Source: an optimization exercise on an open RTL-to-GDS flow (aim: small area). Production flows keep margins and buffers that such runs may drop.
RTL that was checked went through simulation tests only; none was proved equivalent to the original.
Some runs may be left out. An edit can pass the tests and still lose a function that they never use.
No functional check of the RTL was part of run 2.

==> flow/design.v, too long to show whole: its modules and the start of the top module <==
// module fa: 4 lines
// module ha: 4 lines
// module recip_core: 7750 lines
// module recip_top: 15 lines
module recip_top(
  input clk,
  input [31:0] b,
  output reg [31:0] r
);
  // ...
==> flow/run.sh <==
#!/bin/bash
# synth_recipe.tcl (not shown) runs the flow's synth.tcl, then flattens the netlist and writes it again
# the make line also repeats each setting of config.mk as NAME=value (left out here)
make -C /OpenROAD-flow-scripts/flow DESIGN_CONFIG=/design/flow/config.mk WORK_HOME=/design/flow/orfs CLKGATE_MAP_FILE= SYNTH_SCRIPT=/design/flow/synth_recipe.tcl finish
==> flow/config.mk <==
export PLATFORM = sky130hd
export DESIGN_NAME = recip_top
export DESIGN_NICKNAME = recip_top
export VERILOG_FILES = /design/flow/design.v
export SDC_FILE = /design/flow/constraint.sdc
export NUM_CORES = 8
export LEC_CHECK = 0
export ABC_AREA = 1
export CAP_MARGIN = 20
export CORE_MARGIN = 2
export CORE_UTILIZATION = 45
export SLEW_MARGIN = 20
export SYNTH_HIERARCHICAL = 1
export SYNTH_MINIMUM_KEEP_SIZE = 0
==> flow/constraint.sdc <==
create_clock -name core_clock -period 800.0 [get_ports {clk}]
set_input_delay 160.0000 -clock core_clock [delete_from_list [all_inputs] [get_ports {clk}]]
set_output_delay 160.0000 -clock core_clock [all_outputs]
set_load 0.01 [all_outputs]
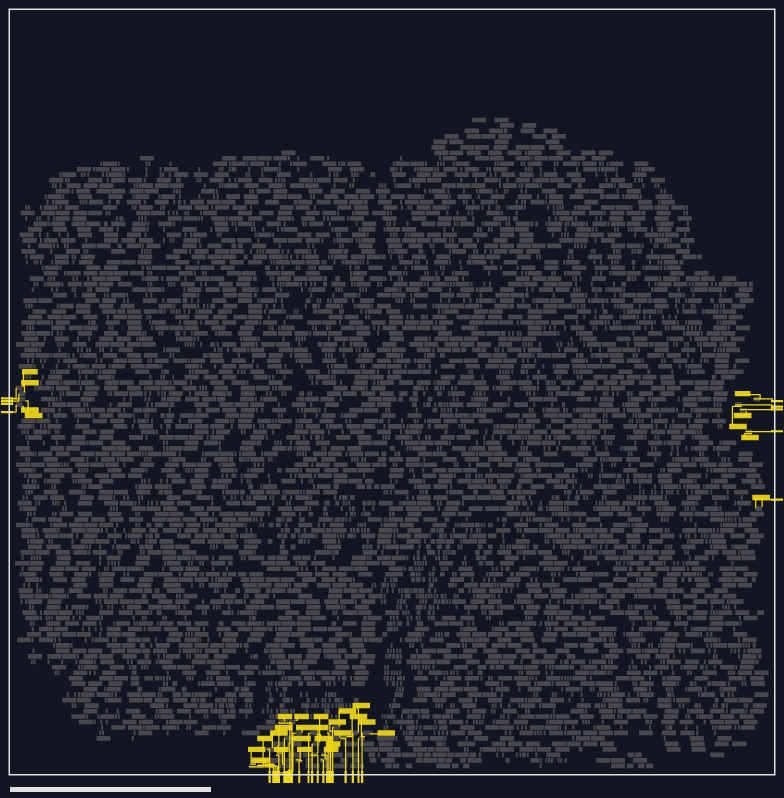
Figure 1: run 1, nets reached from selected ports.
The bar under the picture is 100 µm long.
| color | port | bits | direction | end cells | buffers | wire |
|---|---|---|---|---|---|---|
| yellow | b | 32 | input | 32 | 32 | 763 µm |
Port-buffer cells: 64
num ports: 65

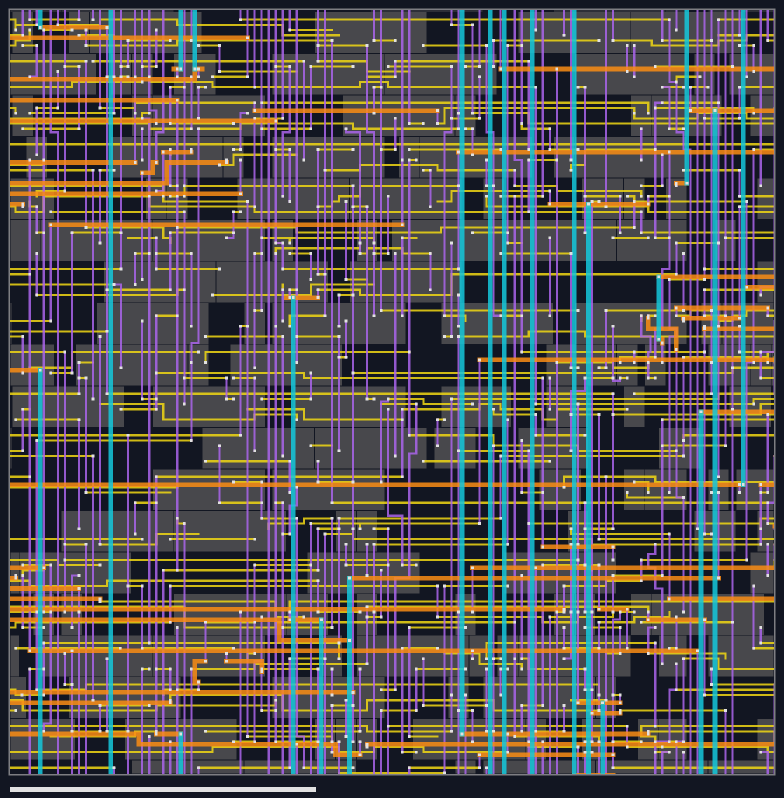
Figure 2: run 1, a small window of the routed layout.
The bar under the picture is 20 µm long. Window x 165 to 215, y 165 to 215 µm. Cells in gray, sequential cells in the stronger gray; small squares are vias.
| color | layer |
|---|---|
| cyan | met4 |
| orange | met3 |
| yellow | met1 |
| purple | met2 |
cells with their middle in the window: 129
sequential cells in the window: 0
most frequent: fa_1 (54), nand2_1 (48), buf_4 (12)

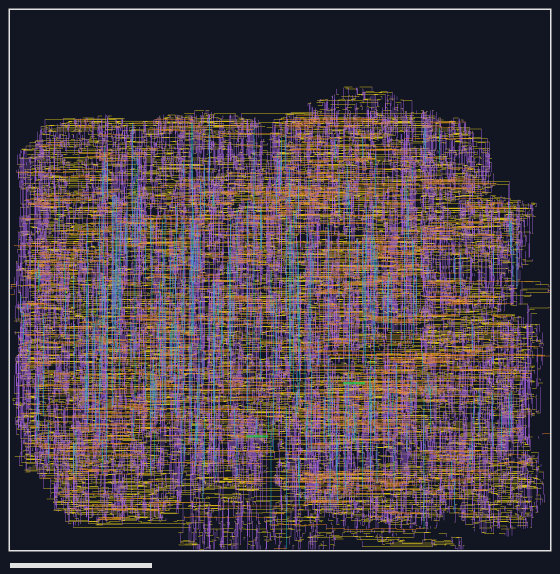
Figure 3: run 1, routed metal, one color a layer.
The bar under the picture is 100 µm long.
| color | layer | wire length |
|---|---|---|
| orange | met3 | 24.0 mm |
| cyan | met4 | 10400 µm |
| yellow | met1 | 78.1 mm |
| green | met5 | 27.6 µm |
| purple | met2 | 100 mm |

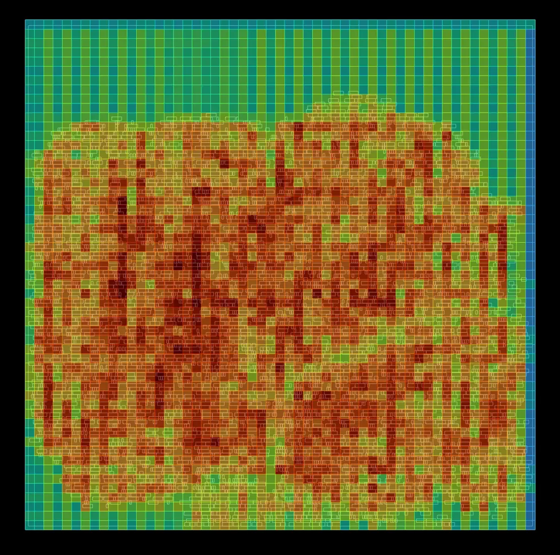
Figure 4: run 1, congestion heat map.
WL per Instance: 28.14 µm
met2 Track Usage GR: 48.62%
GRT busiest layer: met2
GRT met3 Usage: 7.563%

==> results.txt, run 1 <==
most common cell after layout, fill and taps aside=nand2_1; RSZ-0062 raised after global routing=no; Hold WS=0.4121 ns; H-tree depth=3; initial core utilization=45.41%; period utilization=20.15%; status=timing/DRC/antenna clean; Antenna Cells=3; Reg2Reg Depth=318; syn_area_per_cell=10.65 µm²; share of cells above drive strength 1=4.868%; die area=144200 µm²; vias after detailed routing=45280; first-pass GRT wire length=327.0 mm; critical path class=flip-flop to output pin; Sink Count=64; DRT iter0 DRCs=4230; post-synthesis cell area=63510 µm²; Yosys cell types=32; max-capacitance violation count=0; stages on the worst setup path=1; worst reg-to-reg setup slack=695.61 ns; Placed Area=65810 µm²; Final setup viols=0; CTS root buf=clkbuf_16; Detailed Route WL=213.0 mm; Tot GR Track Use=30.34%; fin util=47.26%; dominant cell type by area after synthesis=fa_1; largest class=multi-input combinational cells; Final non-clock buffer share=3.036%; post_cts resized=0; Post-CTS Setup Bufs=0; met1 Track Usage GR=39.79%; fin cells=7569; number of buffers created by CTS=9; clk slew on worst S/H paths=0.09 ns; crit path buf inv count=1; CLK BUF=13; most used cells in the layout excluding fill and tap cells=nand2_1 (2471), fa_1 (2376), buf_4 (174); Placed Cells=7550; multi-input gates=5183; Slew headroom=34.86%; Fin Setup TNS=0 ns; Worst Path Max Fanout=1; met2 wire length=100.5 mm; Yosys reg bits=64; asr flop ratio synth=0%; TritonCTS clock tree=yes; FF+latch count=64; Routed Antenna Nets=0; Multi-input gate area=59390 µm²; CP max-delay cell=clkdlybuf4s50_1; invs w/o clock=186; Vias per Instance=5.983; Setup Skew=0.03665 ns; Seq/Total Area, Yosys=2.017%; hold path depth=0; Area Overhead vs Synth=4.088%; Ys Warns=7; First-pass DRT Iterations=5; Skew-Pair Late Insertion Delay=0.41 ns; critical path capture point type=output pin; minimum clock period after layout=161.22 ns; Synth Flop Type=dfxtp_1; final hold vios=0; count of non-CTS buffers in the layout=241; Req. time, crit path=640.00 ns; kind of launch point of the worst setup path=flip-flop; drt drc=0; cells after synthesis=5964; setup ws final=638.78 ns; Seq. cell area=1363 µm²; multi-input combinational area share=89.84%; routability-driven placement congestion ratio=0.8927; clock buffer depth=2; fraction of area in registers=2.061%; CP Data Arrival Time=1.22 ns; dpl ws=639.17 ns; met1 WL=78.08 mm; initial antenna violation count=4; Max stage delay on crit path=0.52 ns; Die X=379.7 µm; crit path cell chain=clkdlybuf4s50_1; top cell type's share of synthesized area=75.11%; FMAX=6.203 MHz; hpwl dp=145.3 mm; Worst Tran Pin Value=0.9760 ns
run 1: synthesized netlist by cell type (6+ instances only):
cell type,n
inv_1,158
nor4_1,20
nand4_1,7
buf_1,73
buf_2,14
nand3_1,55
fa_1,2383
inv_2,24
buf_6,7
xnor2_1,20
xor2_1,14
dfxtp_1,64
nand2_1,2471
nor3_1,8
nor2_1,84
or2_2,6
buf_4,29
ha_1,81
nand2_2,17
clkbuf_1,408
run 1: logic make-up after synthesis:
| logic type | after synthesis | synth area share, % |
|---|---|---|
| buffers and inverters | 717 | 4.519 |
| xor gates and xnor gates | 34 | 0.4689 |
| AOI/OAI and AO/OA | 3 | 0.02757 |
| adders and majority gates | 2464 | 76.71 |
| and+or+nand+nor | 2682 | 16.26 |
| DFF | 64 | 2.017 |
Figure 5. Final layout (run 1).
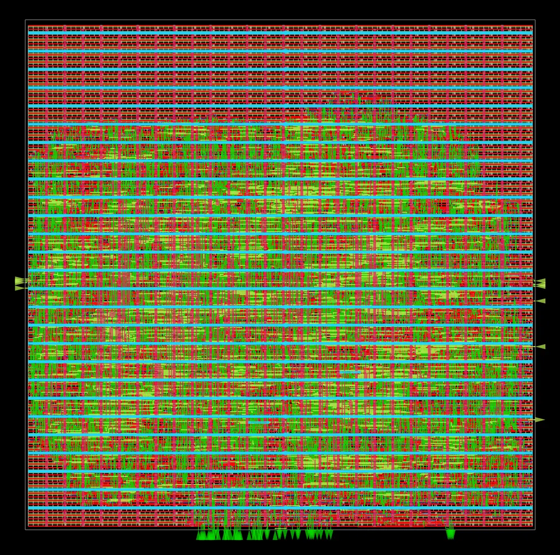

==> run 2: a larger rewrite; changed files in full <==
==> flow/design.v <==
module FloatingAddition #(parameter XLEN=32)
                        (input [XLEN-1:0]A,
                         input [XLEN-1:0]B,
                         input clk,
                         output reg  [XLEN-1:0] result);
reg [23:0] A_Mantissa,B_Mantissa;
reg [23:0] Temp_Mantissa;
reg [22:0] Mantissa;
reg [7:0] Exponent;
reg Sign;
wire MSB;
reg [7:0] A_Exponent,B_Exponent,Temp_Exponent,diff_Exponent;
reg A_sign,B_sign,Temp_sign;
reg [32:0] Temp;
reg carry;
reg [2:0] one_hot;
reg comp;
reg [7:0] exp_adjust;
integer i;
always @(*)
begin
comp =  (A[30:23] >= B[30:23])? 1'b1 : 1'b0;
A_Mantissa = comp ? {1'b1,A[22:0]} : {1'b1,B[22:0]};
A_Exponent = comp ? A[30:23] : B[30:23];
A_sign = comp ? A[31] : B[31];
B_Mantissa = comp ? {1'b1,B[22:0]} : {1'b1,A[22:0]};
B_Exponent = comp ? B[30:23] : A[30:23];
B_sign = comp ? B[31] : A[31];
diff_Exponent = A_Exponent-B_Exponent;
B_Mantissa = (B_Mantissa >> diff_Exponent);
{carry,Temp_Mantissa} =  (A_sign ~^ B_sign)? A_Mantissa + B_Mantissa : A_Mantissa-B_Mantissa ; 
exp_adjust = A_Exponent;
if(carry)
    begin
        Temp_Mantissa = Temp_Mantissa>>1;
        exp_adjust = exp_adjust+1'b1;
    end
else
    begin
for (i = 0; i < 256; i = i + 1) begin
    if (!Temp_Mantissa[23]) begin
        Temp_Mantissa = Temp_Mantissa << 1;
        exp_adjust = exp_adjust - 1'b1;
    end else begin
        i = 256;
    end
end
    end
Sign = A_sign;
Mantissa = Temp_Mantissa[22:0];
Exponent = exp_adjust;
result = {Sign,Exponent,Mantissa};
end
endmodule
module FloatingMultiplication #(parameter XLEN=32)
                                (input [XLEN-1:0]A,
                                 input [XLEN-1:0]B,
                                 input clk,
                                 output reg  [XLEN-1:0] result);
reg [23:0] A_Mantissa,B_Mantissa;
reg [22:0] Mantissa;
reg [47:0] Temp_Mantissa;
reg [7:0] A_Exponent,B_Exponent,Temp_Exponent,diff_Exponent,Exponent;
reg A_sign,B_sign,Sign;
reg [32:0] Temp;
reg [6:0] exp_adjust;
always@(*)
begin
A_Mantissa = {1'b1,A[22:0]};
A_Exponent = A[30:23];
A_sign = A[31];
B_Mantissa = {1'b1,B[22:0]};
B_Exponent = B[30:23];
B_sign = B[31];
Temp_Exponent = A_Exponent+B_Exponent-127;
Temp_Mantissa = A_Mantissa*B_Mantissa;
Mantissa = Temp_Mantissa[47] ? Temp_Mantissa[46:24] : Temp_Mantissa[45:23];
Exponent = Temp_Mantissa[47] ? Temp_Exponent+1'b1 : Temp_Exponent;
Sign = A_sign^B_sign;
result = {Sign,Exponent,Mantissa};
end
endmodule
module FloatingReciprocal#(parameter XLEN=32)
                        (
                         input [XLEN-1:0]B,
                         input clk,
                          output [XLEN-1:0] reciprocal);
reg [23:0] A_Mantissa,B_Mantissa;
reg [22:0] Mantissa;
wire [7:0] exp;
reg [23:0] Temp_Mantissa;
reg [7:0] A_Exponent,B_Exponent,Temp_Exponent,diff_Exponent;
wire [7:0] Exponent;
reg [7:0] A_adjust,B_adjust;
reg A_sign,B_sign,Sign;
reg [32:0] Temp;
wire [31:0] temp1,temp2,temp3,temp4,temp5,temp6,temp7,debug;
wire [31:0] x0,x1,x2,x3;
reg [6:0] exp_adjust;
reg [XLEN-1:0] B_scaled; 
reg en1,en2,en3,en4,en5;
reg dummy;
FloatingMultiplication M1(.A({{1'b0,8'd126,B[22:0]}}),.B(32'h3ff0f0f1),.clk(clk),.result(temp1));  
assign debug = {1'b1,temp1[30:0]};
  FloatingAddition A1(.A(32'h4034b4b5),.B({1'b1,temp1[30:0]}),.result(x0),.clk(clk));
FloatingMultiplication M2(.A({{1'b0,8'd126,B[22:0]}}),.B(x0),.clk(clk),.result(temp2));
  FloatingAddition A2(.A(32'h40000000),.B({!temp2[31],temp2[30:0]}),.result(temp3),.clk(clk));
FloatingMultiplication M3(.A(x0),.B(temp3),.clk(clk),.result(x1));
FloatingMultiplication M4(.A({1'b0,8'd126,B[22:0]}),.B(x1),.clk(clk),.result(temp4));
  FloatingAddition A3(.A(32'h40000000),.B({!temp4[31],temp4[30:0]}),.result(temp5),.clk(clk));
FloatingMultiplication M5(.A(x1),.B(temp5),.clk(clk),.result(x2));
FloatingMultiplication M6(.A({1'b0,8'd126,B[22:0]}),.B(x2),.clk(clk),.result(temp6));
  FloatingAddition A4(.A(32'h40000000),.B({!temp6[31],temp6[30:0]}),.result(temp7),.clk(clk));
FloatingMultiplication M7(.A(x2),.B(temp7),.clk(clk),.result(x3));
assign Exponent = x3[30:23]+8'd126-B[30:23];
  assign reciprocal = (B==32'b0)?32'b0:{B[31],Exponent,x3[22:0]};
endmodule
module recip_top(
  input clk,
  input [31:0] b,
  output reg [31:0] r
);
  reg [31:0] b_q;
  wire [31:0] rw;
  FloatingReciprocal u_recip(.B(b_q), .clk(clk), .reciprocal(rw));
  always @(posedge clk) begin
    b_q <= b;
    r <= rw;
  end
endmodule
==> flow/config.mk <==
export PLATFORM = sky130hd
export DESIGN_NAME = recip_top
export DESIGN_NICKNAME = recip_top
export VERILOG_FILES = /design/flow/design.v
export SDC_FILE = /design/flow/constraint.sdc
export NUM_CORES = 8
export LEC_CHECK = 0
export ABC_AREA = 1
export CAP_MARGIN = 20
export CORE_MARGIN = 2
export CORE_UTILIZATION = 45
export SLEW_MARGIN = 20
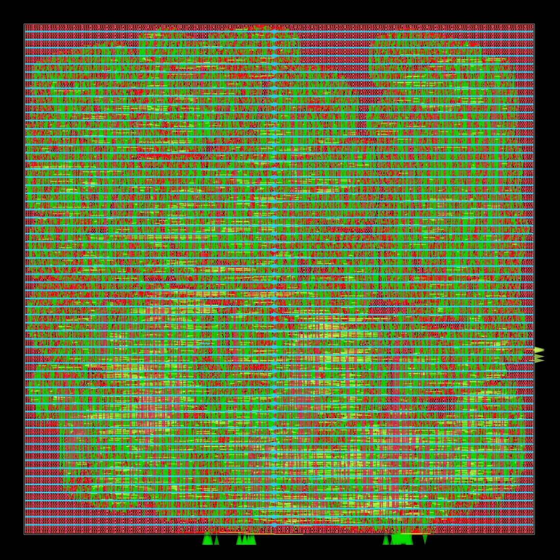
Figure 6: run 2, final layout.
fin util: 45.91%
fin cells: 60490

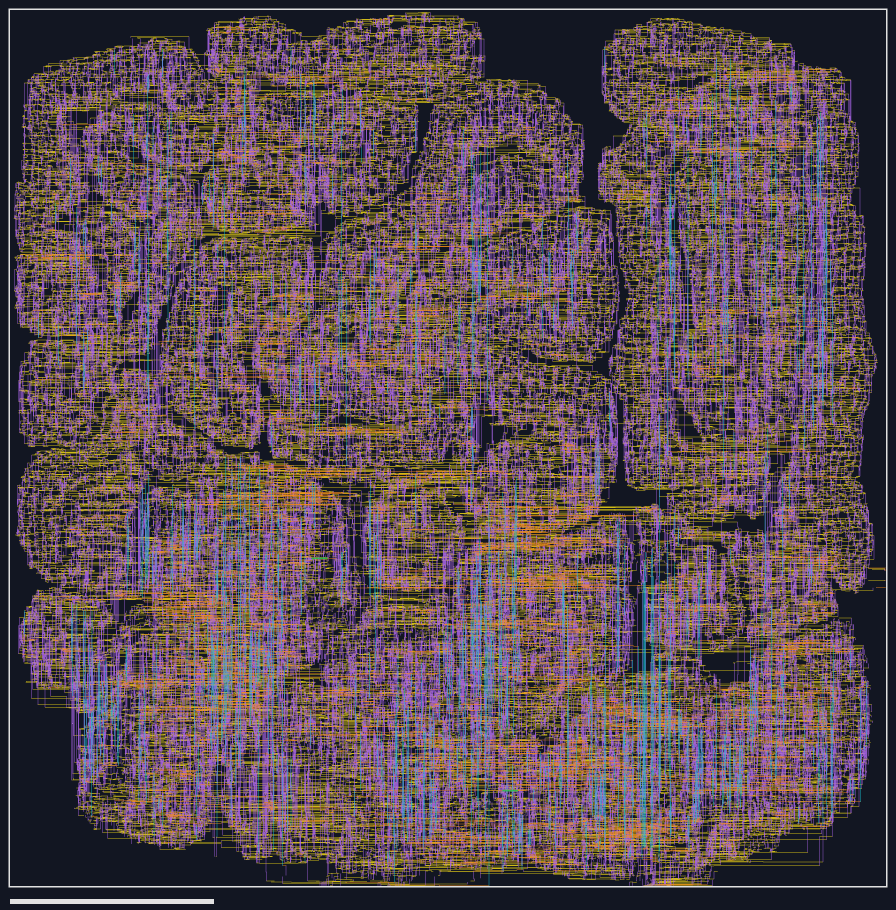
Figure 7: run 2, routed metal, one color a layer.
The bar under the picture is 200 µm long.
| color | layer | wire length |
|---|---|---|
| purple | met2 | 475 mm |
| orange | met3 | 58.0 mm |
| green | met5 | 27.6 µm |
| cyan | met4 | 39.8 mm |
| yellow | met1 | 464 mm |

==> results.txt, run 2 <==
FMAX=2.350 MHz (-62%); Hold WC Path Type=flip-flop to flip-flop; drt drc=0 (unchanged); Ys Warns=3 (-4); Req. time, crit path=800.37 ns (+160.37 ns); Final #Nets=56120; post_cts resized=0 (unchanged); period utilization=53.19% (+33 points); most common library cells after synthesis=nand2_1 (11020), inv_1 (9905), nor2_1 (5694); first-pass GRT wire length=1662 mm (+410%); Seq/Total Area, Yosys=0.3896% (-1.6 points); Synth Flop Type=dfxtp_1; CORE AREA=729600 µm²; Fin Setup TNS=0 ns (unchanged); post-synthesis cell area=328800 µm² (+420%); RSZ-0062 raised after global routing=no; number of global-route vias before repair=309300; top cell type's share of synthesized area=18.79% (-56 points); hpwl dp=834.2 mm (+470%); number of buffers created by CTS=9 (unchanged); Worst Path Max Fanout=32 (+31); stages on the worst setup path=729 (+728); Vias per Instance=5.202 (-13%); routability-driven placement congestion ratio=0.9511 (+6.5%); remaining global-route overflow=0; most frequent CP cell=ha_1; Slew headroom=19.06% (-16 points); TritonCTS clock tree=yes; Slew Limit Fails=0; Detailed Route WL=1037 mm (+390%); First-pass DRT Iterations=8 (+3); critical path capture point type=flip-flop; Port-buffer cells=64 (unchanged); Routed Antenna Nets=0 (unchanged); Post-CTS Setup Bufs=0 (unchanged); asr flop ratio synth=0% (unchanged); H-tree depth=3 (unchanged); largest net degree at the start of global routing=102; kind of launch point of the worst setup path=flip-flop; status=timing/DRC/antenna clean; CTS root buf=clkbuf_16; Post-CTS Hold Fix Bufs=0; clock buffer depth=2 (unchanged); Die Height=858.8 µm; CP max-delay cell=a21oi_4; share of cells above drive strength 1=18.40% (+14 points); Yosys reg bits=64 (unchanged); most common cell after layout, fill and taps aside=nand2_1; crit path buf inv count=174 (+173); EDFF count, synth=0; DRT iter0 DRCs=20590 (+390%); Final setup viols=0 (unchanged); Skew-Pair Late Insertion Delay=0.47 ns (+0.06 ns); Area contributors post-synth=fa_1 (19%), nand2_1 (13%), inv_1 (11%); final hold vios=0 (unchanged); die area=737600 µm² (+410%); Sink Count=64 (unchanged); CP Data Arrival Time=425.92 ns (+424.70 ns); clk slew on worst S/H paths=0.10 ns (about the same); Max stage delay on crit path=0.80 ns (+0.28 ns); CP top delay family=adder cells; cells after synthesis=51700 (+770%); row count=314; Area Overhead vs Synth=1.854%; minimum clock period after layout=425.55 ns (+264.33 ns); hold path depth=0 (unchanged); vias after detailed routing=314700 (+590%); critical path class=flip-flop to flip-flop; syn_area_per_cell=6.360 µm² (-40%); initial antenna violation count=34 (+30); Setup Skew=0.05359 ns (+0.01694 ns); dominant cell type by area after synthesis=fa_1; most common cell in the netlist=nand2_1; num ports=65 (unchanged); initial core utilization=45.07% (-0.34 points); most used cells in the layout excluding fill and tap cells=nand2_1 (11010), inv_1 (9890), nor2_1 (5687); Die X=858.8 µm (+130%); Yosys cell types=132 (+310%); max-capacitance violation count=0 (unchanged)
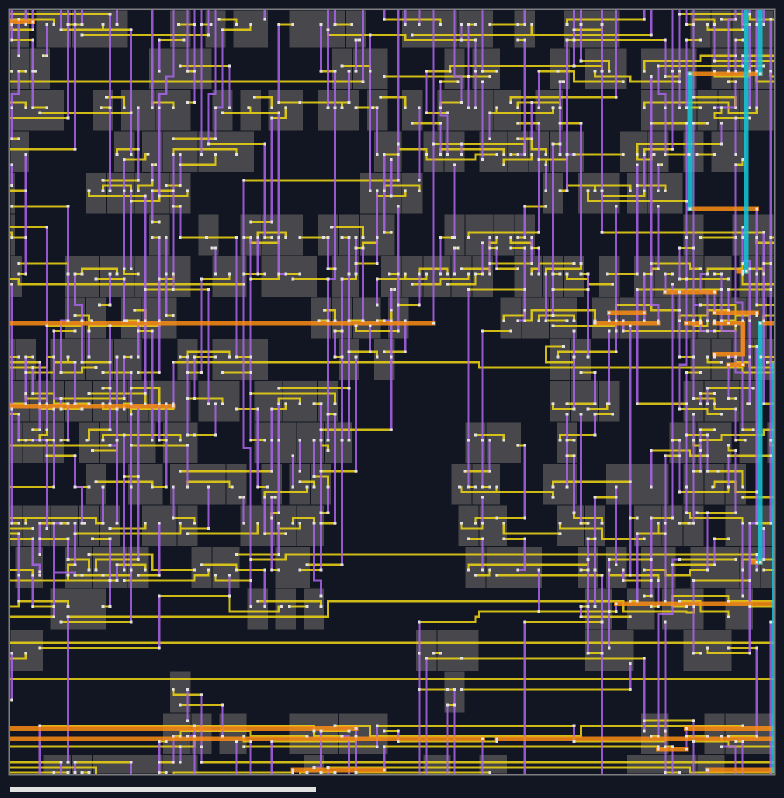
Figure 8: run 2, a small window of the routed layout.
The bar under the picture is 20 µm long. Window x 404 to 454, y 404 to 454 µm. Cells in gray, sequential cells in the stronger gray; small squares are vias.
| color | layer |
|---|---|
| yellow | met1 |
| orange | met3 |
| cyan | met4 |
| purple | met2 |
sequential cells in the window: 0
cells with their middle in the window: 233
most frequent: nand2_1 (61), inv_1 (33), nand3_1 (32)

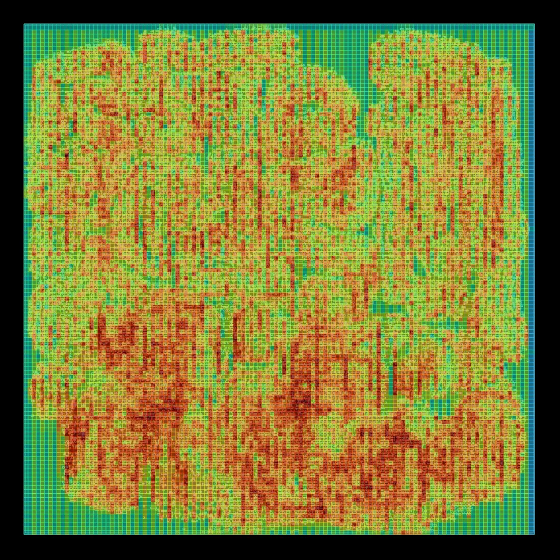
Figure 9: run 2, congestion heat map.
Tot GR Track Use: 27.55%
WL per Instance: 17.14 µm
met1 Track Usage GR: 36.79%

[run 2: cells by family after synthesis]
logic type      share of synthesized area (%)
compound gates                          3.747
xor+xnor                                1.284
fa+ha+maj                               27.04
buf+inv                                 15.66
flops                                  0.3896
mux                                   0.03463
other cells                          0.002284
simple gates                            51.85
[run 2: final cells by class]
cell class	count	area, µm²
flip-flops and latches	64	1340
fillers	76990	394600
clock buffers	10	250.2
diodes	14	35.03
inverters	10480	40520
well taps	9638	12060
multi-input cells	39760	276400
repair buffers	519	4227
clock inverters	6	95.09
[run 2: metal layers]
layer / routed length (µm) / vias to the layer above / GRT usage (%)
met1: 464400 / 147600 / 36.79
met2: 474500 / 7614 / 46.80
li1: - / 157900 / -
met5: 27 / - / 0
met4: 39810 / 4 / 8.631
met3: 57980 / 1582 / 2.802
[run 2: stage by stage]
step	instances	setup slack (ns)	utilization, %	instance area (µm²)	hold WS (ns)
after global placement	60460	376.61	45.85	334500	0.3675
after global routing	60480	336.81	45.90	334900	0.3877
after CTS	60470	375.67	45.90	334900	0.3796
after detailed placement	60460	377.73	45.85	334500	0.3705
final	60490	374.46	45.91	334900	0.3789
after floorplan	51710	416.91	-	328800	0.4070
Figure 10. Nets reached from selected ports (run 2).
The bar under the picture is 200 µm long.
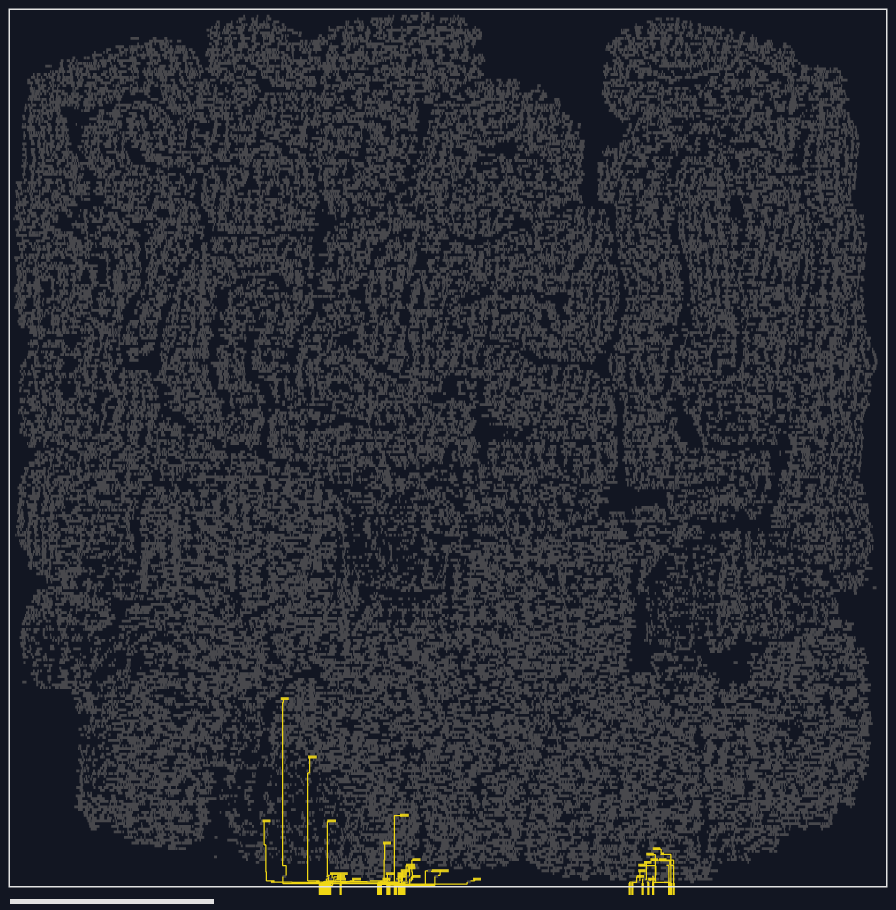

--- run 3: outline of the changes from run 2 ---
flow/design.v: 130 -> 4599 lines; modules unchanged: 0
  fa: new, 4 lines
  ha: new, 4 lines
  recip_core: new, 4576 lines
  recip_top: edited, 13 -> 15 lines
  removed: FloatingAddition, FloatingMultiplication, FloatingReciprocal
==> module ha as of run 3 <==
module ha(input a, input b, output s, output co);
  assign s = a ^ b;
  assign co = a & b;
endmodule
==> module fa as of run 3 <==
module fa(input a, input b, input c, output s, output co);
  assign s = a ^ b ^ c;
  assign co = (a & b) | (a & c) | (b & c);
endmodule
==> module recip_top as of run 3 <==
module recip_top(
  input clk,
  input [31:0] b,
  output reg [31:0] r
);
  reg [31:0] b_q;
  wire [22:0] mant;
  recip_core u_core(.f(b_q[22:0]), .mant(mant));
  wire [7:0] e = 8'd253 - b_q[30:23];
  wire zero = (b_q == 32'd0);
  always @(posedge clk) begin
    b_q <= b;
    r <= zero ? 32'd0 : {b_q[31], e, mant};
  end
endmodule
--- a/flow/config.mk
+++ b/flow/config.mk
@@ -11,2 +11,4 @@
 export CORE_UTILIZATION = 45
 export SLEW_MARGIN = 20
+export SYNTH_HIERARCHICAL = 1
+export SYNTH_MINIMUM_KEEP_SIZE = 0
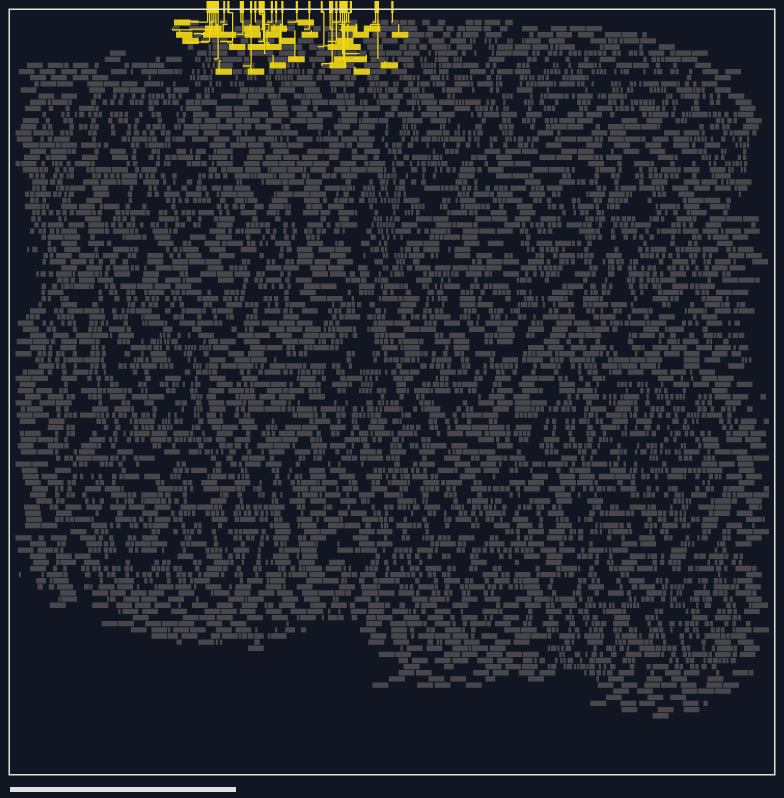
Figure 11: run 3, nets reached from selected ports.
The bar under the picture is 100 µm long.
| color | port | bits | direction | end cells | buffers | wire |
|---|---|---|---|---|---|---|
| yellow | b | 32 | input | 32 | 32 | 639 µm |

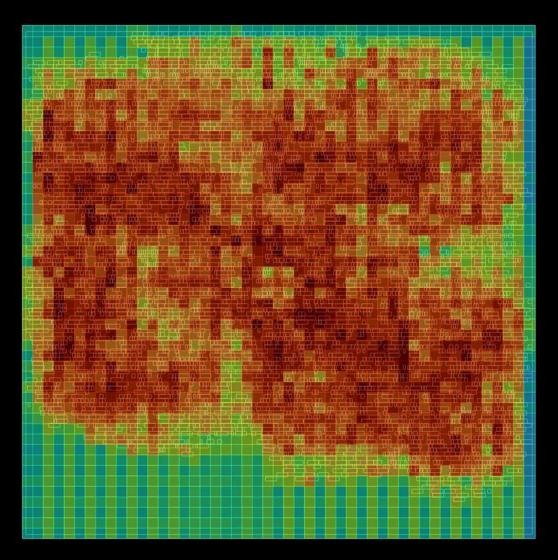
Figure 12: run 3, congestion heat map.
Tot GR Track Use: 41.16%
met2 Track Usage GR: 57.72%
met1 Track Usage GR: 51.10%
GRT met3 Usage: 19.51%

==> results.txt, run 3 <==
Max stage delay on crit path=0.56 ns (-0.24 ns); H-tree depth=3 (unchanged); Ys Warns=7 (+4); TritonCTS clock tree=yes; cells after synthesis=5595 (-89%); fin cells=6809 (-89%); final hold vios=0 (unchanged); Hold WS=0.3557 ns (-0.02320 ns); vias after detailed routing=51260 (-84%); initial core utilization=45.43% (+0.36 points); Worst Path Max Fanout=1 (-97%); Post-CTS Hold Fix Bufs=0 (unchanged); met1 WL=80.08 mm (-83%); fin util=47.75% (+1.8 points); period utilization=20.15% (-33 points); hold path depth=0 (unchanged); Multi-input gate area=45080 µm² (-84%); FMAX=6.204 MHz (+160%); Post-CTS Setup Bufs=0 (unchanged); status=timing/DRC/antenna clean; CP Data Arrival Time=1.19 ns (-424.73 ns); WL per Instance=35.45 µm (+110%); Yosys cell types=36 (-73%); Req. time, crit path=640.00 ns (-160.37 ns); first-pass GRT wire length=352.8 mm (-79%); Slew headroom=23.17% (+4.1 points); number of buffers created by CTS=9 (unchanged); most common library cells after synthesis=fa_1 (1402), o22ai_1 (1061), a21oi_1 (1032); asr flop ratio synth=0% (unchanged); Placed Cells=6784 (-89%); wire length on met3=43.69 mm (-25%); top cell type's share of synthesized area=55.67% (+37 points); drt drc=0 (unchanged); Area contributors post-synth=fa_1 (56%), o22ai_1 (13%), a21oi_1 (10%); clk slew on worst S/H paths=0.05 ns (-0.05 ns); num ports=65 (unchanged); Area Overhead vs Synth=5.090%; Seq/Total Area, Yosys=2.541% (+2.2 points); critical path class=flip-flop to output pin; number of global-route vias before repair=52620 (-83%); fillcell total=10600 (-86%); Hold WC Path Type=flip-flop to flip-flop; First-pass DRT Iterations=9 (+1); Yosys reg bits=64 (unchanged); routability-driven placement congestion ratio=1.033 (+8.6%); Final setup viols=0 (unchanged); DRT iter0 DRCs=10820 (-47%); RSZ-0062 raised after global routing=no; syn_area_per_cell=9.012 µm² (+42%); max-capacitance violation count=0 (unchanged); minimum clock period after layout=161.19 ns (-264.36 ns); share of cells above drive strength 1=7.681% (-11 points); crit path buf inv count=1 (-99%); most common cell in the netlist=fa_1; Vias per Instance=7.528 (+45%); most used cells in the layout excluding fill and tap cells=fa_1 (1402), o22ai_1 (1061), a21oi_1 (1032); EDFF count, synth=0 (unchanged); Routed Antenna Nets=0 (unchanged); Setup Skew=0.007317 ns (-0.04628 ns); GRT busiest layer=met2; critical path capture point type=output pin; Final Cell Area=52990 µm² (-84%); Final #Nets=6824 (-88%); CTS root buf=clkbuf_16; Skew-Pair Late Insertion Delay=0.32 ns (-0.15 ns); Synth Flop Type=dfxtp_1; post-synthesis cell area=50420 µm² (-85%); Seq. cell area=1282 µm² (-4.3%); Placed Area=52630 µm² (-84%); Top Layer Used=met5; Port-buffer cells=64 (unchanged); CP max-delay cell=clkdlybuf4s50_1; post_cts resized=0 (unchanged); Sink Count=64 (unchanged)
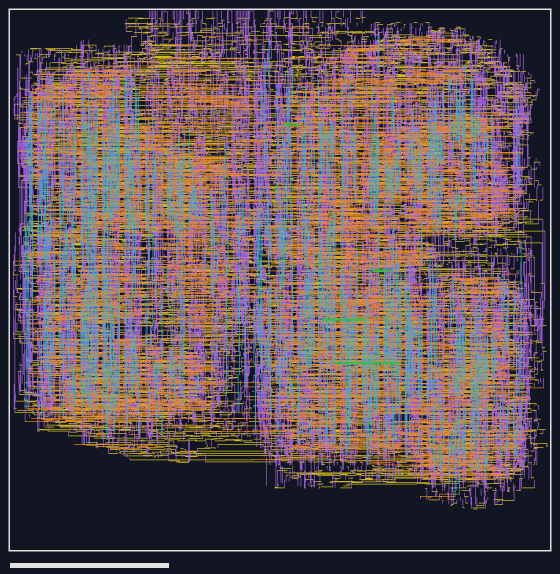
Figure 13: run 3, routed metal, one color a layer.
The bar under the picture is 100 µm long.
| color | layer | wire length |
|---|---|---|
| purple | met2 | 97.2 mm |
| orange | met3 | 43.7 mm |
| yellow | met1 | 80.1 mm |
| green | met5 | 85.6 µm |
| cyan | met4 | 20.3 mm |

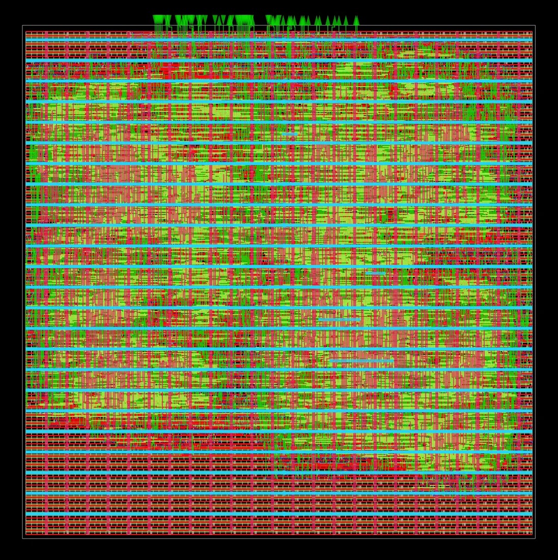
Figure 14: run 3, final layout.
Die X: 338.7 µm
row count: 122
Detailed Route WL: 241.4 mm
die area: 114700 µm²
Die Height: 338.7 µm

==> run 3: final cells by class <==
class / instances / area share [%]
clock buffer: 10 / 0.4510
timing repair buffer: 341 / 5.134
clock inverter: 6 / 0.1747
tap: 1488 / 3.514
antenna: 9 / 0.04250
inverter: 448 / 3.178
multi-input combinational: 4443 / 85.09
sequential: 64 / 2.420
==> run 3: kinds of logic after synthesis <==
| group | Yosys count | synth area share (%) |
|---|---|---|
| compound gates | 2163 | 24.55 |
| fa+ha+maj | 1484 | 57.70 |
| buf+inv | 1088 | 8.271 |
| simple gates | 766 | 6.417 |
| flops | 64 | 2.541 |
| xor+xnor | 30 | 0.5211 |
==> run 3: worst reg2reg max path: cells and delay by family (launching register included) <==
kind,cells,cell delay (ns)
flip-flops,1,0.31
AND/OR/NAND/NOR,24,4.17
XOR/XNOR,3,0.68
AO/OA/AOI/OAI,8,1.97
buffers and inverters,62,8.61
adder cells (fa/ha/maj),266,96.59
Figure 15. A small window of the routed layout (run 3).
The bar under the picture is 20 µm long. Window x 144 to 194, y 144 to 194 µm. Cells in gray, sequential cells in the stronger gray; small squares are vias.
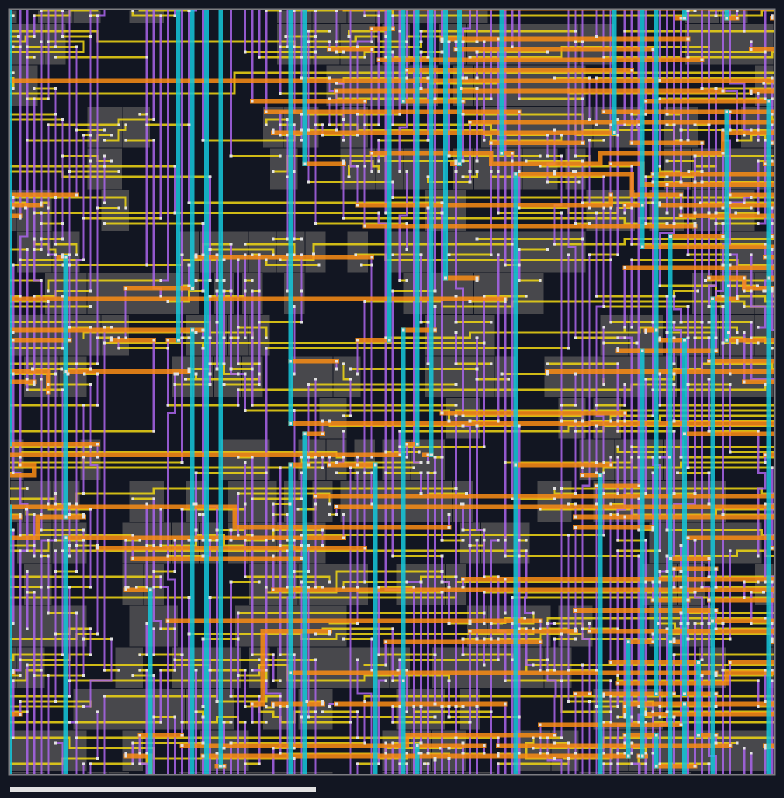

==> run 4: too many edits to list; what changed since run 3 <==
flow/design.v: 4599 -> 4271 lines; modules unchanged: 2
  mj: new, 3 lines
  pp3: new, 3 lines
  recip_core: edited, 4576 -> 4242 lines
  recip_top: edited, 15 -> 15 lines
==> module pp3 as of run 4 <==
module pp3(input a1, input a2, input b1, input b2, input c1, input c2, output y);
  assign y = ~((a1 & a2) | (b1 & b2) | (c1 & c2));
endmodule
==> module recip_top as of run 4 <==
module recip_top(
  input clk,
  input [31:0] b,
  output reg [31:0] r
);
  reg [31:0] b_q;
  wire [22:0] nmant;    
  recip_core u_core(.f(b_q[22:0]), .nmant(nmant));
  wire [7:0] e = 8'd253 - b_q[30:23];
  wire zero = (b_q == 32'd0);
  always @(posedge clk) begin
    b_q <= b;
    r <= zero ? 32'd0 : {b_q[31], e, ~nmant};
  end
endmodule
==> module mj as of run 4 <==
module mj(input a, input b, input c, output co);
  assign co = (a & b) | (a & c) | (b & c);
endmodule
--- a/flow/config.mk
+++ b/flow/config.mk
@@ -7,8 +7,9 @@
 export LEC_CHECK = 0
 export ABC_AREA = 1
-export CAP_MARGIN = 20
+export CAP_MARGIN = 10
 export CORE_MARGIN = 2
-export CORE_UTILIZATION = 45
-export SLEW_MARGIN = 20
+export CORE_UTILIZATION = 50
+export PLACE_DENSITY = 0.72
+export SLEW_MARGIN = 10
 export SYNTH_HIERARCHICAL = 1
 export SYNTH_MINIMUM_KEEP_SIZE = 0
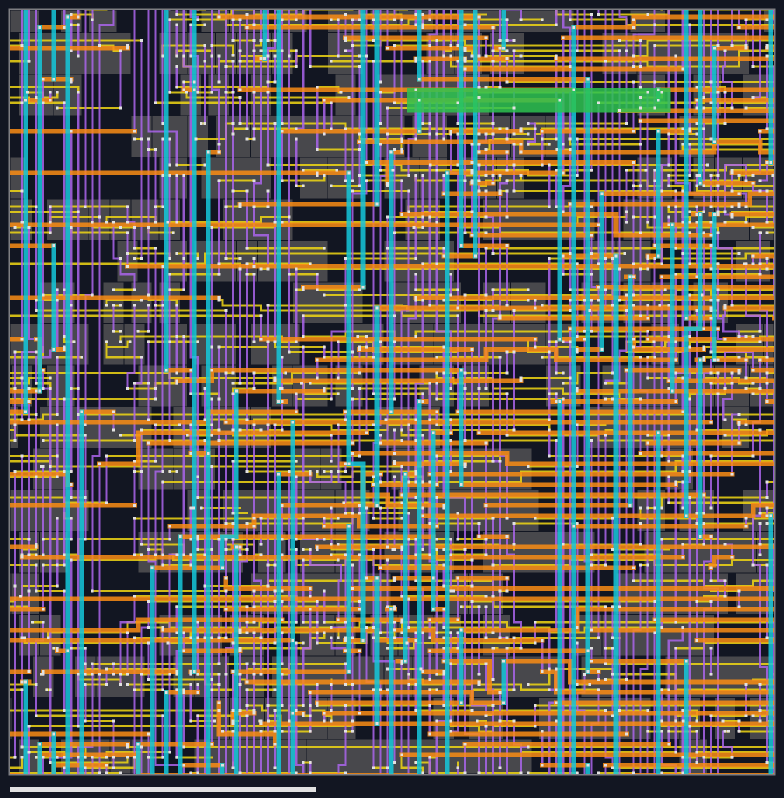
Figure 16: run 4, a small window of the routed layout.
The bar under the picture is 20 µm long. Window x 131 to 181, y 131 to 181 µm. Cells in gray, sequential cells in the stronger gray; small squares are vias.
| color | layer |
|---|---|
| yellow | met1 |
| purple | met2 |
| cyan | met4 |
| orange | met3 |
| green | met5 |
most frequent: o22ai_1 (54), a21oi_1 (49), nand2_1 (28)
cells with their middle in the window: 205
sequential cells in the window: 0

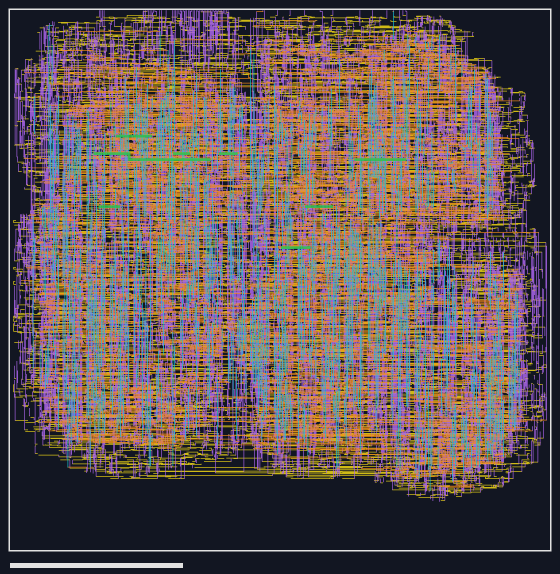
Figure 17: run 4, routed metal, one color a layer.
The bar under the picture is 100 µm long.
| color | layer | wire length |
|---|---|---|
| yellow | met1 | 73.9 mm |
| green | met5 | 176 µm |
| orange | met3 | 43.6 mm |
| purple | met2 | 87.2 mm |
| cyan | met4 | 20.4 mm |
vias after detailed routing: 51130
WL per Instance: 34.74 µm

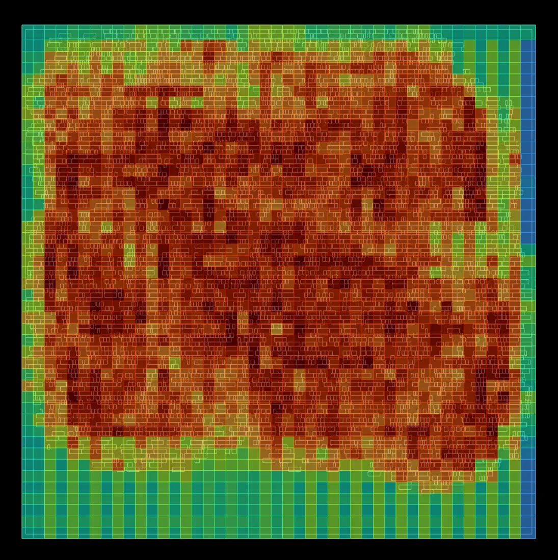
Figure 18: run 4, congestion heat map.
Tot GR Track Use: 45.28%
GRT met3 Usage: 24.61%

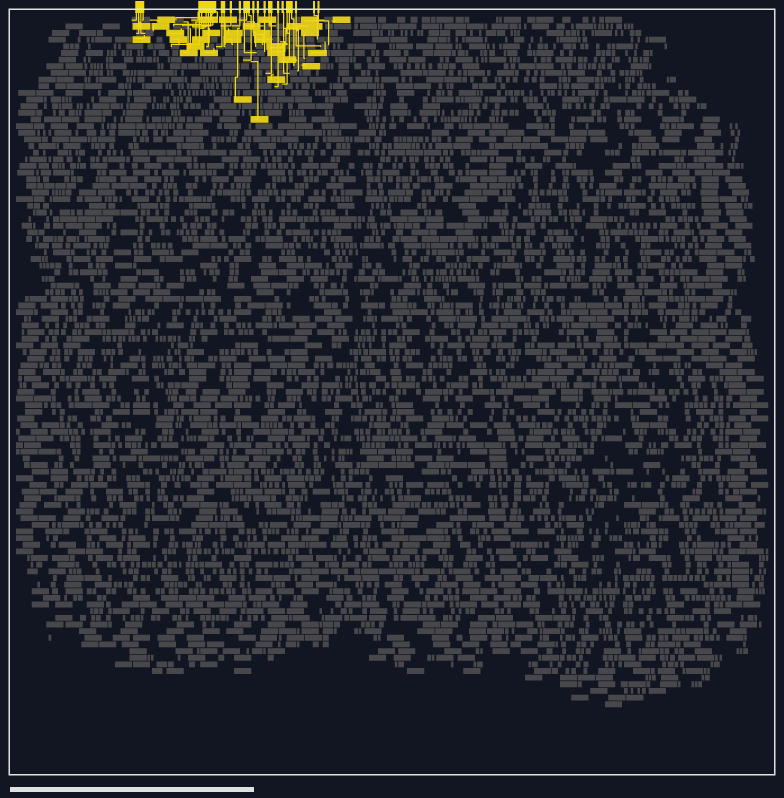
Figure 19: run 4, nets reached from selected ports.
The bar under the picture is 100 µm long.
| color | port | bits | direction | end cells | buffers | wire |
|---|---|---|---|---|---|---|
| yellow | b | 32 | input | 32 | 32 | 807 µm |

==> results.txt, run 4 <==
row count=113 (-7.4%); Post-CTS Hold Fix Bufs=0 (unchanged); most used cells in the layout excluding fill and tap cells=fa_1 (1207), a21oi_1 (1132), o22ai_1 (1112); Slew headroom=16.21% (-7.0 points); TritonCTS clock tree=yes; routability-driven placement congestion ratio=1.040 (+0.68%); Setup Skew=0.005775 ns (-0.001542 ns); post_cts resized=0 (unchanged); post-synthesis xor/xnor area fraction=0.7168% (+0.20 points); initial core utilization=50.30% (+4.9 points); Post-Synth Adder-Cell Area=53.15% (-4.5 points); Final Cell Area=49350 µm² (-6.9%); Routed Antenna Nets=0 (unchanged); Ys Warns=7 (unchanged); RSZ-0062 raised after global routing=no; first-pass GRT wire length=332.8 mm (-5.6%); DRT iter0 DRCs=10970 (+1.4%); hold path depth=0 (unchanged); Worst Tran Pin Value=1.255 ns; post-synthesis cell area=47650 µm² (-5.5%); post-synthesis mux area share=0% (unchanged); First-pass DRT Iterations=13 (+4); worst reg-to-reg setup slack=696.57 ns; num ports=65 (unchanged); CP Data Arrival Time=1.22 ns (+0.03 ns); Skew-Pair Late Insertion Delay=0.32 ns (about the same); Post-CTS Setup Bufs=0 (unchanged); remaining global-route overflow=0; post-synthesis compound-gate area fraction=29.09% (+4.5 points); most common library cells after synthesis=fa_1 (1207), a21oi_1 (1132), o22ai_1 (1112); status=timing/DRC/antenna clean; dpl ws=639.15 ns; Placed Cells=6464 (-4.7%); Fin Setup TNS=0 ns; Die Height=312.7 µm (-7.7%); final hold vios=0 (unchanged); Die X=312.7 µm (-7.7%); Req. time, crit path=640.00 ns (about the same); clk slew on worst S/H paths=0.06 ns (about the same); Area Overhead vs Synth=3.574%; FMAX=6.203 MHz (about the same); Post-Synth Simple-Gate Area=4.850% (-1.6 points); Area contributors post-synth=fa_1 (51%), o22ai_1 (15%), a21oi_1 (12%); period utilization=20.15% (about the same); Final setup viols=0 (unchanged); asr flop ratio synth=0% (unchanged); largest family of logic cells by synthesized area=adder cells; crit path buf inv count=1 (unchanged); CP max-delay cell=clkdlybuf4s50_1; Port-buffer cells=64 (unchanged); initial antenna violation count=11; Placed Area=49060 µm² (-6.8%); Synth Flop Type=dfxtp_1; CORE AREA=94730 µm²; hpwl dp=148.5 mm; Detailed Route WL=225.3 mm (-6.7%); clock buffer depth=2; crit path cell chain=clkdlybuf4s50_1; CTS root buf=clkbuf_16; CP top delay family=buffers and inverters; Slew Limit Fails=0; drt drc=0 (unchanged); Yosys reg bits=64 (unchanged); Max stage delay on crit path=0.57 ns (about the same); most common cell after layout, fill and taps aside=fa_1; Seq/Total Area, Yosys=2.689% (+0.15 points); stages on the worst setup path=1; fillcell total=8968 (-15%); syn_area_per_cell=8.563 µm² (-5.0%); fin cells=6484 (-4.8%); critical path capture point type=output pin; cells after synthesis=5565 (-0.54%); minimum clock period after layout=161.22 ns (+0.03200 ns); Hold WC Path Type=flip-flop to flip-flop; die area=97790 µm² (-15%); H-tree depth=3 (unchanged); EDFF count, synth=0 (unchanged); Final #Nets=6543 (-4.1%); Vias per Instance=7.885 (+4.8%); Worst Path Max Fanout=1 (unchanged); Yosys cell types=38 (+5.6%); Sink Count=64 (unchanged); number of global-route vias before repair=51980 (-1.2%); top cell type's share of synthesized area=50.71% (-5.0 points); setup ws final=638.78 ns; number of buffers created by CTS=9 (unchanged); Hold WS=0.3807 ns (+0.02501 ns); fin util=52.10% (+4.4 points); share of cells above drive strength 1=6.500% (-1.2 points); max-capacitance violation count=0 (unchanged); dominant cell type by area after synthesis=fa_1; Reg2Reg Depth=372; kind of launch point of the worst setup path=flip-flop; critical path class=flip-flop to output pin; largest net degree at the start of global routing=66; most common cell in the netlist=fa_1
## run 4: cell count changes after synthesis, sizes merged, moves of 10 or more
cell / previous run / this run
a21oi: 1032 / 1132
a22oi: 0 / 22
buf: 146 / 156
clkinv: 46 / 59
fa: 1402 / 1207
ha: 82 / 93
inv: 402 / 451
nand3: 136 / 17
nor2: 200 / 153
o21ai: 12 / 77
o22ai: 1062 / 1112
or2: 45 / 25
## run 4: area by class of cell
type / count / area (µm²) / area share [%]
Tap cell: 1265 / 1583 / 3.207
Clock buffer: 10 / 239.0 / 0.4842
Inverter: 510 / 1916 / 3.881
Sequential cell: 64 / 1282 / 2.599
Timing Repair Buffer: 289 / 2330 / 4.720
Multi-Input combinational cell: 4336 / 41950 / 85.00
Antenna cell: 4 / 10.01 / 0.02028
Clock inverter: 6 / 43.79 / 0.08873
## run 4: per-layer routing
layer	up-vias	part of all wire (%)	global-route usage (%)
met5	-	0.078	0.09671
met4	16	9.1	28.56
met3	1889	19	24.61
met2	6281	39	61.28
met1	24140	33	55.92
li1	18800	-	-
Figure 20. Final layout (run 4).
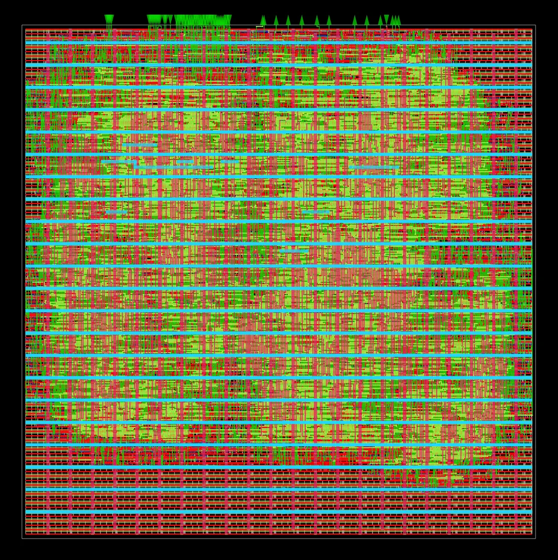

## Run 5: large edit since run 4, in outline
flow/design.v: 4271 -> 4271 lines; modules unchanged: 5
  recip_core: edited, 4242 -> 4242 lines
--- a/flow/config.mk
+++ b/flow/config.mk
@@ -9,6 +9,5 @@
 export CAP_MARGIN = 10
 export CORE_MARGIN = 2
-export CORE_UTILIZATION = 50
-export PLACE_DENSITY = 0.72
+export CORE_UTILIZATION = 40
 export SLEW_MARGIN = 10
 export SYNTH_HIERARCHICAL = 1
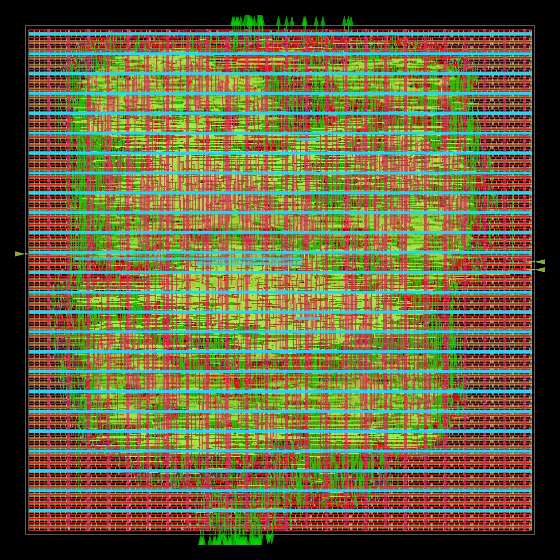
Figure 21: run 5, final layout.
fin cells: 6745
row count: 126
Die X: 348.4 µm
fin util: 42.18%
Die Height: 348.4 µm

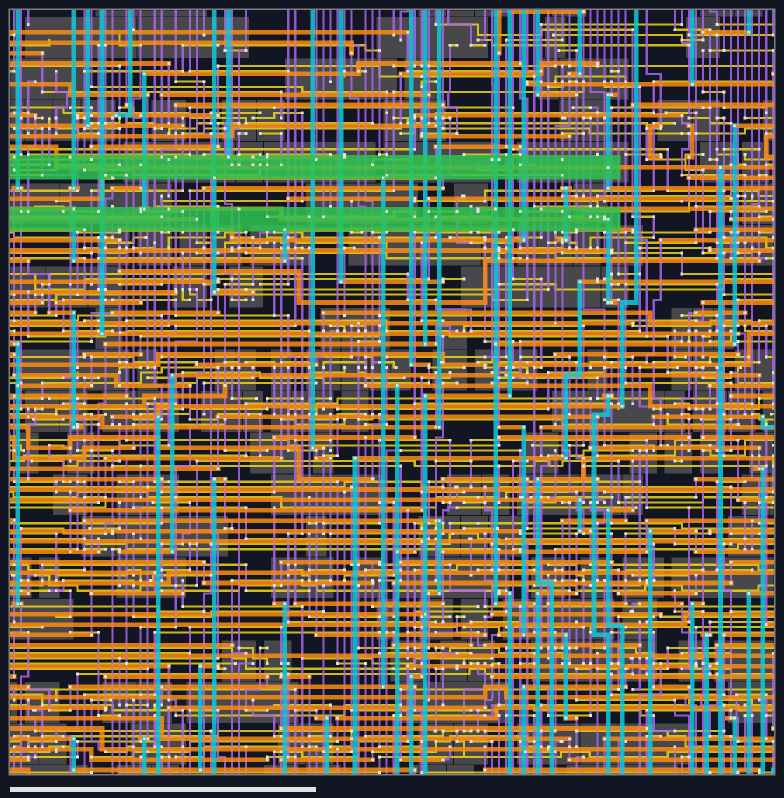
Figure 22: run 5, a small window of the routed layout.
The bar under the picture is 20 µm long. Window x 149 to 199, y 149 to 199 µm. Cells in gray, sequential cells in the stronger gray; small squares are vias.
| color | layer |
|---|---|
| orange | met3 |
| green | met5 |
| purple | met2 |
| yellow | met1 |
| cyan | met4 |
most frequent: o22ai_1 (46), a21oi_1 (46), fa_1 (24)
sequential cells in the window: 0
cells with their middle in the window: 168

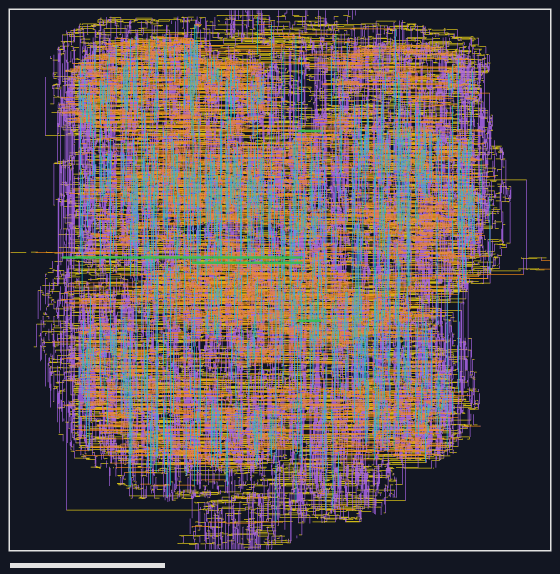
Figure 23: run 5, routed metal, one color a layer.
The bar under the picture is 100 µm long.
| color | layer | wire length |
|---|---|---|
| green | met5 | 251 µm |
| yellow | met1 | 79.6 mm |
| orange | met3 | 41.8 mm |
| purple | met2 | 92.9 mm |
| cyan | met4 | 19500 µm |
WL per Instance: 34.71 µm
vias after detailed routing: 50570
Tot GR Track Use: 38.11%
Detailed Route WL: 234.1 mm

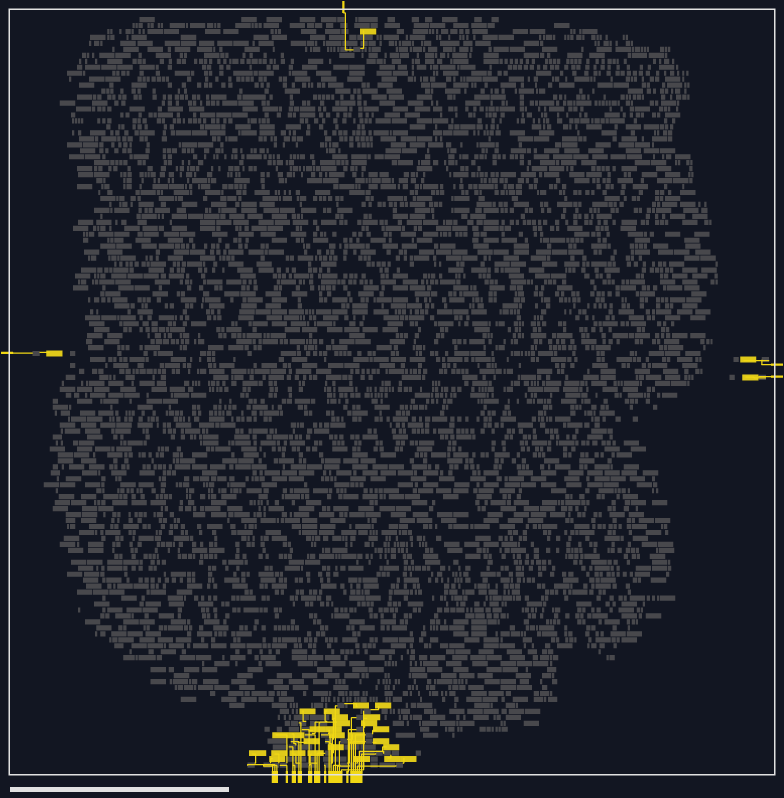
Figure 24: run 5, nets reached from selected ports.
The bar under the picture is 100 µm long.
| color | port | bits | direction | end cells | buffers | wire |
|---|---|---|---|---|---|---|
| yellow | b | 32 | input | 32 | 32 | 731 µm |

==> results.txt, run 5 <==
status=timing/DRC/antenna clean; TritonCTS clock tree=yes; Final setup viols=0 (unchanged); most common library cells after synthesis=fa_1 (1207), a21oi_1 (1132), o22ai_1 (1112); Sink Count=64 (unchanged); share of cells above drive strength 1=6.655% (+0.15 points); number of global-route vias before repair=52060 (+0.15%); initial antenna violation count=6 (-5); Slew headroom=14.69% (-1.5 points); fillcell total=11610 (+29%); First-pass DRT Iterations=14 (+1); routability-driven placement congestion ratio=0.9948 (-4.3%); Req. time, crit path=640.00 ns (about the same); Area Overhead vs Synth=4.812%; num ports=65 (unchanged); die area=121400 µm² (+24%); Final #Nets=6528 (-0.23%); post_cts resized=0 (unchanged); drt drc=0 (unchanged); Final Cell Area=49740 µm² (+0.78%); CP max-delay cell=clkdlybuf4s50_1; hpwl dp=151.7 mm (+2.1%); Placed Cells=6720 (+4.0%); most used cells in the layout excluding fill and tap cells=fa_1 (1206), a21oi_1 (1132), o22ai_1 (1112); Ys Warns=7 (unchanged); most common cell after layout, fill and taps aside=fa_1; clk slew on worst S/H paths=0.09 ns (+0.03 ns); initial core utilization=40.24% (-10 points); Hold WC Path Type=flip-flop to flip-flop; cells after synthesis=5523 (-0.75%); Post-CTS Setup Bufs=0 (unchanged); crit path buf inv count=1 (unchanged); largest net degree at the start of global routing=69 (+4.5%); CP Data Arrival Time=1.31 ns (+0.09 ns); Routed Antenna Nets=0 (unchanged); minimum clock period after layout=161.31 ns (+0.08800 ns); H-tree depth=3 (unchanged); hold path depth=0 (unchanged); CORE AREA=117900 µm² (+24%); Max stage delay on crit path=0.54 ns (-0.03 ns); setup ws final=638.69 ns (-0.08800 ns); CP top delay family=buffers and inverters; syn_area_per_cell=8.592 µm² (+0.35%); Slew Limit Fails=0 (unchanged); dominant cell type by area after synthesis=fa_1; remaining global-route overflow=0 (unchanged); FMAX=6.199 MHz (about the same); Multi-input gate area=41910 µm² (about the same); stages on the worst setup path=1 (unchanged); period utilization=20.16% (about the same); crit path cell chain=clkdlybuf4s50_1; max-capacitance violation count=0 (unchanged); Worst Tran Pin Value=1.278 ns (+0.02280 ns); clock buffer depth=2 (unchanged); Vias per Instance=7.497 (-4.9%); Placed Area=49420 µm² (+0.73%); Port-buffer cells=64 (unchanged); Worst Path Max Fanout=1 (unchanged); critical path class=flip-flop to output pin; Reg2Reg Depth=368 (-1.1%); post-synthesis cell area=47460 µm² (-0.41%); Hold WS=0.3683 ns (-0.01240 ns); top cell type's share of synthesized area=50.92% (+0.21 points); CTS root buf=clkbuf_16; asr flop ratio synth=0% (unchanged); RSZ-0062 raised after global routing=no; dpl ws=639.16 ns (+0.006000 ns); number of buffers created by CTS=9 (unchanged); EDFF count, synth=0 (unchanged); Setup Skew=0.03761 ns (+0.03184 ns); Synth Flop Type=dfxtp_1; worst reg-to-reg setup slack=696.28 ns (-0.29 ns); first-pass GRT wire length=344.8 mm (+3.6%); Skew-Pair Late Insertion Delay=0.44 ns (+0.12 ns); critical path capture point type=output pin; Area contributors post-synth=fa_1 (51%), o22ai_1 (15%), a21oi_1 (12%); Fin Setup TNS=0 ns (unchanged); final hold vios=0 (unchanged); kind of launch point of the worst setup path=flip-flop; Seq/Total Area, Yosys=2.700% (+0.011 points); Seq. cell area=1282 µm² (unchanged); most common cell in the netlist=fa_1; Yosys cell types=32 (-16%); Yosys reg bits=64 (unchanged); DRT iter0 DRCs=10420 (-5.1%); Post-CTS Hold Fix Bufs=0 (unchanged)
run 5: logic make-up (layout without fill, tap and decap cells):
kind of cell | after synthesis | after routing | synth area share [%]
DFF | 64 | 64 | 2.700
adders and majority gates | 1300 | 1300 | 53.37
AOI/OAI and AO/OA | 2427 | 2427 | 29.25
buffers and inverters | 1131 | 807 | 9.236
and+or+nand+nor | 561 | 561 | 4.706
xor gates and xnor gates | 40 | 40 | 0.7382
other | 0 | 10 | 0
run 5: final cells by class:
class	count	area share (%)
multi-input cells	4328	84.26
clock inverters	4	0.1082
inverters	480	3.622
clock buffers	11	0.4880
diodes	10	0.05031
repair buffers	312	5.031
flip-flops and latches	64	2.578
well taps	1536	3.864
run 5: metal layers:
metal	part of all wire [%]	track usage [%]	routed length, µm
met1	34	47.17	79650
met2	40	52.75	92940
met3	18	18.85	41770
met4	8.3	23.33	19540
met5	0.11	1.561	251

==> static timing again, ports no longer ideal <==
The flow's constraints put no driver on any port. The routed layouts listed below were extracted and timed again, unchanged, in two steps.
Step 1, drivers: a clkbuf_16 drives clk and a buf_2 each remaining input, both assumed.
Step 2, shift: input delay + t, output delay - t, t = (earliest + latest rising clock arrival at the registers) / 2. This alone moves slack from input paths to output paths.
Slacks: ideal / step 1 / step 2; pairs: ideal / step 1.
run	t (ns)	setup WS [ns]	worst setup path after step 2	clock arrival spread, ns	pins driven straight from the clock port
run 1	0.432	638.780 / 638.735 / 639.167	register to output	0.036 / 0.037	1
run 2	0.520	374.455 / 374.455 / 374.455	register to register	0.053 / 0.053	1
run 3	0.344	638.814 / 638.789 / 639.133	register to output	0.008 / 0.007	1
run 4	0.366	638.782 / 638.737 / 639.103	register to output	0.006 / 0.006	1
run 5	0.480	638.694 / 638.635 / 639.115	register to output	0.037 / 0.038	1
After both steps setup and hold are still met in every run listed.
